This is an optimization exercise on Yosys and OpenROAD, whose aim is small area, not a production implementation.
RTL that was checked went through simulation tests only; none was proved equivalent to the original.
Some runs may be left out. An edit can pass the tests and still lose a function that they never use.
No functional check of the RTL was part of run 11.
Treat power and IR drop as tool artefacts here; the default activity estimate runs too high for this design.

<file path="design/flow/config.mk">
export PLATFORM = sky130hd
export DESIGN_NAME = median_filter
export DESIGN_NICKNAME = median_filter
export VERILOG_FILES = /design/flow/design.v
export SDC_FILE = /design/flow/constraint.sdc
export NUM_CORES = 8
export LEC_CHECK = 0
export CAP_MARGIN = 20
export CORE_MARGIN = 2
export CORE_UTILIZATION = 15
export PLACE_DENSITY = 0.25
export SLEW_MARGIN = 20
</file>
<file path="design/flow/constraint.sdc">
create_clock -name core_clock -period 50.0 [get_ports {clk}]
set_input_delay 10.0000 -clock core_clock [delete_from_list [all_inputs] [get_ports {clk}]]
set_output_delay 10.0000 -clock core_clock [all_outputs]
set_load 0.01 [all_outputs]
</file>
<file path="design/flow/design.v">
module median_filter (
    input rst,
    input [7:0] image_input,
    input enable,
    input enable_process,
    input clk,
    output [7:0] image_output
);
    parameter [31:0] Depth = 8;  
    parameter [31:0] Width = 6;  
    parameter [31:0] filter_size = Width*Depth;
    reg [7:0] filtered_image [0:filter_size-1];
    reg [31:0] bits_in_filter;  
    reg [31:0] bit_to_return;  
    reg [7:0] replacement;
    reg [7:0] window [0:8];
    reg [7:0] pos_filled;
    reg [7:0] swap_in;
    integer i, j;
    always @(posedge clk, posedge rst) begin
        if(rst) begin 
            bits_in_filter = 0;
            bit_to_return = 0;
            pos_filled = 0;
        end else if (enable) begin
            pos_filled = 0;
            if(bits_in_filter < filter_size) begin
                filtered_image[bits_in_filter] = image_input;
                bits_in_filter = bits_in_filter + 1;
            end
        end else if (enable_process) begin
            if(bits_in_filter == filter_size) begin  
                window[0] = filtered_image[bit_to_return]; 
                pos_filled = 0;
                if((bit_to_return %  Depth) == 0) begin
                    window[1] = 0;
                    window[2] = 0;
                    window[3] = 0;
                    pos_filled[0] = 1;
                    pos_filled[1] = 1;
                    pos_filled[2] = 1;
                end
                if(bit_to_return < Depth) begin
                    window[1] = 0;
                    window[4] = 0;
                    window[6] = 0;
                    pos_filled[0] = 1;
                    pos_filled[3] = 1;
                    pos_filled[5] = 1;
                end
                if(bit_to_return > (filter_size - 1 - Depth)) begin
                    window[3] = 0;
                    window[5] = 0;
                    window[8] = 0;
                    pos_filled[2] = 1;
                    pos_filled[4] = 1;
                    pos_filled[7] = 1;
                end
                if((bit_to_return % Depth) == (Depth - 1)) begin
                    window[6] = 0;
                    window[7] = 0;
                    window[8] = 0;
                    pos_filled[5] = 1;
                    pos_filled[6] = 1;
                    pos_filled[7] = 1;
                end
                if(pos_filled[0] == 1'b0) begin
                    window[1] = filtered_image[bit_to_return-1-Depth];
                end
                if(pos_filled[1] == 1'b0) begin
                    window[2] = filtered_image[bit_to_return-1];
                end
                if(pos_filled[2] == 1'b0) begin
                    window[3] = filtered_image[bit_to_return-1+Depth];
                end
                if(pos_filled[3] == 1'b0) begin
                    window[4] = filtered_image[bit_to_return-Depth];
                end
                if(pos_filled[4] == 1'b0) begin
                    window[5] = filtered_image[bit_to_return+Depth];
                end
                if(pos_filled[5] == 1'b0) begin
                    window[6] = filtered_image[bit_to_return+1-Depth];
                end
                if(pos_filled[6] == 1'b0) begin
                    window[7] = filtered_image[bit_to_return+1];
                end
                if(pos_filled[7] == 1'b0) begin
                    window[8] = filtered_image[bit_to_return+1+Depth];
                end
                for(i = 0; i < 8; i = i+1) begin
                    for(j = 0; j < 8-i; j = j+1) begin
                        if(window[j] > window[j+1]) begin
                            swap_in = window[j];
                            window[j] = window[j+1];
                            window[j+1] = swap_in;
                        end
                    end
                end
                replacement = window[4];  
            end
            bit_to_return = bit_to_return + 1;
        end
    end
    assign image_output = replacement;
endmodule
</file>
<file path="design/flow/run.sh">
#!/bin/bash
# synth_recipe.tcl (not shown) runs the flow's synth.tcl, then flattens the netlist and writes it again
# the make line also repeats each setting of config.mk as NAME=value (left out here)
make -C /OpenROAD-flow-scripts/flow DESIGN_CONFIG=/design/flow/config.mk WORK_HOME=/design/flow/orfs CLKGATE_MAP_FILE= SYNTH_SCRIPT=/design/flow/synth_recipe.tcl finish
</file>
==> run_1/floorplan.png <==
The bar under the picture is 200 um long. Pins as bars on the die edge.
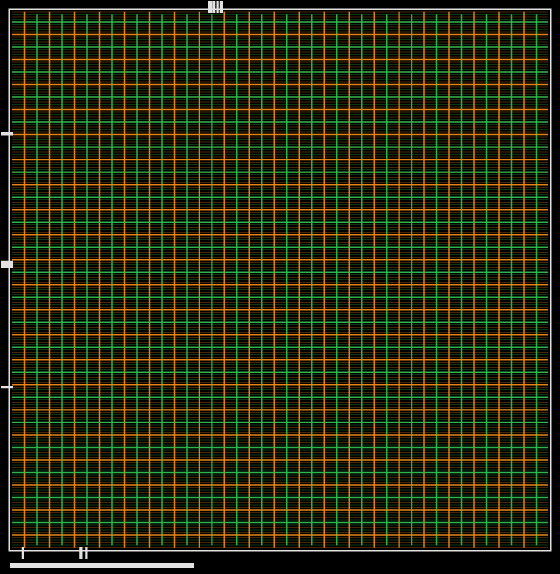
Key: orange = VSS; green = VDD
The core has 214 rows. 42 straps on met5. 20 signal pins sit on the boundary.
core box area: 339000 um2
Die X-Extent: 587.0 um
height of the die: 587.0 um

==> run_1/class_map.png <==
The bar under the picture is 200 um long. Fill, decap, tap and diode cells in gray.
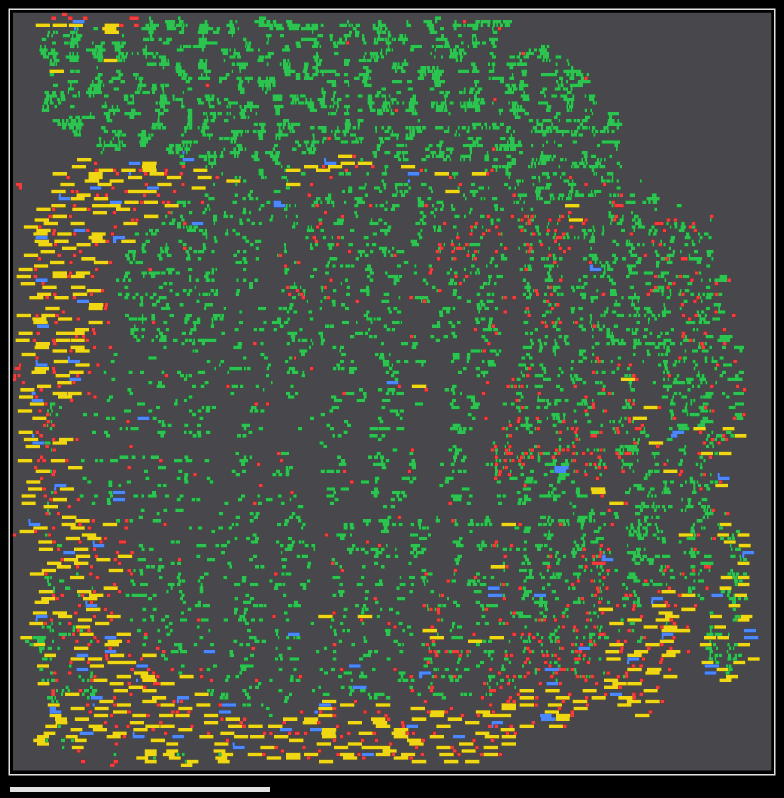
Key: green = remaining logic cells [cells 5062]; red = remaining buffers and delay cells [cells 918]; blue = clock drivers and dummy loads [cells 117]; yellow = sequential cells [cells 456]
fin util: 18.96%
final instance area: 64260 um2
Site Rows: 214

==> qor.txt, run 1 <==
status: timing/DRC/antenna clean
GRT busiest layer: met2
Final Max Tran Viols: 0
share of cells above drive strength 1: 21.00%
maximum fanout along the worst path: 41
Post-Route Setup TNS: 0 ns
max FFs per register: 384
DR WL met2: 246600 um
Synth Area in Compound Gates: 36.84%
Antenna Cells: 70
wire per inst: 59.36 um
footprint of the multi-input gates: 34850 um2
vias in the first global route: 64680
slowest cell delay on critical path: 0.92 ns
Worst setup SP type: flop
Tot GR Track Use: 36.83%
die area: 344500 um2
Final setup violation count: 0
synthesized area: 50980 um2
dpl hpwl: 505300 um
DRC: 0
EDFF count, synth: 392
area share of the largest cell type after synthesis: 23.09%
Non-CTS buffers: 918
met2 Use GR: 48.42%
Clock Latency Late Sink: 0.85 ns
GRT met1 Usage: 46.89%
# Taps: 4536
final setup margin: 14.67 ns
cts bufs inserted: 71
crit path time final: 35.33 ns
RSZ-0062 raised after global routing: false
Seq/Total Area, Yosys: 26.23%
CTS max path bufs: 4
final wirelength: 662400 um
path depth of the worst reg2reg path: 121
worst hold path cell count: 0
CLK BUF: 92
area grow syn2layout: 26.07%
Slew headroom: 5.299%
Starting Density: 15.04%
Clock Tree Root: clkbuf_16
final hold slack: 0.3737 ns
Post-synth top flop: edfxtp_1
post-route insts no fill: 11160
Nets: 6750
worst r2r src: bit_to_return[0]$_DFFE_PP0P_
Cells after Synth: 6222
postcts setup bufs: 0
DR pass1 iterations: 10
FF+latch count: 456
worst hold start: bits_in_filter[16]$_DFFE_PP0P_
Mapped Avg Cell Area: 8.193 um2
layout filler cell count: 38110
Crit. End Element: flop
worst slew pin tran: 1.414 ns
Multi-input comb cells: 4806
Crit path top cell by count: ha_1
==> run_1/clock_wires.png <==
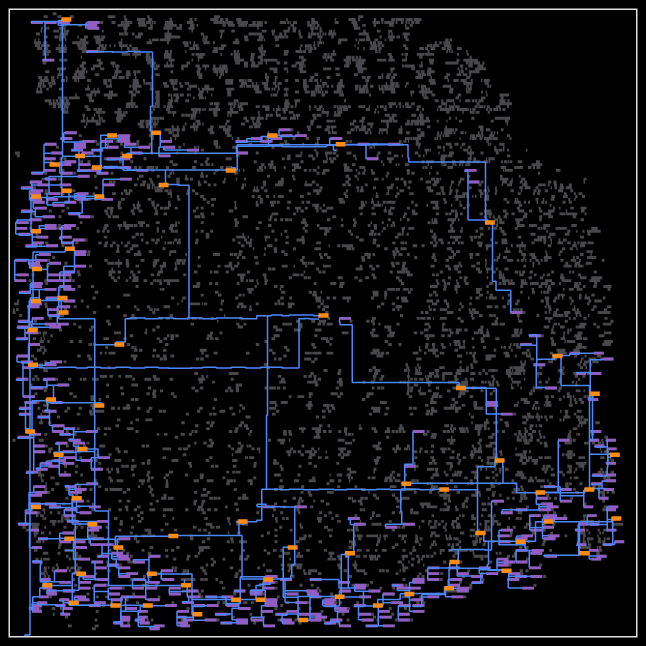
Key: purple = flip-flops [count 456]; blue = clock wires [length 11200 um]; orange = clock-net drivers [count 71]
There are 72 routed clock nets. Position of the flops: all over the die.

==> run_1/layers.png <==
The bar under the picture is 200 um long.
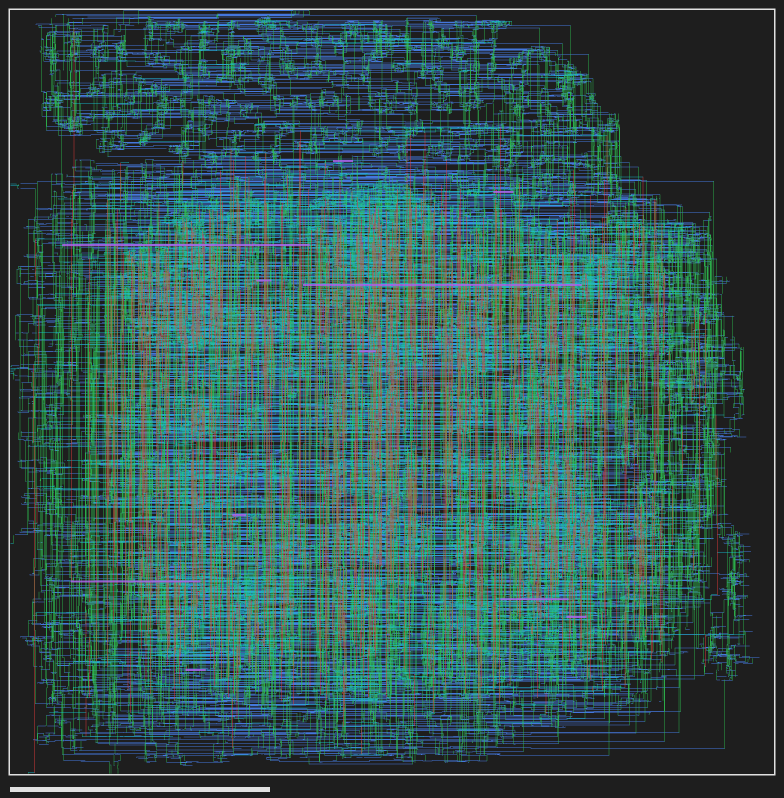
Key: purple = M5 [wire length 636 um]; blue = M1 [wire length 275 mm]; red = M4 [wire length 58.9 mm]; green = M2 [wire length 247 mm]; cyan = M3 [wire length 81.0 mm]

==> run_1/ir_map.png <==
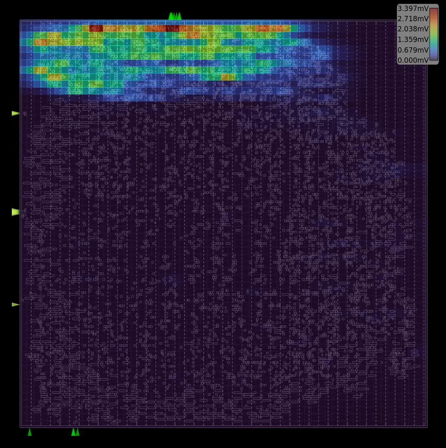

==> run 2, diff against run 1 <==
==> design/flow/design.v (replaced) <==
module median_filter (
    input rst,
    input [7:0] image_input,
    input enable,
    input enable_process,
    input clk,
    output [7:0] image_output
);
    localparam Depth = 8;  
    localparam Width = 6;  
    localparam N = Depth*Width;
    reg [7:0] ring [0:N-1];
    reg [5:0] k;
    integer j;
    always @(posedge clk) begin
        if (enable | enable_process) begin
            ring[0] <= enable ? image_input : ring[N-1];
            for (j = 1; j < N; j = j + 1)
                ring[j] <= ring[j-1];
        end
    end
    always @(posedge clk, posedge rst) begin
        if (rst)
            k <= 6'b111111;
        else if (enable_process)
            k <= k + 6'd1;
    end
    wire top    = (k[2:0] == 3'd0);
    wire bottom = (k[2:0] == 3'd7);
    wire left   = (k[5:3] == 3'd0);
    wire right  = (k[5:3] == 3'd5);
    wire [7:0] x [0:8];
    wire [8:0] valid;
    assign x[0] = ring[0];  assign valid[0] = 1'b1;               
    assign x[1] = ring[1];  assign valid[1] = ~top;               
    assign x[2] = ring[47]; assign valid[2] = ~bottom;            
    assign x[3] = ring[8];  assign valid[3] = ~left;              
    assign x[4] = ring[40]; assign valid[4] = ~right;             
    assign x[5] = ring[9];  assign valid[5] = ~(top | left);      
    assign x[6] = ring[7];  assign valid[6] = ~(bottom | left);   
    assign x[7] = ring[41]; assign valid[7] = ~(top | right);     
    assign x[8] = ring[39]; assign valid[8] = ~(bottom | right);  
    function maj9(input [8:0] v);
        reg lo0, lo1, lo2, me0, me1, me2, hi0, hi1, hi2;
        begin
            lo0 = v[0] & v[1] & v[2]; me0 = (v[0] & v[1]) | (v[0] & v[2]) | (v[1] & v[2]); hi0 = v[0] | v[1] | v[2];
            lo1 = v[3] & v[4] & v[5]; me1 = (v[3] & v[4]) | (v[3] & v[5]) | (v[4] & v[5]); hi1 = v[3] | v[4] | v[5];
            lo2 = v[6] & v[7] & v[8]; me2 = (v[6] & v[7]) | (v[6] & v[8]) | (v[7] & v[8]); hi2 = v[6] | v[7] | v[8];
            lo0 = lo0 | lo1 | lo2;
            me0 = (me0 & me1) | (me0 & me2) | (me1 & me2);
            hi0 = hi0 & hi1 & hi2;
            maj9 = (lo0 & me0) | (lo0 & hi0) | (me0 & hi0);
        end
    endfunction
    reg [8:0] e, free;
    reg [7:0] m;
    integer b, i;
    always @* begin
        free = valid;
        e = 9'd0;
        for (b = 7; b >= 0; b = b - 1) begin
            for (i = 0; i < 9; i = i + 1)
                if (free[i]) e[i] = x[i][b];
            m[b] = maj9(e);
            free = free & ~(e ^ {9{m[b]}});
        end
    end
    assign image_output = m;
endmodule
--- a/design/flow/config.mk
+++ b/design/flow/config.mk
@@ -5,8 +5,10 @@
 export SDC_FILE = /design/flow/constraint.sdc
 export NUM_CORES = 8
 export LEC_CHECK = 0
+export ABC_AREA = 1
 export CAP_MARGIN = 20
 export CORE_MARGIN = 2
-export CORE_UTILIZATION = 15
-export PLACE_DENSITY = 0.25
+export CORE_UTILIZATION = 50
+export CTS_BUF_LIST = sky130_fd_sc_hd__clkbuf_2
+export PLACE_DENSITY = 0.6
 export SLEW_MARGIN = 20
==> run_2/ir_map.png <==
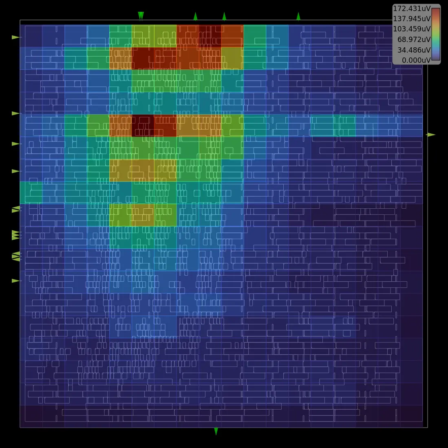

==> run_2/clock_wires.png <==
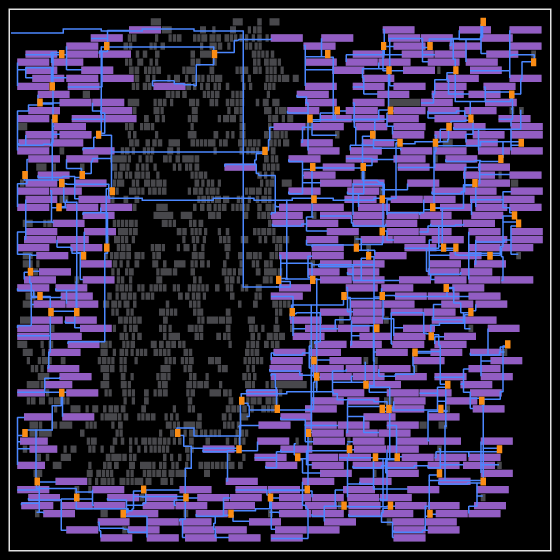
Key: blue = clock wires [length 5140 um]; purple = flip-flops [count 390]; orange = clock-net drivers [count 95]
There are 96 routed clock nets.
Worst Skew: 0.05142 ns
Clock Latency Late Sink: 0.99 ns

==> qor.txt, run 2 <==
path depth of the worst reg2reg path: 4 (-97%)
FF+latch count: 390 (-14%)
# Taps: 402 (-91%)
EDFF count, synth: 384 (-2.0%)
dpl hpwl: 17790 um (-96%)
crit path time final: 21.59 ns (-13.73 ns)
final setup margin: 28.41 ns (+13.73 ns)
area grow syn2layout: 9.318%
final instance area: 17350 um2 (-73%)
ANT nets after route: 0
vias in the first global route: 9261 (-86%)
Site Rows: 65 (-70%)
area share of the largest cell type after synthesis: 72.65% (+50 points)
Post-CTS Resized: 0
worst r2r src: k[2]$_DFFE_PP1P_
core box area: 31390 um2 (-91%)
crit path launch: k[0]$_DFFE_PP1P_
CP endpoint: image_output[0]
Final Max Tran Viols: 0 (unchanged)
maximum fanout along the worst path: 19 (-54%)
status: timing/DRC/antenna clean
DR WL met2: 11570 um (-95%)
GRT met1 Usage: 27.05% (-20 points)
worst hold path cell count: 0 (unchanged)
met2 Use GR: 24.27% (-24 points)
CTS tree: yes
sequential cell area share: 67.37%
CTS max path bufs: 3 (-1)
worst hold start: ring[37][1]$_DFFE_PP_
post-route insts no fill: 1848 (-83%)
layout filler cell count: 2697 (-93%)
DRC: 0 (unchanged)
Clock Tree Root: clkbuf_2
Multi-input comb cells: 708 (-85%)
Tot GR Track Use: 17.70% (-19 points)
Antenna Cells: 4 (-94%)
Slew headroom: 29.29% (+24 points)
post-synth top area cell: edfxtp_1
CLK BUF: 134 (+46%)
Crit path top cell by count: nand2_1
footprint of the multi-input gates: 3461 um2 (-90%)
R2R Setup Slk: 48.49 ns
most common cell after layout, fill and taps aside: edfxtp_1
Final setup violation count: 0 (unchanged)
final hold slack: 0.3742 ns (+0.0004680 ns)
Mapped Avg Cell Area: 12.43 um2 (+52%)
DR pass1 iterations: 7 (-3)
metal3 WL: 1585 um
postcts setup bufs: 0 (unchanged)
Seq/Total Area, Yosys: 73.65% (+47 points)
cts bufs inserted: 95 (+34%)
FF+latch count, synth: 390
max FFs per register: 384 (unchanged)
wire per inst: 15.32 um (-74%)
Cells after Synth: 1277 (-79%)
slowest cell delay on critical path: 0.55 ns (-0.37 ns)
Post-synth top flop: edfxtp_1
Nets: 1402 (-79%)
worst slew pin tran: 1.061 ns (-0.3537 ns)
initial antenna violation count: 2
simple-gate portion of the synthesized area: 18.08%
drt via density: 5.146
Crit. End Element: primary output
grt ovf: 0
RSZ-0062 raised after global routing: false
Synth Area in Compound Gates: 3.224% (-34 points)
Worst setup SP type: flop
Post-Route Setup TNS: 0 ns (unchanged)
Die X-Extent: 182.2 um (-69%)
synthesized area: 15870 um2 (-69%)
share of cells above drive strength 1: 14.91% (-6.1 points)
GRT busiest layer: met1
Non-CTS buffers: 23 (-97%)
Starting Density: 50.56% (+36 points)
==> run_2/chip.png <==
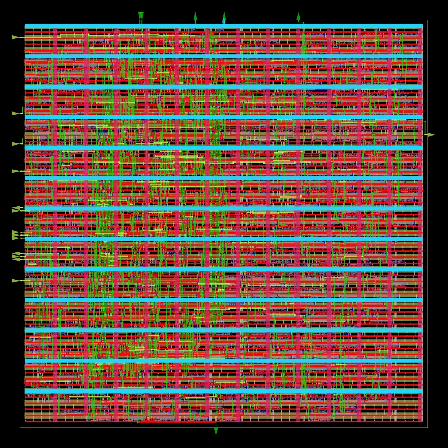
fin util: 55.27%
die area: 33180 um2
final wirelength: 28310 um
height of the die: 182.2 um

==> run_2/layers.png <==
The bar under the picture is 50 um long.
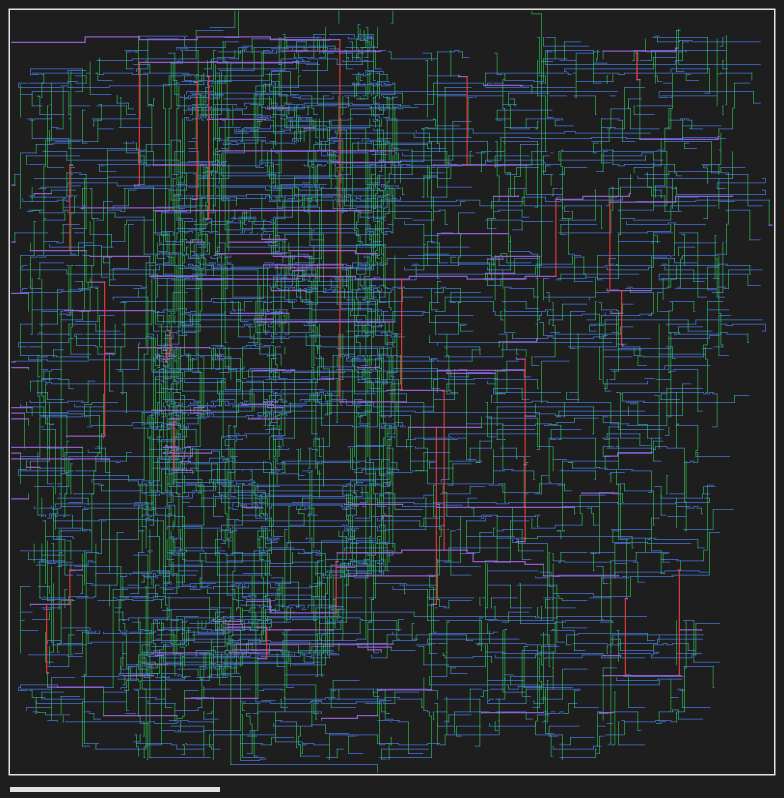

==> run 3, diff against run 2 <==
--- a/design/flow/config.mk
+++ b/design/flow/config.mk
@@ -9,6 +9,6 @@
 export CAP_MARGIN = 20
 export CORE_MARGIN = 2
 export CORE_UTILIZATION = 50
-export CTS_BUF_LIST = sky130_fd_sc_hd__clkbuf_2
+export CTS_BUF_LIST = sky130_fd_sc_hd__clkbuf_4
 export PLACE_DENSITY = 0.6
 export SLEW_MARGIN = 20
==> run_3/layers.png <==
The bar under the picture is 50 um long.
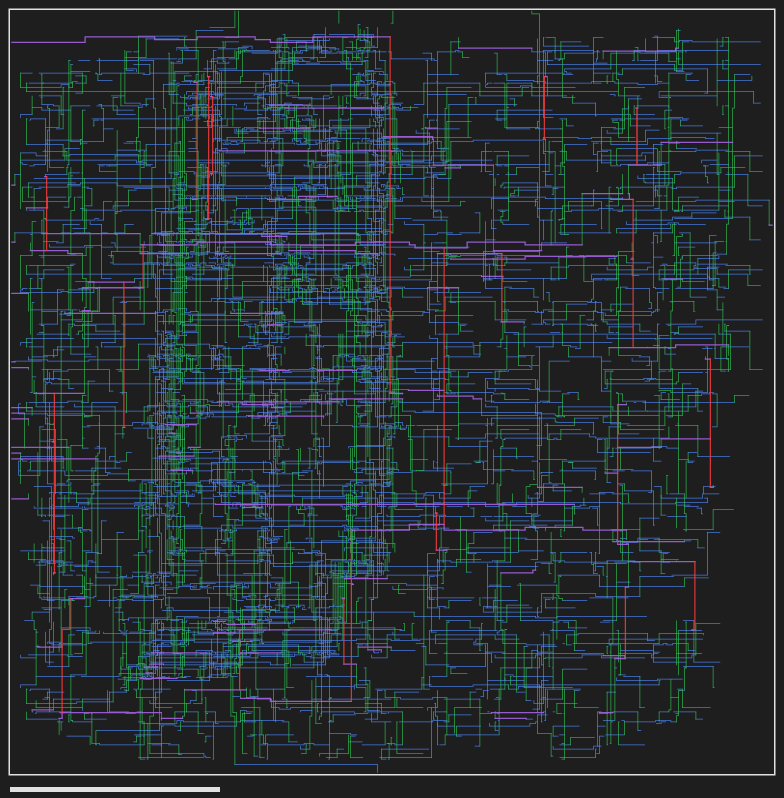
Key: red = M4 [wire length 623 um]; green = M2 [wire length 11700 um]; purple = M3 [wire length 1450 um]; blue = M1 [wire length 14700 um]

==> run_3/chip.png <==
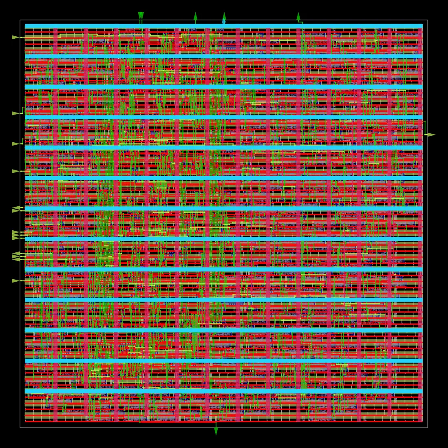
post-route insts no fill: 1871
Site Rows: 65
final wirelength: 28430 um

==> run_3/clock_wires.png <==
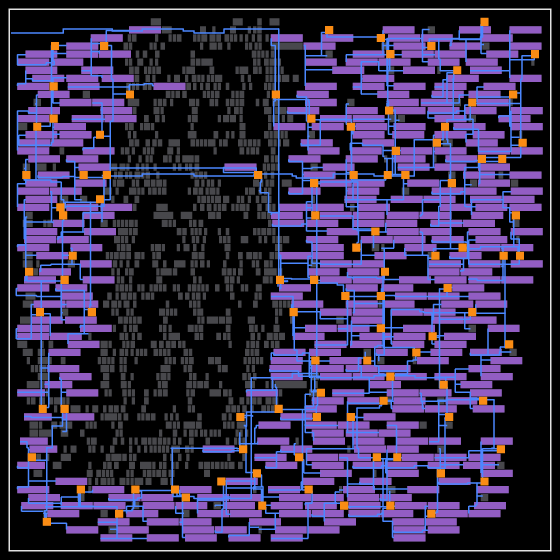
Key: orange = clock-net drivers [count 98]; blue = clock wires [length 5260 um]; purple = flip-flops [count 390]
There are 99 routed clock nets. Position of the flops: all over the die.
Clock Latency Late Sink: 0.77 ns

==> qor.txt, run 3 <==
DR WL met2: 11710 um (+1.3%)
met2 Use GR: 24.46% (+0.18 points)
Non-CTS inverters: 169
Crit path max-delay family: simple AND/OR/NAND/NOR gates
RR Endpoint: k[5]$_DFFE_PP1P_
hold_buf cts: 0
crit path time final: 21.35 ns (-0.2437 ns)
Post-DP Area: 16510 um2
CTS sink cnt: 390
multiplexer share of the synthesized area: 0%
synthesized area: 15870 um2 (unchanged)
Ys Warns: 2
final setup margin: 28.65 ns (+0.2437 ns)
Leading cell kind: flip-flops and latches
area grow syn2layout: 12.09%
Final GP Congestion: 0.8416
sequential cell area share: 65.70% (-1.7 points)
buffering overhead: 1.238%
Post-synth ARST share: 1.538%
Mapped Avg Cell Area: 12.43 um2 (unchanged)
Seq/Total Area, Yosys: 73.65% (unchanged)
height of the die: 182.2 um (unchanged)
die area: 33180 um2 (unchanged)
max FFs per register: 384 (unchanged)
Final clock-cell share: 7.188%
proportion of cell area occupied by multi-input gates: 19.45%
largest cells by area after synthesis: edfxtp_1 (73%), nand2_1 (7.6%), nand3_1 (4.2%), inv_1 (3.8%), nand4_1 (2.1%)
most common cell in the netlist: edfxtp_1
M3 GR Usage: 4.570%
Starting Density: 50.56% (unchanged)
core box area: 31390 um2 (unchanged)
post-synth top area cell: edfxtp_1
drt via density: 5.122 (-0.46%)
synth unique cells: 39
Inst Count DP: 1692
Multi-input comb cells: 708 (unchanged)
path depth of the worst reg2reg path: 4 (unchanged)
Tot GR Track Use: 17.85% (+0.15 points)
footprint of the multi-input gates: 3461 um2 (unchanged)
xor/xnor share of the synthesized area: 0.2207%
area share of the largest cell type after synthesis: 72.65% (unchanged)
Critical-path top delay cell: clkdlybuf4s50_1
# Taps: 402 (unchanged)
EDFF count, synth: 384 (unchanged)
simple-gate portion of the synthesized area: 18.08% (unchanged)
worst r2r src: k[2]$_DFFE_PP1P_
grt ovf: 0 (unchanged)
R2R Setup Slk: 48.50 ns (about the same)
final period utilization: 42.70%
layout filler cell count: 2636 (-2.3%)
number of stages on the worst setup path: 73
CP endpoint: image_output[0]
dpl hpwl: 17790 um (unchanged)
Synth Area in Compound Gates: 3.224% (unchanged)
slowest cell delay on critical path: 0.55 ns (about the same)
Critical Path RT: 40.00 ns
Slew headroom: 28.11% (-1.2 points)
GRT busiest layer: met1
Worst setup SP type: flop
Final Max Tran Viols: 0 (unchanged)
Post-CTS Resized: 0 (unchanged)
Post-Synth Adder-Cell Area: 0.2365%
Cells after Synth: 1277 (unchanged)
FF+latch count, synth: 390 (unchanged)
ANT nets after route: 0 (unchanged)
PortBufs: 19
Nets: 1405 (+0.21%)
worst hold start: ring[32][6]$_DFFE_PP_
final instance area: 17790 um2 (+2.5%)
I/O pin cnt: 20
most frequent cells in the layout: edfxtp_1 (384), nand2_1 (322), inv_1 (160)
Worst Skew: 0.02627 ns (-0.02516 ns)
Post-Route Setup TNS: 0 ns (unchanged)
post-route met1 wirelength: 14650 um
Crit path top cell by count: nand2_1
CP arrival: 11.35 ns
Antenna Cells: 2 (-2)
worst slew pin tran: 1.078 ns (+0.01776 ns)
crit path launch: k[0]$_DFFE_PP1P_
final hold slack: 0.4015 ns (+0.02726 ns)
wire per inst: 15.20 um (-0.80%)
max-cap viol count: 0
Final Hold Vio Count: 0
metal3 WL: 1445 um (-8.8%)
Final setup violation count: 0 (unchanged)
CTS tree: yes
CLK BUF: 142 (+6.0%)
CTS max path bufs: 3 (unchanged)
worst hold path cell count: 0 (unchanged)
FF+latch area: 11690 um2
FF+latch count: 390 (unchanged)
Mapped Nets: 1292
vias in the first global route: 9358 (+1.0%)
worst hold endpoint: ring[33][6]$_DFFE_PP_
cts bufs inserted: 98 (+3.2%)
total number of vias: 9584
Hold Path Class: flop to flop
Setup WS pre-CTS: 29.57 ns
most common cell after layout, fill and taps aside: edfxtp_1
RSZ-0062 raised after global routing: false
H-tree Lvls: 3
first-pass GRT wire length: 46290 um
Post-synth top flop: edfxtp_1
Non-CTS buffers: 23 (unchanged)
WS Path Type: flop to primary output
Clock Tree Root: clkbuf_4
largest net degree at the start of global routing: 91
commonest cells in the netlist: edfxtp_1 (384), nand2_1 (323), inv_1 (160)
status: timing/DRC/antenna clean
Max Fclk: 46.84 MHz
largest family of logic cells by synthesized area: simple AND/OR/NAND/NOR gates
DRC: 0 (unchanged)
postcts setup bufs: 0 (unchanged)
fin util: 56.67% (+1.4 points)
initial antenna violation count: 2 (unchanged)
Clock transition at path regs: 0.07 ns
Die X-Extent: 182.2 um (unchanged)
maximum fanout along the worst path: 19 (unchanged)
share of cells above drive strength 1: 15.34% (+0.43 points)
GRT met1 Usage: 27.04% (about the same)
Crit. End Element: primary output
initial DRC count: 657
Buf+Inv Stages, Crit Path: 8
DR top layer: met4
DR pass1 iterations: 5 (-2)
==> run_3/class_map.png <==
The bar under the picture is 50 um long. Fill, decap, tap and diode cells in gray.
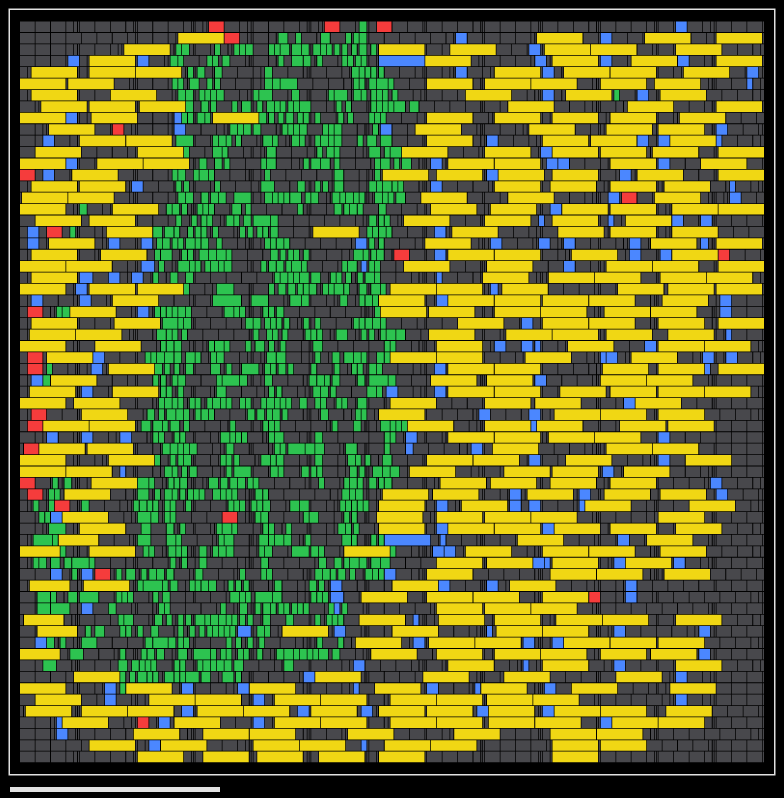

==> run 4, diff against run 3 <==
--- a/design/flow/config.mk
+++ b/design/flow/config.mk
@@ -10,5 +10,7 @@
 export CORE_MARGIN = 2
 export CORE_UTILIZATION = 50
 export CTS_BUF_LIST = sky130_fd_sc_hd__clkbuf_4
+export CTS_CLUSTER_DIAMETER = 50
+export CTS_CLUSTER_SIZE = 12
 export PLACE_DENSITY = 0.6
 export SLEW_MARGIN = 20
==> run_4/class_map.png <==
The bar under the picture is 50 um long. Fill, decap, tap and diode cells in gray.
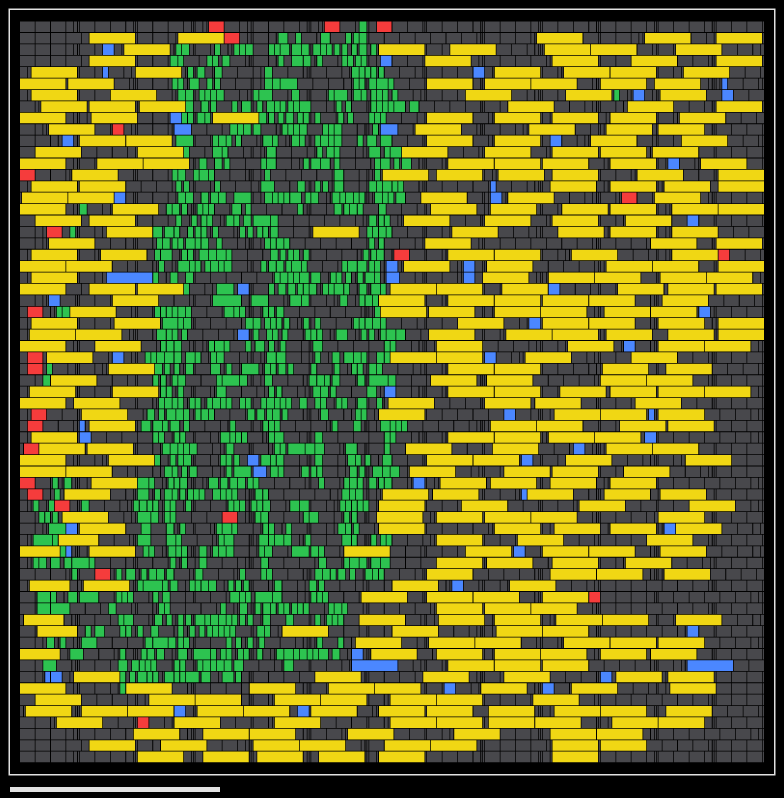
final instance area: 17000 um2
core box area: 31390 um2

==> run_4/floorplan.png <==
The bar under the picture is 50 um long. Pins as bars on the die edge.
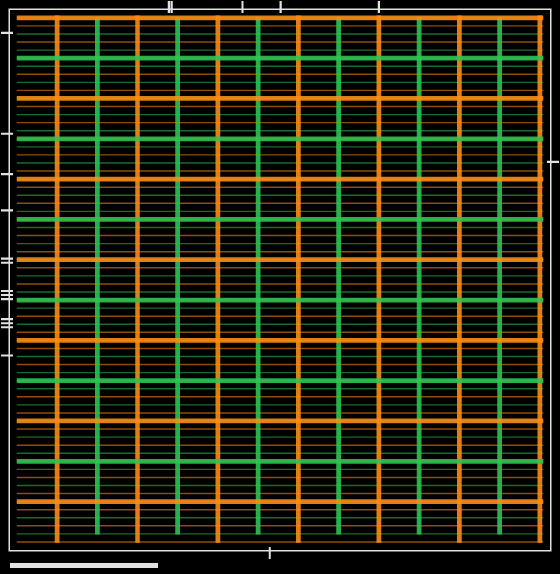
Key: green = VDD; orange = VSS
13 straps on met5. 13 straps on met4. The core has 65 rows. 66 met1 rails follow the rows. 20 signal pins sit on the boundary.

==> run_4/layers.png <==
The bar under the picture is 50 um long.
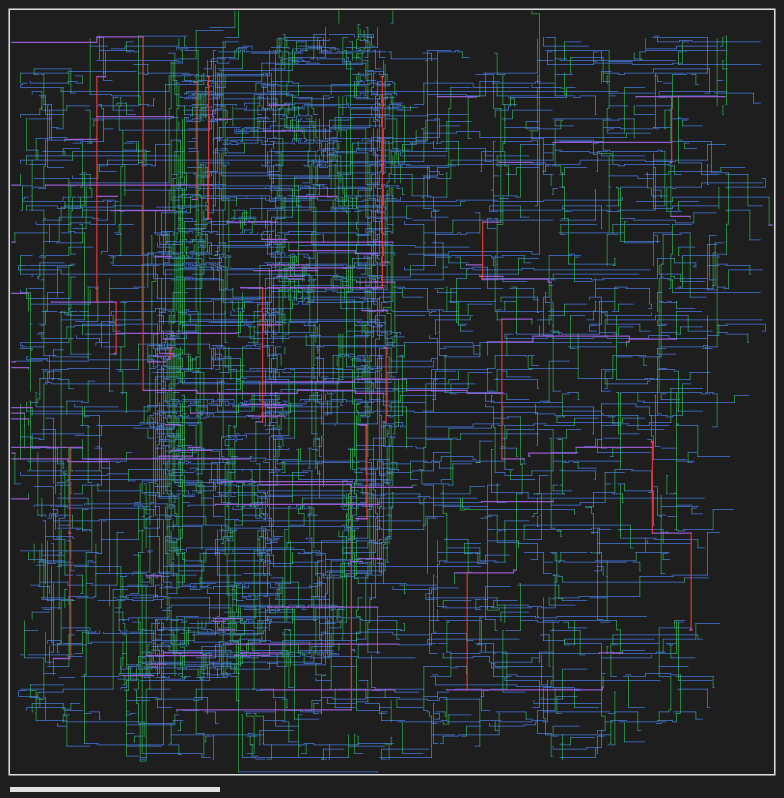
Key: red = M4 [wire length 576 um]; purple = M3 [wire length 1290 um]; blue = M1 [wire length 14400 um]; green = M2 [wire length 11000 um]

==> qor.txt, run 4 <==
post-route insts no fill: 1753 (-6.3%)
Post-synth top flop: edfxtp_1
sequential cell area share: 68.75% (+3.0 points)
Leading cell kind: flip-flops and latches
Non-CTS inverters: 169 (unchanged)
postcts setup bufs: 0 (unchanged)
Crit. End Element: primary output
multiplexer share of the synthesized area: 0% (unchanged)
area grow syn2layout: 7.127%
commonest cells in the netlist: edfxtp_1 (384), nand2_1 (323), inv_1 (160)
status: timing/DRC/antenna clean
synth unique cells: 39 (unchanged)
number of stages on the worst setup path: 73 (unchanged)
WS Path Type: flop to primary output
CP arrival: 11.32 ns (-0.03 ns)
Final setup violation count: 0 (unchanged)
Post-Synth Adder-Cell Area: 0.2365% (unchanged)
simple-gate portion of the synthesized area: 18.08% (unchanged)
area share of the largest cell type after synthesis: 72.65% (unchanged)
Final Max Tran Viols: 0 (unchanged)
Tot GR Track Use: 16.92% (-0.93 points)
Post-CTS Resized: 0 (unchanged)
Seq/Total Area, Yosys: 73.65% (unchanged)
hold_buf cts: 0 (unchanged)
CLK BUF: 43 (-70%)
path depth of the worst reg2reg path: 4 (unchanged)
DR WL met2: 11050 um (-5.7%)
worst slew pin tran: 1.069 ns (-0.009241 ns)
final setup margin: 28.68 ns (+0.02880 ns)
Worst Skew: 0.03793 ns (+0.01167 ns)
worst hold start: ring[18][3]$_DFFE_PP_
Final GP Congestion: 0.8416 (unchanged)
Inst Count DP: 1692 (unchanged)
first-pass GRT wire length: 44570 um (-3.7%)
Final Hold Vio Count: 0 (unchanged)
total number of vias: 9190 (-4.1%)
crit path time final: 21.32 ns (-0.02880 ns)
largest family of logic cells by synthesized area: simple AND/OR/NAND/NOR gates
synthesized area: 15870 um2 (unchanged)
worst hold endpoint: ring[19][3]$_DFFE_PP_
drt via density: 5.242 (+2.3%)
Mapped Nets: 1292 (unchanged)
final period utilization: 42.64% (-0.058 points)
wire per inst: 15.61 um (+2.7%)
maximum fanout along the worst path: 19 (unchanged)
grt ovf: 0 (unchanged)
post-synth top area cell: edfxtp_1
max-cap viol count: 0 (unchanged)
most common cell after layout, fill and taps aside: edfxtp_1
FF+latch area: 11690 um2 (unchanged)
Critical-path top delay cell: clkdlybuf4s50_1
Clock Latency Late Sink: 0.69 ns (-0.08 ns)
RR Endpoint: k[5]$_DFFE_PP1P_
proportion of cell area occupied by multi-input gates: 20.35% (+0.90 points)
worst r2r src: k[2]$_DFFE_PP1P_
I/O pin cnt: 20 (unchanged)
metal3 WL: 1287 um (-11%)
largest net degree at the start of global routing: 91 (unchanged)
Critical Path RT: 40.00 ns (about the same)
slowest cell delay on critical path: 0.55 ns (about the same)
CTS max path bufs: 3 (unchanged)
xor/xnor share of the synthesized area: 0.2207% (unchanged)
final wirelength: 27360 um (-3.8%)
EDFF count, synth: 384 (unchanged)
die area: 33180 um2 (unchanged)
H-tree Lvls: 2 (-1)
FF+latch count: 390 (unchanged)
Final clock-cell share: 2.885% (-4.3 points)
met2 Use GR: 24.02% (-0.44 points)
dpl hpwl: 17790 um (unchanged)
Cells after Synth: 1277 (unchanged)
most frequent cells in the layout: edfxtp_1 (384), nand2_1 (322), inv_1 (160)
Worst setup SP type: flop
largest cells by area after synthesis: edfxtp_1 (73%), nand2_1 (7.6%), nand3_1 (4.2%), inv_1 (3.8%), nand4_1 (2.1%)
final hold slack: 0.4047 ns (+0.003207 ns)
RSZ-0062 raised after global routing: false
ANT nets after route: 0 (unchanged)
Post-DP Area: 16510 um2 (unchanged)
Buf+Inv Stages, Crit Path: 8 (unchanged)
FF+latch count, synth: 390 (unchanged)
Synth Area in Compound Gates: 3.224% (unchanged)
post-route met1 wirelength: 14450 um (-1.4%)
fin util: 54.16% (-2.5 points)
buffering overhead: 1.295% (+0.057 points)
Non-CTS buffers: 23 (unchanged)
PortBufs: 19 (unchanged)
Site Rows: 65 (unchanged)
worst hold path cell count: 0 (unchanged)
GRT met1 Usage: 26.74% (-0.30 points)
Max Fclk: 46.90 MHz (+0.13%)
CTS sink cnt: 390 (unchanged)
# Taps: 402 (unchanged)
Starting Density: 50.56% (unchanged)
Multi-input comb cells: 708 (unchanged)
Crit path top cell by count: nand2_1
DR top layer: met4
crit path launch: k[0]$_DFFE_PP1P_
Post-Route Setup TNS: 0 ns (unchanged)
Crit path max-delay family: simple AND/OR/NAND/NOR gates
CTS tree: yes
max FFs per register: 384 (unchanged)
Slew headroom: 28.73% (+0.62 points)
Mapped Avg Cell Area: 12.43 um2 (unchanged)
DR pass1 iterations: 5 (unchanged)
Post-synth ARST share: 1.538% (unchanged)
Ys Warns: 2 (unchanged)
M3 GR Usage: 2.973% (-1.6 points)
height of the die: 182.2 um (unchanged)
layout filler cell count: 2665 (+1.1%)
Nets: 1349 (-4.0%)
footprint of the multi-input gates: 3461 um2 (unchanged)
most common cell in the netlist: edfxtp_1
Clock Tree Root: clkbuf_4
Setup WS pre-CTS: 29.57 ns (unchanged)
R2R Setup Slk: 48.50 ns (about the same)
Clock transition at path regs: 0.11 ns (+0.04 ns)
initial DRC count: 618 (-5.9%)
cts bufs inserted: 42 (-57%)
==> run_4/clock_wires.png <==
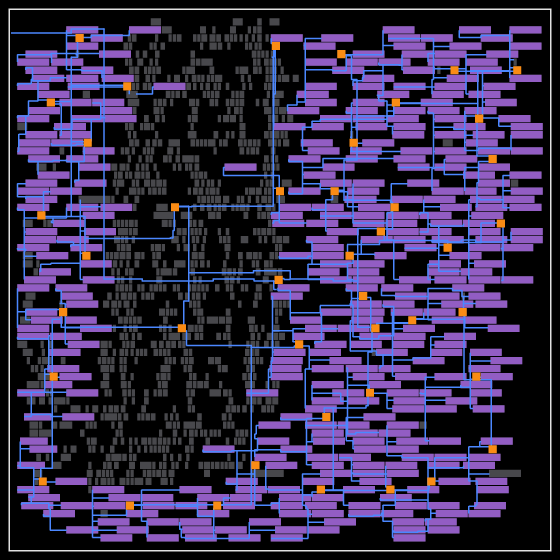

==> run 5, diff against run 4 <==
--- a/design/flow/config.mk
+++ b/design/flow/config.mk
@@ -9,8 +9,5 @@
 export CAP_MARGIN = 20
 export CORE_MARGIN = 2
 export CORE_UTILIZATION = 50
-export CTS_BUF_LIST = sky130_fd_sc_hd__clkbuf_4
-export CTS_CLUSTER_DIAMETER = 50
-export CTS_CLUSTER_SIZE = 12
 export PLACE_DENSITY = 0.6
 export SLEW_MARGIN = 20
==> run_5/clock_wires.png <==
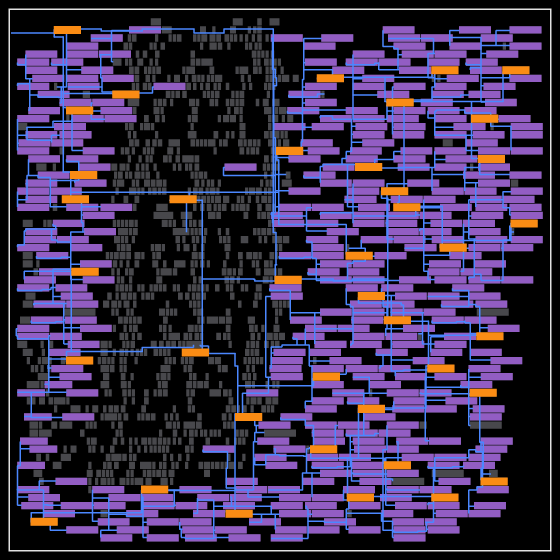
Worst Skew: 0.008931 ns
Clock Latency Late Sink: 0.53 ns

==> run_5/chip.png <==
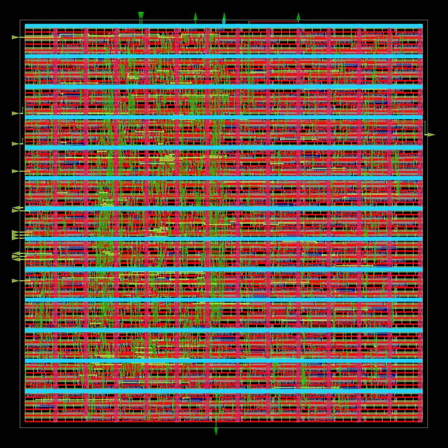
Die X-Extent: 182.2 um
fin util: 56.66%
final wirelength: 27580 um
I/O pin cnt: 20
final instance area: 17790 um2

==> qor.txt, run 5 <==
status: timing/DRC/antenna clean
CTS tree: yes
Multi-input comb cells: 708 (unchanged)
Mapped Avg Cell Area: 12.43 um2 (unchanged)
H-tree Lvls: 2 (unchanged)
worst hold endpoint: ring[27][3]$_DFFE_PP_
final setup margin: 28.89 ns (+0.2114 ns)
Post-Route Setup TNS: 0 ns (unchanged)
WS Path Type: flop to primary output
first-pass GRT wire length: 44880 um (+0.70%)
buffering overhead: 1.238% (-0.057 points)
DR top layer: met4
area share of the largest cell type after synthesis: 72.65% (unchanged)
worst r2r src: k[2]$_DFFE_PP1P_
Tot GR Track Use: 17.05% (+0.13 points)
proportion of cell area occupied by multi-input gates: 19.46% (-0.90 points)
PortBufs: 19 (unchanged)
largest cells by area after synthesis: edfxtp_1 (73%), nand2_1 (7.6%), nand3_1 (4.2%), inv_1 (3.8%), nand4_1 (2.1%)
largest family of logic cells by synthesized area: simple AND/OR/NAND/NOR gates
most common cell in the netlist: edfxtp_1
Post-Synth Adder-Cell Area: 0.2365% (unchanged)
M3 GR Usage: 3.293% (+0.32 points)
Nets: 1346 (-0.22%)
Buf+Inv Stages, Crit Path: 8 (unchanged)
Mapped Nets: 1292 (unchanged)
Clock Tree Root: clkbuf_16
sequential cell area share: 65.72% (-3.0 points)
met2 Use GR: 24.03% (about the same)
FF+latch count: 390 (unchanged)
drt via density: 5.199 (-0.83%)
postcts setup bufs: 0 (unchanged)
hold_buf cts: 0 (unchanged)
Post-CTS Resized: 0 (unchanged)
xor/xnor share of the synthesized area: 0.2207% (unchanged)
Setup WS pre-CTS: 29.57 ns (unchanged)
worst slew pin tran: 1.058 ns (-0.01080 ns)
# Taps: 402 (unchanged)
Critical Path RT: 40.00 ns (about the same)
layout filler cell count: 2577 (-3.3%)
most frequent cells in the layout: edfxtp_1 (384), nand2_1 (322), inv_1 (160)
final period utilization: 42.22% (-0.42 points)
slowest cell delay on critical path: 0.55 ns (about the same)
Clock transition at path regs: 0.06 ns (-0.05 ns)
maximum fanout along the worst path: 19 (unchanged)
FF+latch area: 11690 um2 (unchanged)
max-cap viol count: 0 (unchanged)
Post-synth top flop: edfxtp_1
Synth Area in Compound Gates: 3.224% (unchanged)
Starting Density: 50.56% (unchanged)
synthesized area: 15870 um2 (unchanged)
max FFs per register: 384 (unchanged)
RR Endpoint: k[5]$_DFFE_PP1P_
Final Hold Vio Count: 0 (unchanged)
RSZ-0062 raised after global routing: false
number of stages on the worst setup path: 73 (unchanged)
CTS max path bufs: 3 (unchanged)
Leading cell kind: flip-flops and latches
R2R Setup Slk: 48.50 ns (about the same)
CTS sink cnt: 390 (unchanged)
Final GP Congestion: 0.8416 (unchanged)
==> run_5/ir_map.png <==
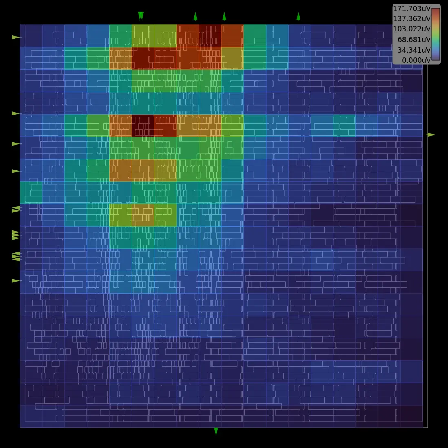

==> run_5/class_map.png <==
The bar under the picture is 50 um long. Fill, decap, tap and diode cells in gray.
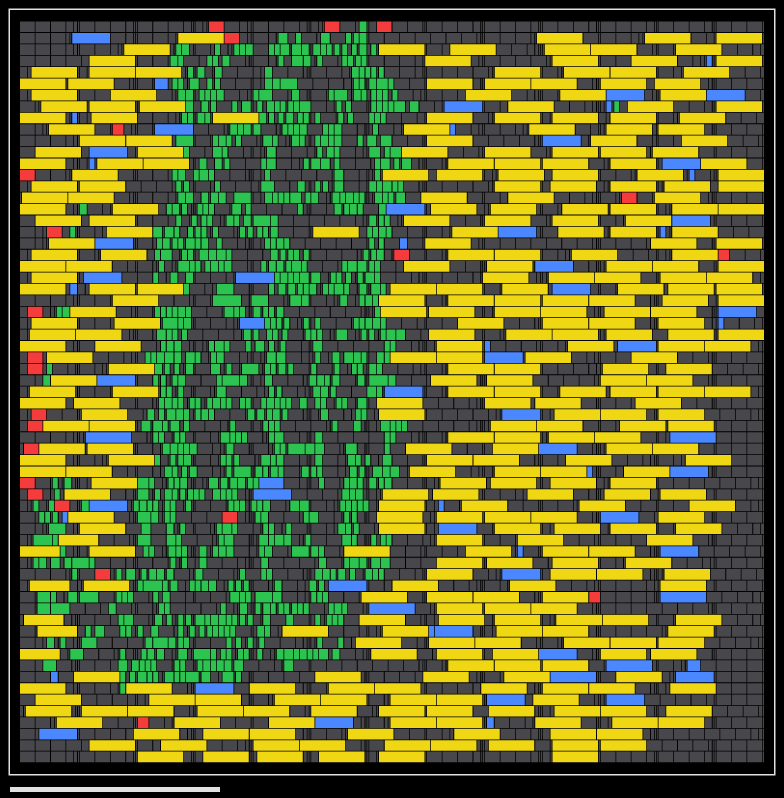

## Run 6: files that changed since run 5, shown whole
removed: design/flow/run.sh
==> design/flow/design.v <==
module median_filter (
    input rst,
    input [7:0] image_input,
    input enable,
    input enable_process,
    input clk,
    output [7:0] image_output
);
    localparam Depth = 8;  
    localparam Width = 6;  
    localparam N = Depth*Width;
    reg [8*N-1:0] ring;
    reg [5:0] k;
    wire [8*N-1:0] ring_next;
    wire [7:0] first = enable ? image_input : ring[8*N-1 -: 8];
    wire shift = enable | enable_process;
    ring_step #(.N(N)) step (.ring(ring), .first(first), .shift(shift),
        .hold(~shift), .ring_next(ring_next));
    always @(posedge clk)
        ring <= ring_next;
    always @(posedge clk, posedge rst) begin
        if (rst)
            k <= 6'b111111;
        else if (enable_process)
            k <= k + 6'd1;
    end
    wire top    = (k[2:0] == 3'd0);
    wire bottom = (k[2:0] == 3'd7);
    wire left   = (k[5:3] == 3'd0);
    wire right  = (k[5:3] == 3'd5);
    wire [7:0] x [0:8];
    wire [8:0] valid;
    assign x[0] = ring[7:0];  assign valid[0] = 1'b1;               
    assign x[1] = ring[15:8];  assign valid[1] = ~top;               
    assign x[2] = ring[383:376]; assign valid[2] = ~bottom;            
    assign x[3] = ring[71:64];  assign valid[3] = ~left;              
    assign x[4] = ring[327:320]; assign valid[4] = ~right;             
    assign x[5] = ring[79:72];  assign valid[5] = ~(top | left);      
    assign x[6] = ring[63:56];  assign valid[6] = ~(bottom | left);   
    assign x[7] = ring[335:328]; assign valid[7] = ~(top | right);     
    assign x[8] = ring[319:312]; assign valid[8] = ~(bottom | right);  
    function maj9(input [8:0] v);
        reg lo0, lo1, lo2, me0, me1, me2, hi0, hi1, hi2;
        begin
            lo0 = v[0] & v[1] & v[2]; me0 = (v[0] & v[1]) | (v[0] & v[2]) | (v[1] & v[2]); hi0 = v[0] | v[1] | v[2];
            lo1 = v[3] & v[4] & v[5]; me1 = (v[3] & v[4]) | (v[3] & v[5]) | (v[4] & v[5]); hi1 = v[3] | v[4] | v[5];
            lo2 = v[6] & v[7] & v[8]; me2 = (v[6] & v[7]) | (v[6] & v[8]) | (v[7] & v[8]); hi2 = v[6] | v[7] | v[8];
            lo0 = lo0 | lo1 | lo2;
            me0 = (me0 & me1) | (me0 & me2) | (me1 & me2);
            hi0 = hi0 & hi1 & hi2;
            maj9 = (lo0 & me0) | (lo0 & hi0) | (me0 & hi0);
        end
    endfunction
    reg [8:0] e, free;
    reg [7:0] m;
    integer b, i;
    always @* begin
        free = valid;
        e = 9'd0;
        for (b = 7; b >= 0; b = b - 1) begin
            for (i = 0; i < 9; i = i + 1)
                if (free[i]) e[i] = x[i][b];
            m[b] = maj9(e);
            free = free & ~(e ^ {9{m[b]}});
        end
    end
    assign image_output = m;
endmodule
module ring_step #(parameter N = 48) (
    input [8*N-1:0] ring,
    input [7:0] first,
    input shift,
    input hold,
    output [8*N-1:0] ring_next
);
    assign ring_next = ({8*N{shift}} & {ring[8*N-9:0], first}) | ({8*N{hold}} & ring);
endmodule
==> design/flow/flow/run.sh <==
#!/bin/bash
# Layout flow: the standard flow (standard.sh) with
#  - synthesis mapped by an area-oriented ABC script (flow/my_synth.tcl),
#  - clock tree synthesis without dummy loads, with small clock buffers,
#  - the smallest buffer for the port buffers.
# Each tool writes its full log under orfs/logs/; make's output goes to run.log.
set -euo pipefail
W=$PWD
export MY_ABC_SCRIPT=$W/flow/area.abc
export FLOW_SYNTH_TCL=$W/synth_recipe.tcl
CTS="-sink_clustering_enable -repair_clock_nets -dont_use_dummy_load -buf_list sky130_fd_sc_hd__clkbuf_8 -sink_clustering_size 20 -sink_clustering_max_diameter 50"
bash standard.sh SYNTH_SCRIPT=$W/flow/my_synth.tcl "CTS_ARGS=$CTS" \
  "BUFFER_PORTS_ARGS=-buffer_cell sky130_fd_sc_hd__buf_1" finish > run.log 2>&1
==> design/flow/flow/area.abc <==
strash
&get -n
&deepsyn -I 4 -J 20 -S 1
&st
&dch
&nf -R 1000
&put
topo
==> design/flow/flow/my_synth.tcl <==
# The standard synthesis (synth_recipe.tcl, sourced unchanged below) with
# one change: the final technology mapping (the abc command of ORFS's
# synth.tcl) uses the area-oriented ABC script MY_ABC_SCRIPT in place of
# ORFS's, without ABC's buffering and up-sizing. Registers are mapped before
# this step (dfflibmap), so they are the standard synthesis's.
proc abc {args} {
  set i [lsearch -exact $args -script]
  if {$i >= 0} { lset args [expr {$i + 1}] $::env(MY_ABC_SCRIPT) }
  puts "abc with $::env(MY_ABC_SCRIPT): $args"
  yosys abc {*}$args
}
source $::env(FLOW_SYNTH_TCL)
==> design/flow/standard.sh <==
#!/bin/bash
# synth_recipe.tcl (not shown) runs the flow's synth.tcl, then flattens the netlist and writes it again
# the make line also repeats each setting of config.mk as NAME=value (left out here)
make -C /OpenROAD-flow-scripts/flow DESIGN_CONFIG=/design/flow/config.mk WORK_HOME=/design/flow/orfs CLKGATE_MAP_FILE= SYNTH_SCRIPT=/design/flow/synth_recipe.tcl "${@:-finish}"
==> design/flow/config.mk <==
export PLATFORM = sky130hd
export DESIGN_NAME = median_filter
export DESIGN_NICKNAME = median_filter
export VERILOG_FILES = /design/flow/design.v
export SDC_FILE = /design/flow/constraint.sdc
export NUM_CORES = 8
export LEC_CHECK = 0
export ABC_AREA = 1
export CAP_MARGIN = 20
export CORE_MARGIN = 2
export CORE_UTILIZATION = 60
export PLACE_DENSITY = 0.7
export SLEW_MARGIN = 20
export SYNTH_HIERARCHICAL = 1
==> run_6/class_map.png <==
The bar under the picture is 50 um long. Fill, decap, tap and diode cells in gray.
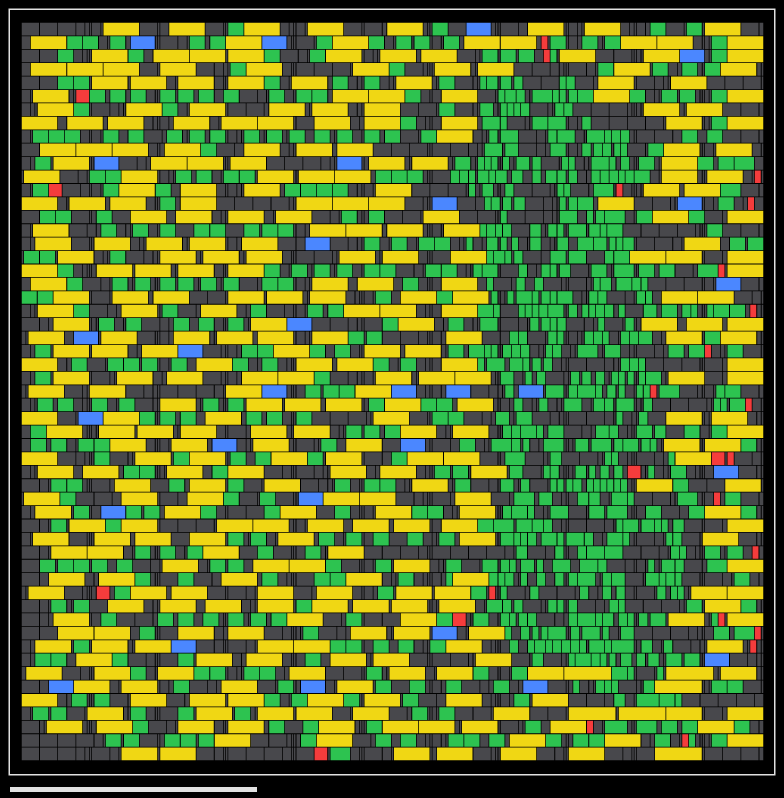
Key: yellow = sequential cells [cells 390]; blue = clock-net drivers [cells 29]; green = remaining logic cells [cells 809]; red = remaining buffers and delay cells [cells 26]

==> run_6/floorplan.png <==
The bar under the picture is 50 um long. Pins as bars on the die edge.
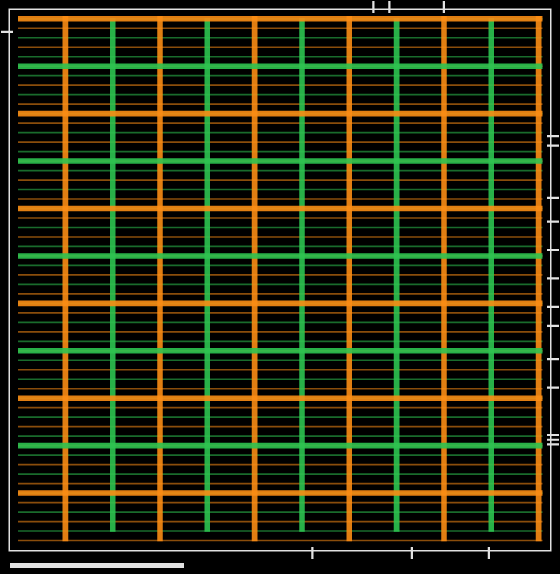
Key: green = VDD; orange = VSS
20 signal pins sit on the boundary. 11 straps on met4. 11 straps on met5. 56 met1 rails follow the rows. The core has 55 rows.

==> qor.txt, run 6 <==
status: timing/DRC/antenna clean
Clock transition at path regs: 0.11 ns (+0.05 ns)
GRT met1 Usage: 31.09%
CTS sink cnt: 390 (unchanged)
Ys Warns: 7
largest cells by area after synthesis: dfxtp_1 (56%), a22o_1 (25%), a21oi_1 (2.3%), nand2_1 (1.7%), o21ai_0 (1.7%)
height of the die: 154.8 um
Final Hold Vio Count: 0 (unchanged)
maximum fanout along the worst path: 27 (+8)
CTS max path bufs: 3 (unchanged)
fin util: 64.65% (+8.0 points)
Mapped Nets: 1214 (-6.0%)
number of stages on the worst setup path: 64 (-12%)
worst slew pin tran: 1.083 ns (+0.02467 ns)
Hold Path Class: flop to flop
H-tree Lvls: 1 (-1)
initial DRC count: 726
drt via density: 6.077 (+17%)
largest family of logic cells by synthesized area: compound AO/OA/AOI/OAI gates
Crit path max-delay family: compound AO/OA/AOI/OAI gates
Post-Synth Adder-Cell Area: 1.595% (+1.4 points)
Post-Route Setup TNS: 0 ns (unchanged)
PortBufs: 19 (unchanged)
RSZ-0062 raised after global routing: false
post-route insts no fill: 1539
Setup WS pre-CTS: 23.63 ns (-5.943 ns)
final hold slack: 0.4198 ns
worst hold endpoint: ring[103]$_DFF_P_
WS Path Type: flop to primary output
crit path launch: k[0]$_DFFE_PP1P_
multiplexer share of the synthesized area: 2.090%
most common cell in the netlist: a22o_1
commonest cells in the netlist: a22o_1 (386), dfxtp_1 (384), a21oi_1 (64)
RR Endpoint: k[2]$_DFFE_PP1P_
final period utilization: 53.07% (+11 points)
initial antenna violation count: 0
Clock Tree Root: clkbuf_8
R2R Setup Slk: 48.66 ns (+0.16 ns)
GRT busiest layer: met1
grt ovf: 0
die area: 23980 um2
Non-CTS inverters: 29
Tot GR Track Use: 19.64% (+2.6 points)
xor/xnor share of the synthesized area: 1.476% (+1.3 points)
Mapped Avg Cell Area: 11.39 um2 (-8.4%)
Post-synth top flop: dfxtp_1
Nets: 1271 (-5.6%)
Post-DP Area: 14140 um2
Site Rows: 55
FF+latch count, synth: 390
sequential cell area share: 53.92% (-12 points)
Worst Skew: 0.08048 ns (+0.07155 ns)
final wirelength: 24130 um (-13%)
# Taps: 285 (-29%)
cts bufs inserted: 29
hold_buf cts: 0 (unchanged)
Critical Path RT: 40.00 ns (about the same)
DR pass1 iterations: 5
max FFs per register: 384 (unchanged)
DRC: 0
area share of the largest cell type after synthesis: 56.31% (-16 points)
FF+latch count: 390 (unchanged)
Post-synth ARST share: 1.538%
Synth Area in Compound Gates: 30.97% (+28 points)
Multi-input comb cells: 780 (+10%)
Buf+Inv Stages, Crit Path: 4 (-4)
Starting Density: 60.67% (+10 points)
FF+latch area: 7845 um2 (-33%)
Clock Latency Late Sink: 0.60 ns (+0.07 ns)
met2 Use GR: 27.61% (+3.6 points)
synthesized area: 13650 um2 (-14%)
layout filler cell count: 1879 (-27%)
first-pass GRT wire length: 40760 um (-9.2%)
final instance area: 14550 um2 (-18%)
most frequent cells in the layout: a22o_1 (386), dfxtp_1 (384), nand2_1 (63)
Die X-Extent: 154.8 um (-15%)
DR top layer: met4
worst hold path cell count: 1
max-cap viol count: 0 (unchanged)
Seq/Total Area, Yosys: 57.46%
worst r2r src: k[0]$_DFFE_PP1P_
Final GP Congestion: 0.8586 (+2.0%)
M3 GR Usage: 2.606% (-0.69 points)
Crit. End Element: primary output
EDFF count, synth: 0
proportion of cell area occupied by multi-input gates: 39.23% (+20 points)
I/O pin cnt: 20 (unchanged)
CTS tree: yes
Post-CTS Resized: 0 (unchanged)
total number of vias: 9353
postcts setup bufs: 0 (unchanged)
final setup margin: 23.46 ns (-5.424 ns)
core box area: 22500 um2
Leading cell kind: flip-flops and latches
buffering overhead: 0.8514% (-0.39 points)
Final setup violation count: 0
slowest cell delay on critical path: 0.83 ns (+0.28 ns)
CLK BUF: 29
==> run_6/layers.png <==
The bar under the picture is 50 um long.
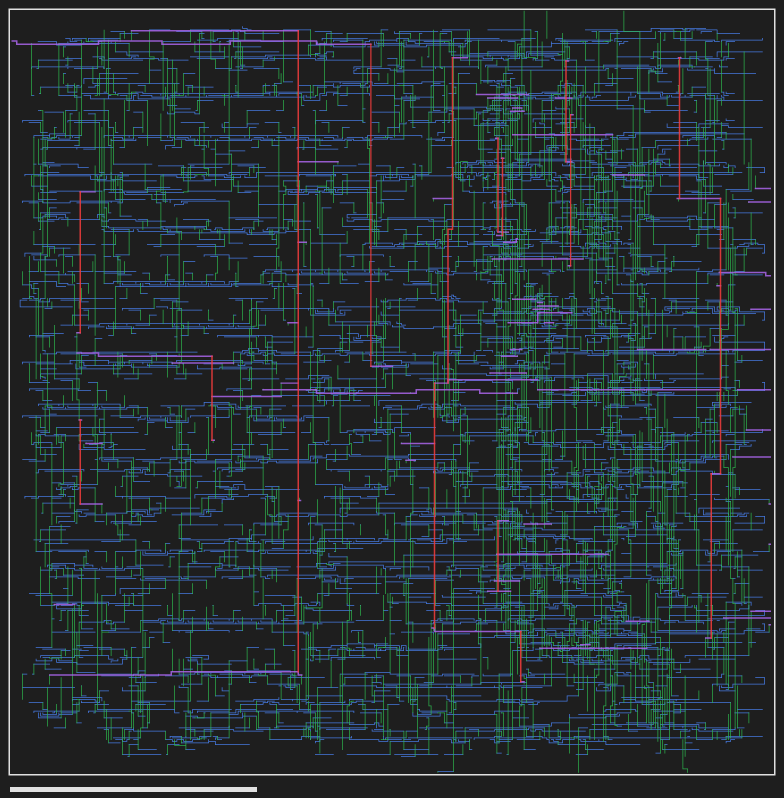
Key: purple = M3 [wire length 682 um]; blue = M1 [wire length 13100 um]; green = M2 [wire length 9730 um]; red = M4 [wire length 602 um]

==> run_6/clock_wires.png <==
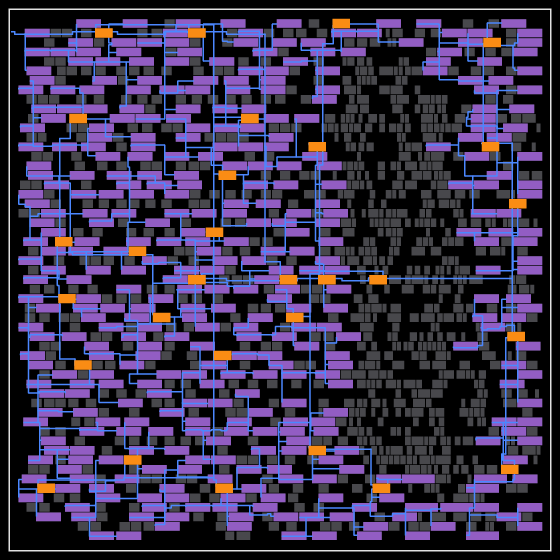

==> run 7, diff against run 6 <==
--- a/design/flow/flow/run.sh
+++ b/design/flow/flow/run.sh
@@ -8,6 +8,6 @@
 W=$PWD
 export MY_ABC_SCRIPT=$W/flow/area.abc
 export FLOW_SYNTH_TCL=$W/synth_recipe.tcl
-CTS="-sink_clustering_enable -repair_clock_nets -dont_use_dummy_load -buf_list sky130_fd_sc_hd__clkbuf_8 -sink_clustering_size 20 -sink_clustering_max_diameter 50"
+CTS="-sink_clustering_enable -repair_clock_nets -dont_use_dummy_load -buf_list sky130_fd_sc_hd__clkbuf_16 -sink_clustering_size 40 -sink_clustering_max_diameter 60"
 bash standard.sh SYNTH_SCRIPT=$W/flow/my_synth.tcl "CTS_ARGS=$CTS" \
   "BUFFER_PORTS_ARGS=-buffer_cell sky130_fd_sc_hd__buf_1" finish > run.log 2>&1
==> run_7/clock_wires.png <==
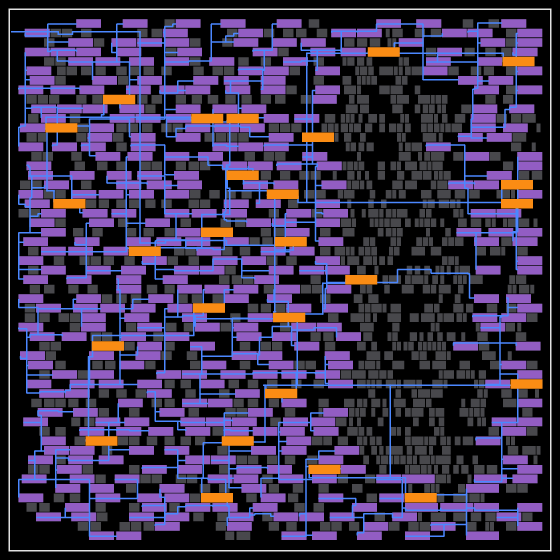
Clock Latency Late Sink: 0.54 ns
Worst Skew: 0.04747 ns

==> run_7/class_map.png <==
The bar under the picture is 50 um long. Fill, decap, tap and diode cells in gray.
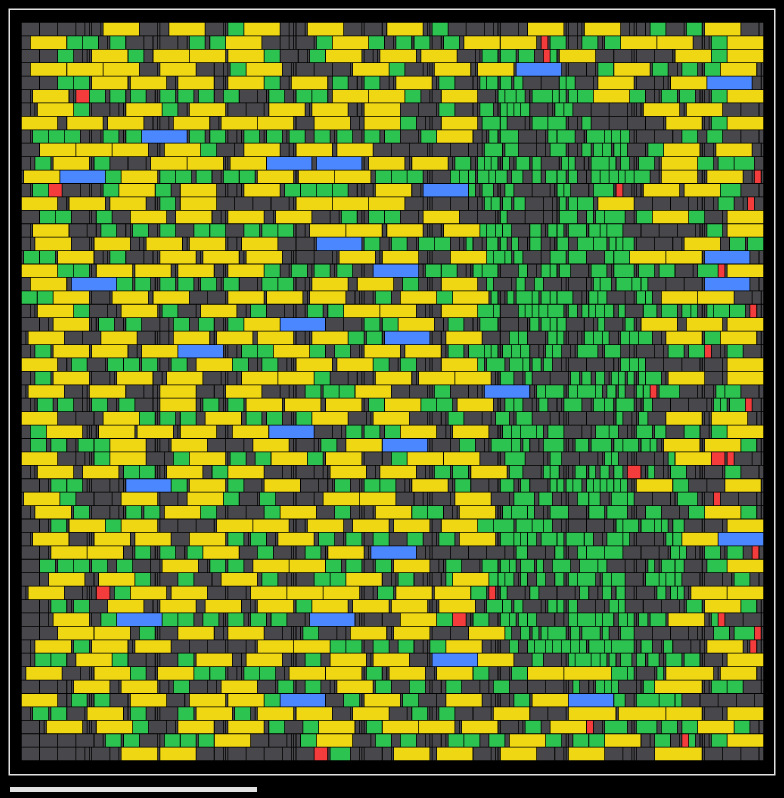
Key: yellow = sequential cells [cells 390]; red = remaining buffers and delay cells [cells 26]; green = remaining logic cells [cells 809]; blue = clock-net drivers [cells 26]

==> run_7/layers.png <==
The bar under the picture is 50 um long.
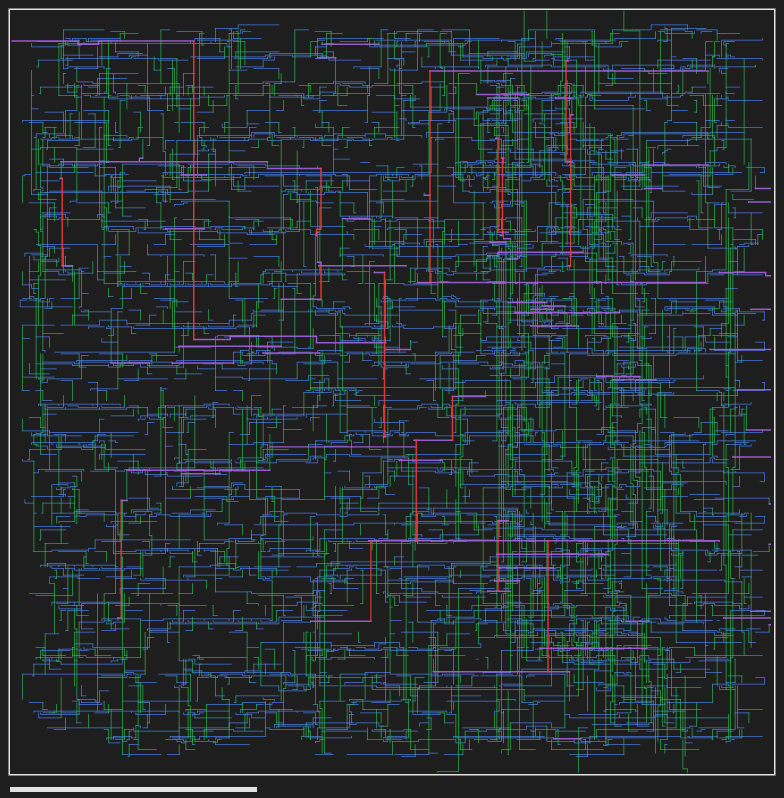
final wirelength: 24140 um
wire per inst: 15.72 um
Tot GR Track Use: 19.68%

==> qor.txt, run 7 <==
status: timing/DRC/antenna clean
Max Fclk: 37.74 MHz
Post-DP Area: 14140 um2 (unchanged)
max FFs per register: 384 (unchanged)
M3 GR Usage: 2.802% (+0.20 points)
Final Hold Vio Count: 0 (unchanged)
FF+latch count, synth: 390 (unchanged)
fin util: 65.77% (+1.1 points)
R2R Setup Slk: 48.66 ns (about the same)
worst hold path cell count: 1 (unchanged)
total number of vias: 9327 (-0.28%)
# Taps: 285 (unchanged)
FF+latch count: 390 (unchanged)
vias in the first global route: 8308
crit path time final: 26.49 ns
path depth of the worst reg2reg path: 3
FF+latch area: 7845 um2 (unchanged)
metal3 WL: 858 um
final period utilization: 52.99% (-0.082 points)
Final GP Congestion: 0.8586 (unchanged)
crit path launch: k[0]$_DFFE_PP1P_
Post-Route Setup TNS: 0 ns (unchanged)
initial antenna violation count: 0 (unchanged)
post-route met1 wirelength: 13070 um
worst hold endpoint: ring[277]$_DFF_P_
area grow syn2layout: 8.413%
share of cells above drive strength 1: 3.437%
CP arrival: 16.49 ns
grt ovf: 0 (unchanged)
CTS sink cnt: 390 (unchanged)
synth unique cells: 38
final hold slack: 0.4214 ns (+0.001577 ns)
layout filler cell count: 1824 (-2.9%)
postcts setup bufs: 0 (unchanged)
DR WL met2: 9848 um
CP endpoint: image_output[0]
Site Rows: 55 (unchanged)
cts bufs inserted: 26 (-10%)
Final clock-cell share: 4.396%
final setup margin: 23.51 ns (+0.04110 ns)
H-tree Lvls: 1 (unchanged)
GRT met1 Usage: 31.28% (+0.20 points)
Inst Count DP: 1510
Antenna Cells: 0
Mapped Nets: 1214 (unchanged)
DR top layer: met4
commonest cells in the netlist: a22o_1 (386), dfxtp_1 (384), a21oi_1 (64)
max-cap viol count: 0 (unchanged)
largest family of logic cells by synthesized area: compound AO/OA/AOI/OAI gates
Ys Warns: 7 (unchanged)
drt via density: 6.072 (about the same)
Nets: 1268 (-0.24%)
area share of the largest cell type after synthesis: 56.31% (unchanged)
height of the die: 154.8 um (unchanged)
footprint of the multi-input gates: 5708 um2
number of stages on the worst setup path: 64 (unchanged)
Post-synth top flop: dfxtp_1
worst hold start: ring[269]$_DFF_P_
ANT nets after route: 0
most common cell after layout, fill and taps aside: a22o_1
final instance area: 14800 um2 (+1.7%)
Clock transition at path regs: 0.10 ns (about the same)
Crit. End Element: primary output
hold_buf cts: 0 (unchanged)
DRC: 0 (unchanged)
Post-synth ARST share: 1.538% (unchanged)
EDFF count, synth: 0 (unchanged)
buffering overhead: 0.8369% (-0.014 points)
die area: 23980 um2 (unchanged)
most frequent cells in the layout: a22o_1 (386), dfxtp_1 (384), nand2_1 (63)
worst r2r src: k[0]$_DFFE_PP1P_
worst slew pin tran: 1.055 ns (-0.02755 ns)
Starting Density: 60.67% (unchanged)
Mapped Avg Cell Area: 11.39 um2 (unchanged)
RR Endpoint: k[2]$_DFFE_PP1P_
CTS tree: yes
Multi-input comb cells: 780 (unchanged)
Critical-path top delay cell: a21oi_1
initial DRC count: 684 (-5.8%)
CTS max path bufs: 3 (unchanged)
post-route insts no fill: 1536 (-0.19%)
Non-CTS buffers: 26
Die X-Extent: 154.8 um (unchanged)
CLK BUF: 26 (-10%)
most common cell in the netlist: a22o_1
Crit path max-delay family: compound AO/OA/AOI/OAI gates
Post-Synth Adder-Cell Area: 1.595% (unchanged)
Synth Area in Compound Gates: 30.97% (unchanged)
GRT busiest layer: met1
Post-CTS Resized: 0 (unchanged)
Buf+Inv Stages, Crit Path: 4 (unchanged)
slowest cell delay on critical path: 0.81 ns (-0.02 ns)
RSZ-0062 raised after global routing: false
Non-CTS inverters: 29 (unchanged)
sequential cell area share: 53.01% (-0.92 points)
largest cells by area after synthesis: dfxtp_1 (56%), a22o_1 (25%), a21oi_1 (2.3%), nand2_1 (1.7%), o21ai_0 (1.7%)
Seq/Total Area, Yosys: 57.46% (unchanged)
Slew headroom: 29.64%
Final Max Tran Viols: 0
Crit path top cell by count: maj3_1
xor/xnor share of the synthesized area: 1.476% (unchanged)
DR pass1 iterations: 4 (-1)
simple-gate portion of the synthesized area: 5.609%
Hold Path Class: flop to flop
Final setup violation count: 0 (unchanged)
Critical Path RT: 40.00 ns (about the same)
Cells after Synth: 1199
multiplexer share of the synthesized area: 2.090% (unchanged)
largest net degree at the start of global routing: 199
Worst setup SP type: flop
maximum fanout along the worst path: 27 (unchanged)
core box area: 22500 um2 (unchanged)
I/O pin cnt: 20 (unchanged)
Clock Tree Root: clkbuf_16
proportion of cell area occupied by multi-input gates: 38.57% (-0.67 points)
synthesized area: 13650 um2 (unchanged)
PortBufs: 19 (unchanged)
Leading cell kind: flip-flops and latches
first-pass GRT wire length: 40890 um (+0.32%)
dpl hpwl: 14620 um
post-synth top area cell: dfxtp_1
Setup WS pre-CTS: 23.63 ns (unchanged)
met2 Use GR: 27.87% (+0.26 points)
WS Path Type: flop to primary output
==> run_7/ir_map.png <==
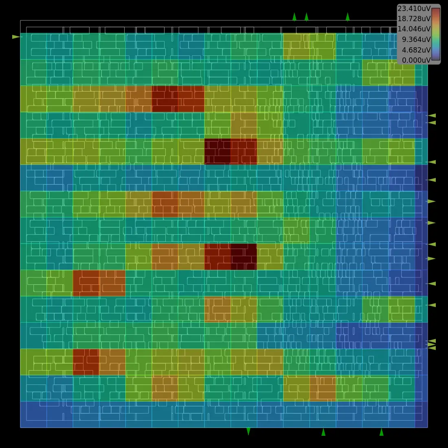

==> run 8, diff against run 7 <==
--- a/design/flow/flow/run.sh
+++ b/design/flow/flow/run.sh
@@ -8,6 +8,6 @@
 W=$PWD
 export MY_ABC_SCRIPT=$W/flow/area.abc
 export FLOW_SYNTH_TCL=$W/synth_recipe.tcl
-CTS="-sink_clustering_enable -repair_clock_nets -dont_use_dummy_load -buf_list sky130_fd_sc_hd__clkbuf_16 -sink_clustering_size 40 -sink_clustering_max_diameter 60"
+CTS="-sink_clustering_enable -repair_clock_nets -dont_use_dummy_load -buf_list sky130_fd_sc_hd__clkbuf_8 -sink_clustering_size 16 -sink_clustering_max_diameter 40"
 bash standard.sh SYNTH_SCRIPT=$W/flow/my_synth.tcl "CTS_ARGS=$CTS" \
   "BUFFER_PORTS_ARGS=-buffer_cell sky130_fd_sc_hd__buf_1" finish > run.log 2>&1
==> run_8/ir_map.png <==
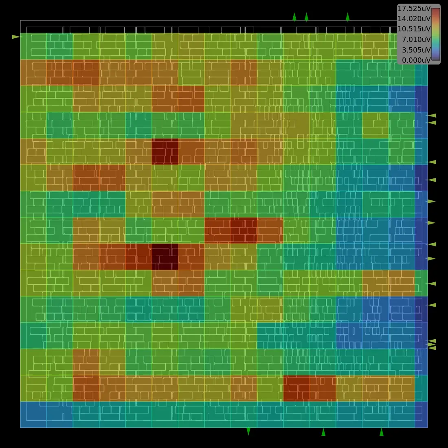

==> run_8/class_map.png <==
The bar under the picture is 50 um long. Fill, decap, tap and diode cells in gray.
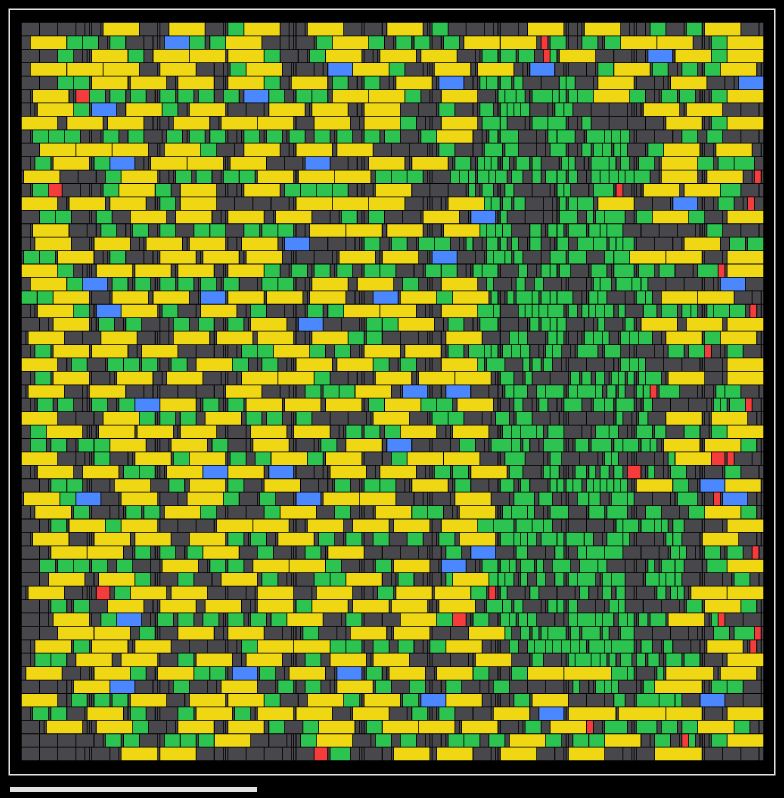
final instance area: 14690 um2
core box area: 22500 um2
sequential cell area share: 53.42%
fin util: 65.27%
Site Rows: 55

==> qor.txt, run 8 <==
status: timing/DRC/antenna clean
Final Max Tran Viols: 0 (unchanged)
Final Hold Vio Count: 0 (unchanged)
Critical-path top delay cell: a21oi_1
Leading cell kind: flip-flops and latches
wire per inst: 15.62 um (-0.63%)
EDFF count, synth: 0 (unchanged)
post-route met1 wirelength: 12970 um (-0.73%)
Post-synth top flop: dfxtp_1
most frequent cells in the layout: a22o_1 (386), dfxtp_1 (384), nand2_1 (63)
Mapped Nets: 1214 (unchanged)
CLK BUF: 39 (+50%)
DR top layer: met4
Cells after Synth: 1199 (unchanged)
Post-synth ARST share: 1.538% (unchanged)
CTS tree: yes
worst hold endpoint: ring[42]$_DFF_P_
DR pass1 iterations: 5 (+1)
largest family of logic cells by synthesized area: compound AO/OA/AOI/OAI gates
max-cap viol count: 0 (unchanged)
Synth Area in Compound Gates: 30.97% (unchanged)
area share of the largest cell type after synthesis: 56.31% (unchanged)
Setup WS pre-CTS: 23.63 ns (unchanged)
RR Endpoint: k[2]$_DFFE_PP1P_
proportion of cell area occupied by multi-input gates: 38.87% (+0.30 points)
grt ovf: 0 (unchanged)
cts bufs inserted: 39 (+50%)
ANT nets after route: 0 (unchanged)
CP endpoint: image_output[0]
largest cells by area after synthesis: dfxtp_1 (56%), a22o_1 (25%), a21oi_1 (2.3%), nand2_1 (1.7%), o21ai_0 (1.7%)
synth unique cells: 38 (unchanged)
area grow syn2layout: 7.580%
simple-gate portion of the synthesized area: 5.609% (unchanged)
share of cells above drive strength 1: 4.430% (+0.99 points)
Crit path top cell by count: maj3_1
Non-CTS buffers: 26 (unchanged)
drt via density: 6.045 (-0.45%)
Nets: 1281 (+1.0%)
vias in the first global route: 8353 (+0.54%)
Inst Count DP: 1510 (unchanged)
FF+latch count, synth: 390 (unchanged)
most common cell after layout, fill and taps aside: a22o_1
Hold Path Class: flop to flop
worst hold start: ring[34]$_DFF_P_
height of the die: 154.8 um (unchanged)
Post-Synth Adder-Cell Area: 1.595% (unchanged)
first-pass GRT wire length: 41060 um (+0.41%)
most common cell in the netlist: a22o_1
number of stages on the worst setup path: 64 (unchanged)
GRT met1 Usage: 31.17% (-0.11 points)
Slew headroom: 29.99% (+0.35 points)
Worst Skew: 0.06252 ns (+0.01505 ns)
Final setup violation count: 0 (unchanged)
CTS sink cnt: 390 (unchanged)
met2 Use GR: 27.72% (-0.15 points)
synthesized area: 13650 um2 (unchanged)
# Taps: 285 (unchanged)
post-synth top area cell: dfxtp_1
max FFs per register: 384 (unchanged)
hold_buf cts: 0 (unchanged)
largest net degree at the start of global routing: 199 (unchanged)
dpl hpwl: 14620 um (unchanged)
Worst setup SP type: flop
initial antenna violation count: 0 (unchanged)
Post-DP Area: 14140 um2 (unchanged)
worst r2r src: k[0]$_DFFE_PP1P_
total number of vias: 9364 (+0.40%)
Final clock-cell share: 3.655% (-0.74 points)
PortBufs: 19 (unchanged)
Tot GR Track Use: 19.97% (+0.30 points)
Post-CTS Resized: 0 (unchanged)
Starting Density: 60.67% (unchanged)
xor/xnor share of the synthesized area: 1.476% (unchanged)
Final GP Congestion: 0.8586 (unchanged)
Die X-Extent: 154.8 um (unchanged)
maximum fanout along the worst path: 27 (unchanged)
footprint of the multi-input gates: 5708 um2 (unchanged)
FF+latch area: 7845 um2 (unchanged)
metal3 WL: 881 um (+2.7%)
Post-Route Setup TNS: 0 ns (unchanged)
crit path time final: 26.43 ns (-0.06400 ns)
Crit. End Element: primary output
final period utilization: 52.86% (-0.13 points)
CP arrival: 16.43 ns (-0.06 ns)
H-tree Lvls: 2 (+1)
slowest cell delay on critical path: 0.80 ns (about the same)
final wirelength: 24190 um (+0.21%)
buffering overhead: 0.8434% (+0.0065 points)
final setup margin: 23.57 ns (+0.06400 ns)
DR WL met2: 9879 um (+0.31%)
Ys Warns: 7 (unchanged)
R2R Setup Slk: 48.66 ns (about the same)
Antenna Cells: 0 (unchanged)
post-route insts no fill: 1549 (+0.85%)
I/O pin cnt: 20 (unchanged)
path depth of the worst reg2reg path: 3 (unchanged)
commonest cells in the netlist: a22o_1 (386), dfxtp_1 (384), a21oi_1 (64)
RSZ-0062 raised after global routing: false
Max Fclk: 37.84 MHz (+0.24%)
DRC: 0 (unchanged)
Clock Tree Root: clkbuf_8
Crit path max-delay family: compound AO/OA/AOI/OAI gates
==> run_8/layers.png <==
The bar under the picture is 50 um long.
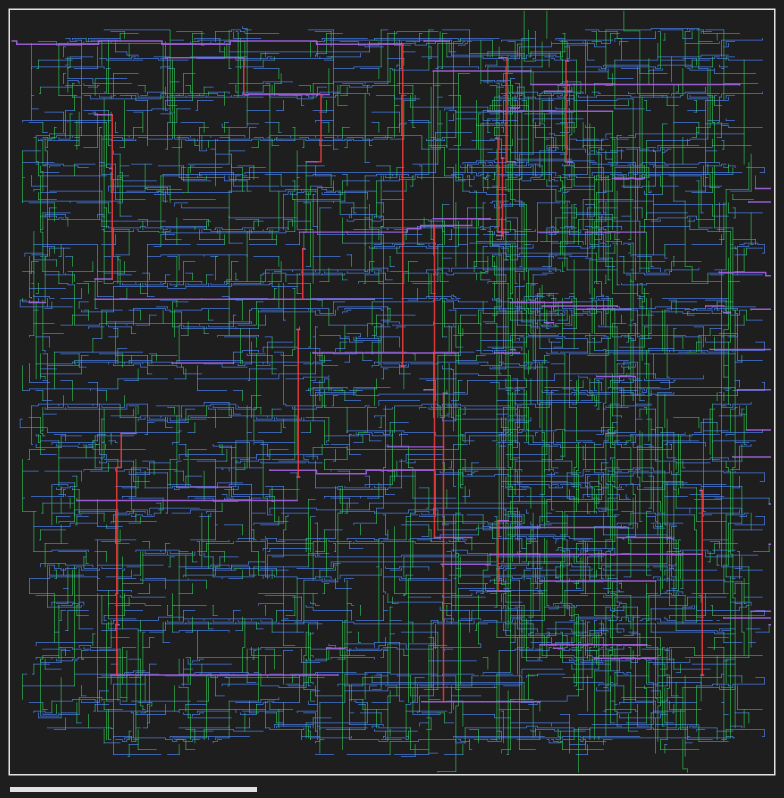
Key: blue = M1 [wire length 13000 um]; purple = M3 [wire length 882 um]; red = M4 [wire length 464 um]; green = M2 [wire length 9880 um]

==> run_8/clock_wires.png <==
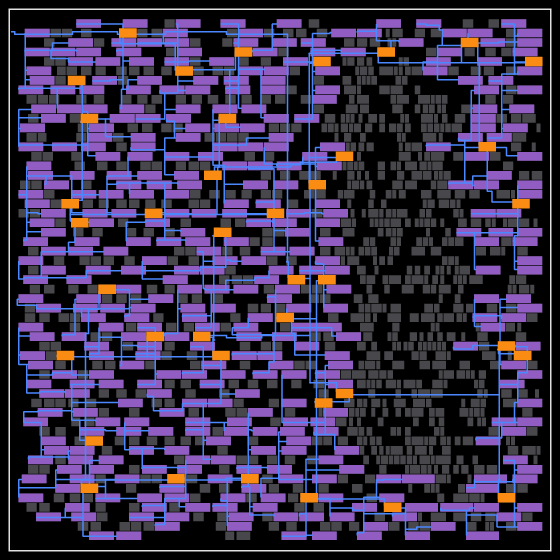

==> run 9, diff against run 8 <==
--- a/design/flow/flow/run.sh
+++ b/design/flow/flow/run.sh
@@ -8,6 +8,6 @@
 W=$PWD
 export MY_ABC_SCRIPT=$W/flow/area.abc
 export FLOW_SYNTH_TCL=$W/synth_recipe.tcl
-CTS="-sink_clustering_enable -repair_clock_nets -dont_use_dummy_load -buf_list sky130_fd_sc_hd__clkbuf_8 -sink_clustering_size 16 -sink_clustering_max_diameter 40"
+CTS="-sink_clustering_enable -repair_clock_nets -dont_use_dummy_load -buf_list sky130_fd_sc_hd__clkbuf_4 -sink_clustering_size 10 -sink_clustering_max_diameter 40"
 bash standard.sh SYNTH_SCRIPT=$W/flow/my_synth.tcl "CTS_ARGS=$CTS" \
   "BUFFER_PORTS_ARGS=-buffer_cell sky130_fd_sc_hd__buf_1" finish > run.log 2>&1
==> run_9/clock_wires.png <==
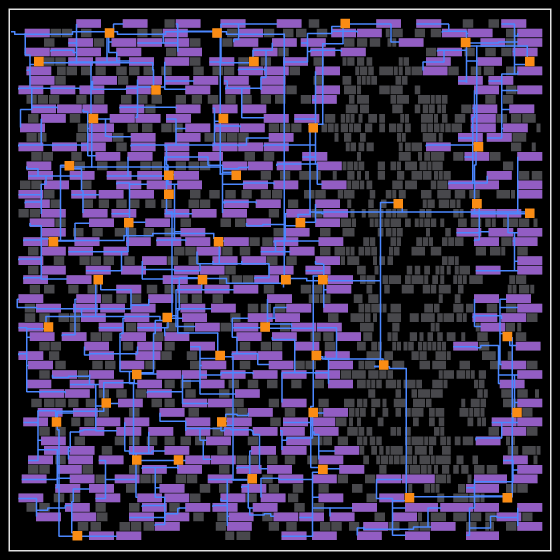
Clock Latency Late Sink: 0.69 ns
Worst Skew: 0.06462 ns

==> run_9/class_map.png <==
The bar under the picture is 50 um long. Fill, decap, tap and diode cells in gray.
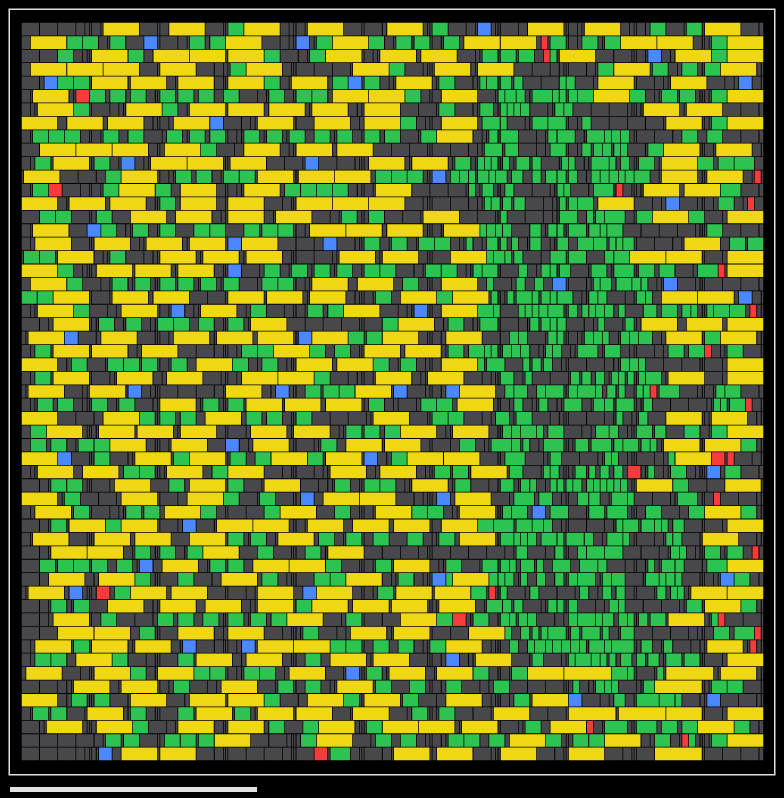
Key: blue = clock-net drivers [cells 47]; green = remaining logic cells [cells 809]; red = remaining buffers and delay cells [cells 26]; yellow = sequential cells [cells 390]
sequential cell area share: 54.08%
final instance area: 14510 um2
fin util: 64.46%

==> run_9/chip.png <==
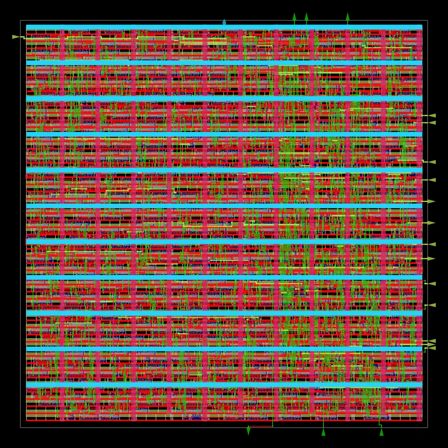
die area: 23980 um2
Die X-Extent: 154.8 um
post-route insts no fill: 1558
height of the die: 154.8 um

==> qor.txt, run 9 <==
max-cap viol count: 0 (unchanged)
worst r2r src: k[0]$_DFFE_PP1P_
Cells after Synth: 1199 (unchanged)
hold_buf cts: 0 (unchanged)
commonest cells in the netlist: a22o_1 (386), dfxtp_1 (384), a21oi_1 (64)
Buf+Inv Stages, Crit Path: 4
dpl hpwl: 14620 um (unchanged)
Post-Route Setup TNS: 0 ns (unchanged)
Final Hold Vio Count: 0 (unchanged)
drt via density: 6.031 (-0.23%)
DR WL met2: 9811 um (-0.69%)
largest net degree at the start of global routing: 199 (unchanged)
Starting Density: 60.67% (unchanged)
Post-Synth Adder-Cell Area: 1.595% (unchanged)
Post-synth ARST share: 1.538% (unchanged)
# Taps: 285 (unchanged)
Final GP Congestion: 0.8586 (unchanged)
Synth Area in Compound Gates: 30.97% (unchanged)
RR Endpoint: k[2]$_DFFE_PP1P_
R2R Setup Slk: 48.66 ns (about the same)
Tot GR Track Use: 20.19% (+0.22 points)
CP endpoint: image_output[0]
Clock Tree Root: clkbuf_4
slowest cell delay on critical path: 0.80 ns (about the same)
GRT busiest layer: met1
FF+latch area: 7845 um2 (unchanged)
path depth of the worst reg2reg path: 3 (unchanged)
total number of vias: 9397 (+0.35%)
largest cells by area after synthesis: dfxtp_1 (56%), a22o_1 (25%), a21oi_1 (2.3%), nand2_1 (1.7%), o21ai_0 (1.7%)
Nets: 1289 (+0.62%)
Critical-path top delay cell: a21oi_1
maximum fanout along the worst path: 27 (unchanged)
wire per inst: 15.63 um (about the same)
cts bufs inserted: 47 (+21%)
EDFF count, synth: 0 (unchanged)
Post-synth top flop: dfxtp_1
max FFs per register: 384 (unchanged)
I/O pin cnt: 20 (unchanged)
status: timing/DRC/antenna clean
Max Fclk: 37.62 MHz (-0.58%)
GRT met1 Usage: 31.32% (+0.15 points)
share of cells above drive strength 1: 5.031% (+0.60 points)
Slew headroom: 30.44% (+0.46 points)
worst hold endpoint: ring[355]$_DFF_P_
final wirelength: 24340 um (+0.62%)
crit path time final: 26.58 ns (+0.1548 ns)
Hold Path Class: flop to flop
grt ovf: 0 (unchanged)
Crit. End Element: primary output
Non-CTS buffers: 26 (unchanged)
final period utilization: 53.17% (+0.31 points)
DR pass1 iterations: 5 (unchanged)
initial antenna violation count: 1 (+1)
Final setup violation count: 0 (unchanged)
synth unique cells: 38 (unchanged)
post-route met1 wirelength: 13030 um (+0.45%)
Final Max Tran Viols: 0 (unchanged)
area grow syn2layout: 6.251%
synthesized area: 13650 um2 (unchanged)
postcts setup bufs: 0
simple-gate portion of the synthesized area: 5.609% (unchanged)
Site Rows: 55 (unchanged)
ANT nets after route: 0 (unchanged)
post-synth top area cell: dfxtp_1
Crit path top cell by count: maj3_1
Crit path max-delay family: compound AO/OA/AOI/OAI gates
Setup WS pre-CTS: 23.63 ns (unchanged)
Leading cell kind: flip-flops and latches
crit path launch: k[0]$_DFFE_PP1P_
most common cell after layout, fill and taps aside: a22o_1
FF+latch count, synth: 390 (unchanged)
worst slew pin tran: 1.043 ns
largest family of logic cells by synthesized area: compound AO/OA/AOI/OAI gates
CTS tree: yes
Ys Warns: 7 (unchanged)
initial DRC count: 675
Post-DP Area: 14140 um2 (unchanged)
CTS sink cnt: 390 (unchanged)
Inst Count DP: 1510 (unchanged)
first-pass GRT wire length: 41440 um (+0.94%)
worst hold start: ring[347]$_DFF_P_
Final clock-cell share: 2.432% (-1.2 points)
CLK BUF: 47 (+21%)
proportion of cell area occupied by multi-input gates: 39.35% (+0.49 points)
buffering overhead: 0.8540% (+0.011 points)
met2 Use GR: 27.61% (-0.11 points)
number of stages on the worst setup path: 64 (unchanged)
footprint of the multi-input gates: 5708 um2 (unchanged)
CP arrival: 16.58 ns (+0.15 ns)
most frequent cells in the layout: a22o_1 (386), dfxtp_1 (384), nand2_1 (63)
Antenna Cells: 1 (+1)
Worst setup SP type: flop
DR top layer: met4
most common cell in the netlist: a22o_1
RSZ-0062 raised after global routing: false
metal3 WL: 951 um (+7.9%)
DRC: 0 (unchanged)
Mapped Nets: 1214 (unchanged)
xor/xnor share of the synthesized area: 1.476% (unchanged)
final setup margin: 23.42 ns (-0.1548 ns)
PortBufs: 19 (unchanged)
core box area: 22500 um2 (unchanged)
H-tree Lvls: 2 (unchanged)
area share of the largest cell type after synthesis: 56.31% (unchanged)
Post-CTS Resized: 0 (unchanged)
vias in the first global route: 8474 (+1.4%)
==> run_9/ir_map.png <==
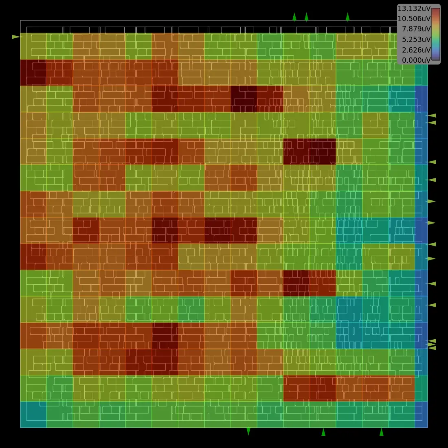

==> run 10, diff against run 9 <==
--- a/design/flow/flow/run.sh
+++ b/design/flow/flow/run.sh
@@ -8,6 +8,6 @@
 W=$PWD
 export MY_ABC_SCRIPT=$W/flow/area.abc
 export FLOW_SYNTH_TCL=$W/synth_recipe.tcl
-CTS="-sink_clustering_enable -repair_clock_nets -dont_use_dummy_load -buf_list sky130_fd_sc_hd__clkbuf_4 -sink_clustering_size 10 -sink_clustering_max_diameter 40"
+CTS="-sink_clustering_enable -repair_clock_nets -dont_use_dummy_load -buf_list sky130_fd_sc_hd__clkbuf_4 -sink_clustering_size 12 -sink_clustering_max_diameter 50"
 bash standard.sh SYNTH_SCRIPT=$W/flow/my_synth.tcl "CTS_ARGS=$CTS" \
   "BUFFER_PORTS_ARGS=-buffer_cell sky130_fd_sc_hd__buf_1" finish > run.log 2>&1
==> design/flow/flow/area.abc (replaced) <==
strash
&get -n
&deepsyn -T 30
&st
&dch
&nf -R 1000
&put
topo
==> run_10/ir_map.png <==
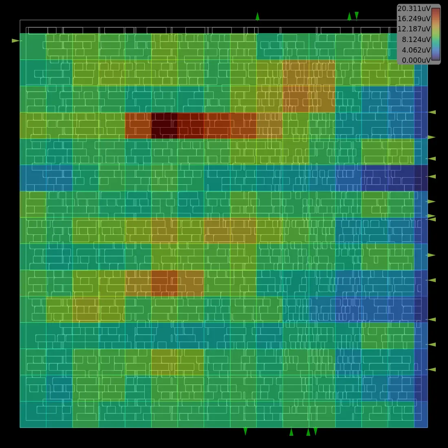

==> run_10/class_map.png <==
The bar under the picture is 50 um long. Fill, decap, tap and diode cells in gray.
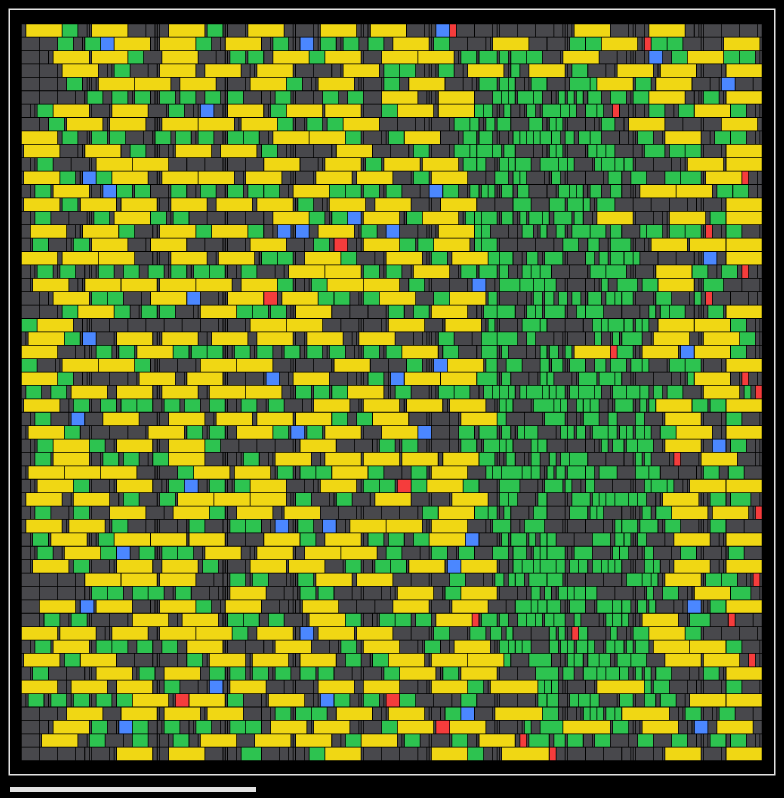
Key: red = remaining buffers and delay cells [cells 25]; blue = clock-net drivers [cells 39]; yellow = sequential cells [cells 390]; green = remaining logic cells [cells 806]
sequential cell area share: 54.18%
fin util: 64.34%

==> run_10/layers.png <==
The bar under the picture is 50 um long.
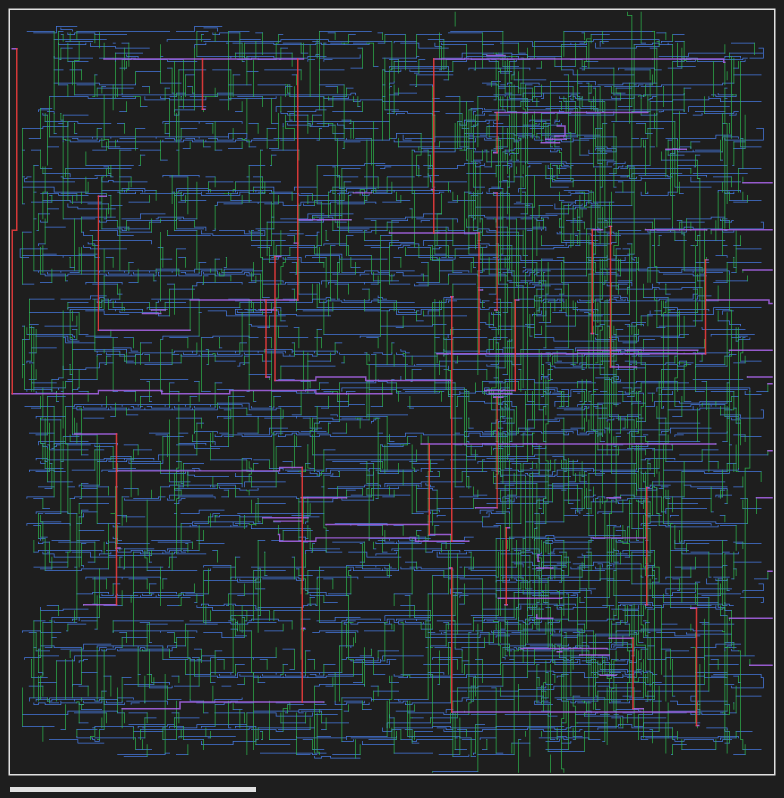
Key: red = M4 [wire length 656 um]; blue = M1 [wire length 13000 um]; purple = M3 [wire length 917 um]; green = M2 [wire length 9600 um]
total number of vias: 9391
wire per inst: 15.62 um

==> qor.txt, run 10 <==
Hold Path Class: flop to flop
final wirelength: 24150 um (-0.80%)
FF+latch count, synth: 390 (unchanged)
PortBufs: 19 (unchanged)
xor/xnor share of the synthesized area: 1.470% (-0.0053 points)
Worst Skew: 0.04069 ns (-0.02393 ns)
largest cells by area after synthesis: dfxtp_1 (56%), a22o_1 (25%), a21oi_1 (2.0%), nand2_1 (1.7%), o21ai_0 (1.7%)
GRT met1 Usage: 30.71% (-0.61 points)
worst hold start: ring[236]$_DFF_P_
Max Fclk: 38.18 MHz (+1.5%)
area share of the largest cell type after synthesis: 56.11% (-0.20 points)
worst r2r src: k[0]$_DFFE_PP1P_
DR WL met2: 9603 um (-2.1%)
vias in the first global route: 8682 (+2.5%)
footprint of the multi-input gates: 5764 um2 (+0.99%)
Mapped Nets: 1211 (-0.25%)
Cells after Synth: 1196 (-0.25%)
Synth Area in Compound Gates: 31.11% (+0.15 points)
DR top layer: met4
max-cap viol count: 0 (unchanged)
Crit path top cell by count: maj3_1
Final Hold Vio Count: 0 (unchanged)
status: timing/DRC/antenna clean
Setup WS pre-CTS: 24.63 ns (+1.002 ns)
GRT busiest layer: met1
Final setup violation count: 0 (unchanged)
Final clock-cell share: 2.022% (-0.41 points)
Slew headroom: 32.30% (+1.9 points)
max FFs per register: 384 (unchanged)
cts bufs inserted: 39 (-17%)
slowest cell delay on critical path: 0.79 ns (about the same)
most common cell in the netlist: a22o_1
share of cells above drive strength 1: 4.206% (-0.83 points)
die area: 24060 um2 (+0.35%)
worst slew pin tran: 1.005 ns (-0.03849 ns)
post-route insts no fill: 1546 (-0.77%)
ANT nets after route: 0 (unchanged)
Die X-Extent: 155.1 um (+0.17%)
area grow syn2layout: 5.680%
CTS tree: yes
Nets: 1277 (-0.93%)
Antenna Cells: 1 (unchanged)
largest family of logic cells by synthesized area: compound AO/OA/AOI/OAI gates
initial antenna violation count: 1 (unchanged)
Worst setup SP type: flop
Post-Route Setup TNS: 0 ns (unchanged)
CLK BUF: 39 (-17%)
Non-CTS buffers: 25 (-3.8%)
Crit path max-delay family: adder cells
crit path launch: k[0]$_DFFE_PP1P_
buffering overhead: 0.8037% (-0.050 points)
final period utilization: 52.38% (-0.79 points)
Post-Synth Adder-Cell Area: 1.370% (-0.22 points)
==> run_10/chip.png <==
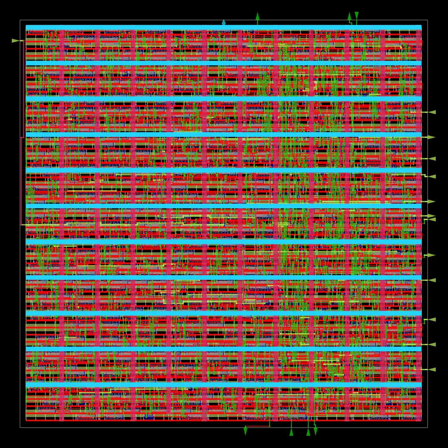

==> run 11, diff against run 10 <==
--- a/design/flow/design.v
+++ b/design/flow/design.v
@@ -51,17 +51,18 @@
             maj9 = (lo0 & me0) | (lo0 & hi0) | (me0 & hi0);
         end
     endfunction
-    reg [8:0] e, free;
+    reg [8:0] e, lo, hi;
     reg [7:0] m;
-    integer b, i;
+    integer b;
     always @* begin
-        free = valid;
-        e = 9'd0;
+        lo = ~valid;
+        hi = 9'd0;
         for (b = 7; b >= 0; b = b - 1) begin
-            for (i = 0; i < 9; i = i + 1)
-                if (free[i]) e[i] = x[i][b];
+            e = hi | (~lo & {x[8][b], x[7][b], x[6][b], x[5][b], x[4][b],
+                             x[3][b], x[2][b], x[1][b], x[0][b]});
             m[b] = maj9(e);
-            free = free & ~(e ^ {9{m[b]}});
+            hi = hi | (e & {9{~m[b]}});
+            lo = lo | (~e & {9{m[b]}});
         end
     end
     assign image_output = m;
--- a/design/flow/flow/run.sh
+++ b/design/flow/flow/run.sh
@@ -8,6 +8,6 @@
 W=$PWD
 export MY_ABC_SCRIPT=$W/flow/area.abc
 export FLOW_SYNTH_TCL=$W/synth_recipe.tcl
-CTS="-sink_clustering_enable -repair_clock_nets -dont_use_dummy_load -buf_list sky130_fd_sc_hd__clkbuf_4 -sink_clustering_size 12 -sink_clustering_max_diameter 50"
+CTS="-sink_clustering_enable -repair_clock_nets -dont_use_dummy_load -buf_list sky130_fd_sc_hd__clkbuf_4 -sink_clustering_size 12 -sink_clustering_max_diameter 60"
 bash standard.sh SYNTH_SCRIPT=$W/flow/my_synth.tcl "CTS_ARGS=$CTS" \
   "BUFFER_PORTS_ARGS=-buffer_cell sky130_fd_sc_hd__buf_1" finish > run.log 2>&1
==> design/flow/flow/area.abc (replaced) <==
strash
&get -n
&deepsyn -I 4 -J 20 -S 1
&st
&dch
&nf -R 1000
&put
topo
==> run_11/chip.png <==
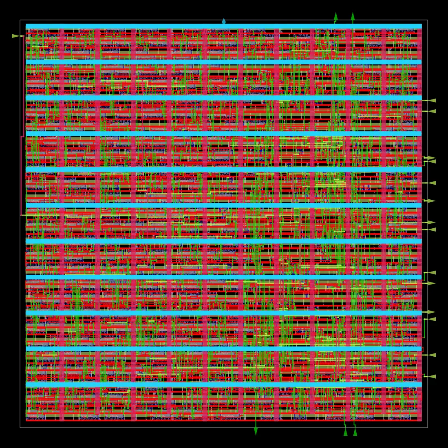
final wirelength: 25670 um
fin util: 64.42%
final instance area: 14450 um2
die area: 23920 um2

==> run_11/clock_wires.png <==
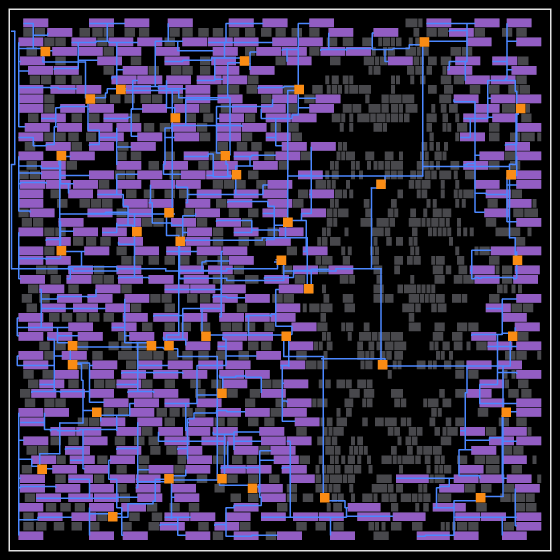
Key: blue = clock wires [length 3880 um]; purple = flip-flops [count 390]; orange = clock-net drivers [count 39]
There are 40 routed clock nets. Position of the flops: all over the die.

==> run_11/floorplan.png <==
The bar under the picture is 50 um long. Pins as bars on the die edge.
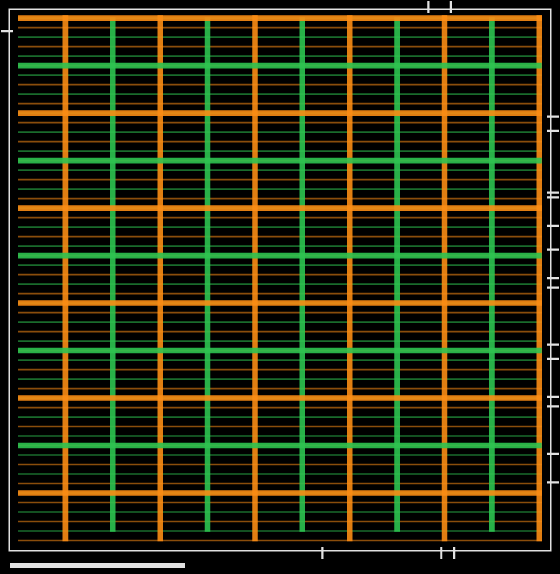
Key: green = VDD; orange = VSS
11 straps on met4. 11 straps on met5.

==> qor.txt, run 11 <==
status: timing/DRC/antenna clean
Inst Count DP: 1524
FF+latch area: 7845 um2
wire per inst: 16.39 um (+5.0%)
most common cell in the netlist: a22o_1
DRC: 0
vias in the first global route: 8644 (-0.44%)
path depth of the worst reg2reg path: 3
GRT met1 Usage: 33.48% (+2.8 points)
commonest cells in the netlist: a22o_1 (390), dfxtp_1 (384), nand2_1 (132)
ANT nets after route: 0 (unchanged)
Clock Latency Late Sink: 0.68 ns
CP arrival: 15.59 ns
Clock transition at path regs: 0.12 ns
Clock Tree Root: clkbuf_4
Final GP Congestion: 0.8545
Final setup violation count: 0 (unchanged)
Hold Path Class: flop to flop
final hold slack: 0.4437 ns
met2 Use GR: 30.12%
metal3 WL: 1128 um
Crit path max-delay family: compound AO/OA/AOI/OAI gates
multiplexer share of the synthesized area: 0.5788%
post-route met1 wirelength: 13520 um
Crit path top cell by count: maj3_1
DR WL met2: 10390 um (+8.2%)
post-synth top area cell: dfxtp_1
initial DRC count: 750
R2R Setup Slk: 48.66 ns
Post-DP Area: 14120 um2
Critical Path RT: 40.00 ns
FF+latch count, synth: 390 (unchanged)
# Taps: 285
max FFs per register: 384 (unchanged)
Nets: 1296 (+1.5%)
PortBufs: 19 (unchanged)
most common cell after layout, fill and taps aside: a22o_1
Synth Area in Compound Gates: 32.09% (+0.98 points)
slowest cell delay on critical path: 0.63 ns (-0.16 ns)
buffering overhead: 1.177% (+0.37 points)
postcts setup bufs: 0
FF+latch count: 390
Post-Route Setup TNS: 0 ns (unchanged)
CP endpoint: image_output[0]
total number of vias: 9706 (+3.4%)
Multi-input comb cells: 798
DR pass1 iterations: 5
Final Hold Vio Count: 0 (unchanged)
I/O pin cnt: 20
Tot GR Track Use: 21.45%
worst slew pin tran: 1.041 ns (+0.03584 ns)
Crit. End Element: primary output
worst hold path cell count: 1
Max Fclk: 39.07 MHz (+2.3%)
Post-synth ARST share: 1.538%
Die X-Extent: 154.7 um (-0.29%)
Slew headroom: 30.62% (-1.7 points)
sequential cell area share: 54.28% (+0.099 points)
CTS sink cnt: 390
Buf+Inv Stages, Crit Path: 8
hold_buf cts: 0
first-pass GRT wire length: 43170 um
Non-CTS buffers: 29 (+16%)
Ys Warns: 7
synth unique cells: 38
Cells after Synth: 1211 (+1.3%)
Post-CTS Resized: 0
M3 GR Usage: 3.418%
layout filler cell count: 1834
Mapped Nets: 1226 (+1.2%)
Critical-path top delay cell: a31oi_1
final period utilization: 51.19% (-1.2 points)
Post-synth top flop: dfxtp_1
dpl hpwl: 15950 um
initial antenna violation count: 1 (unchanged)
Setup WS pre-CTS: 25.29 ns (+0.6631 ns)
Non-CTS inverters: 23
CTS max path bufs: 3
Starting Density: 60.70%
grt ovf: 0
Site Rows: 55
RR Endpoint: k[2]$_DFFE_PP1P_
GRT busiest layer: met1
CLK BUF: 39 (unchanged)
largest net degree at the start of global routing: 166
maximum fanout along the worst path: 19
EDFF count, synth: 0
Final clock-cell share: 2.026% (+0.0037 points)
share of cells above drive strength 1: 4.457% (+0.25 points)
area grow syn2layout: 6.128%
height of the die: 154.7 um
max-cap viol count: 0 (unchanged)
proportion of cell area occupied by multi-input gates: 39.36%
H-tree Lvls: 2
Worst Skew: 0.05890 ns (+0.01821 ns)
RSZ-0062 raised after global routing: false
synthesized area: 13620 um2
worst hold start: ring[43]$_DFF_P_
largest family of logic cells by synthesized area: compound AO/OA/AOI/OAI gates
DR top layer: met4
post-route insts no fill: 1566 (+1.3%)
crit path time final: 25.59 ns
cts bufs inserted: 39 (unchanged)
Worst setup SP type: flop
Antenna Cells: 2 (+1)
largest cells by area after synthesis: dfxtp_1 (56%), a22o_1 (25%), nand2_1 (3.6%), o21ai_0 (1.5%), maj3_1 (1.5%)
simple-gate portion of the synthesized area: 7.084%
number of stages on the worst setup path: 60
core box area: 22430 um2
worst hold endpoint: ring[51]$_DFF_P_
final setup margin: 24.41 ns
Leading cell kind: flip-flops and latches
most frequent cells in the layout: a22o_1 (390), dfxtp_1 (384), nand2_1 (132)
crit path launch: k[0]$_DFFE_PP1P_
Mapped Avg Cell Area: 11.25 um2
Post-Synth Adder-Cell Area: 1.746% (+0.38 points)
Final Max Tran Viols: 0
footprint of the multi-input gates: 5689 um2 (-1.3%)
worst r2r src: k[0]$_DFFE_PP1P_
Seq/Total Area, Yosys: 57.61%
drt via density: 6.198
CTS tree: yes
xor/xnor share of the synthesized area: 0.2573% (-1.2 points)
area share of the largest cell type after synthesis: 56.45% (+0.34 points)
WS Path Type: flop to primary output

## Gallery

Top view of the die.
shot_01.png
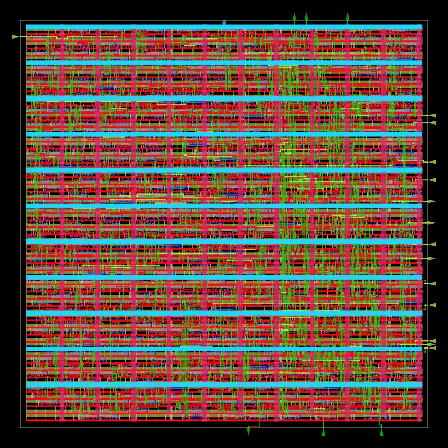
shot_02.png
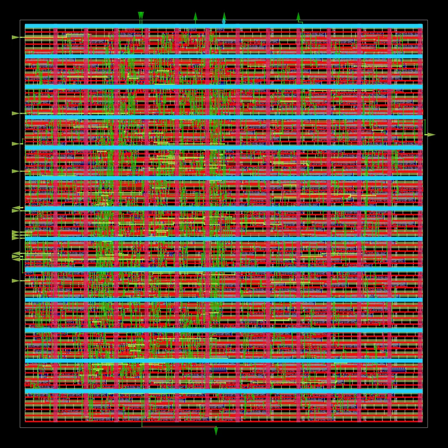
shot_03.png
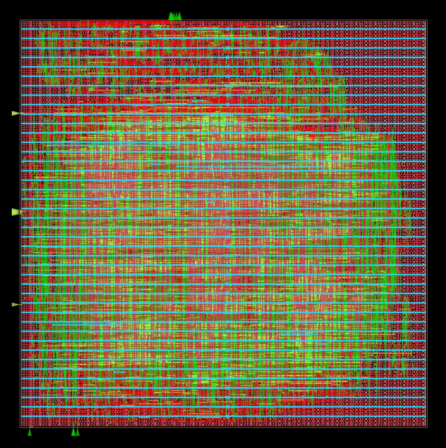
- most wire: shot_03.png
- run 7 = shot_01.png
- run 4 = shot_02.png
- run 1 = shot_03.png


## Gallery

IR drop map.
Plate I
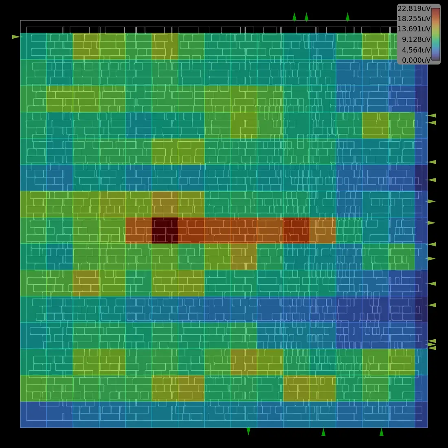
Plate II
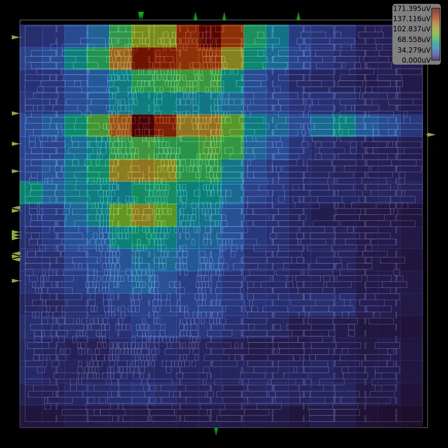
Plate III
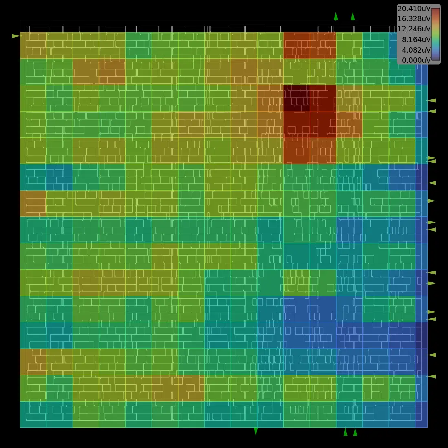
Plate II: run 3
Plate III: run 11
Plate I: run 6

-- re-timing with driven ports --
In the flow no input, the clock included, has a driving cell. The finished layouts below were timed again as built, in two steps. Step 1: set_driving_cell puts a clkbuf_16 on clk and a buf_2 on each other input, an assumption about the parent block. Step 2 adds t to the input delays and takes it off the output delays; t is the mean of the earliest and latest rising clock arrival at the registers after step 1. Input paths then give back, and output paths get back, about the clock's delay inside the block. a / b / c = no drivers / after step 1 / after step 2; a / b = the first two.
run | shift t [ns] | slack for setup (ns) | hold slack, ns | worst setup path after step 2
run 1 | 0.925 | 14.670 / 14.670 / 14.670 | 0.374 / 0.374 / 0.374 | register to register
run 2 | 1.006 | 28.405 / 28.357 / 29.364 | 0.374 / 0.374 / 0.374 | register to output
run 3 | 0.810 | 28.649 / 28.599 / 29.409 | 0.401 / 0.401 / 0.401 | register to output
run 4 | 0.722 | 28.678 / 28.629 / 29.350 | 0.405 / 0.405 / 0.405 | register to output
run 5 | 0.577 | 28.889 / 28.835 / 29.412 | 0.412 / 0.412 / 0.412 | register to output
run 6 | 0.605 | 23.465 / 23.421 / 24.026 | 0.420 / 0.420 / 0.420 | register to output
run 7 | 0.559 | 23.506 / 23.461 / 24.020 | 0.421 / 0.421 / 0.421 | register to output
run 8 | 0.554 | 23.570 / 23.527 / 24.081 | 0.431 / 0.431 / 0.431 | register to output
run 9 | 0.676 | 23.415 / 23.373 / 24.049 | 0.417 / 0.417 / 0.417 | register to output
run 10 | 0.678 | 23.811 / 23.773 / 24.451 | 0.456 / 0.456 / 0.456 | register to output
run 11 | 0.685 | 24.408 / 24.368 / 25.053 | 0.444 / 0.444 / 0.444 | register to output
After both steps every run listed still meets setup and hold.
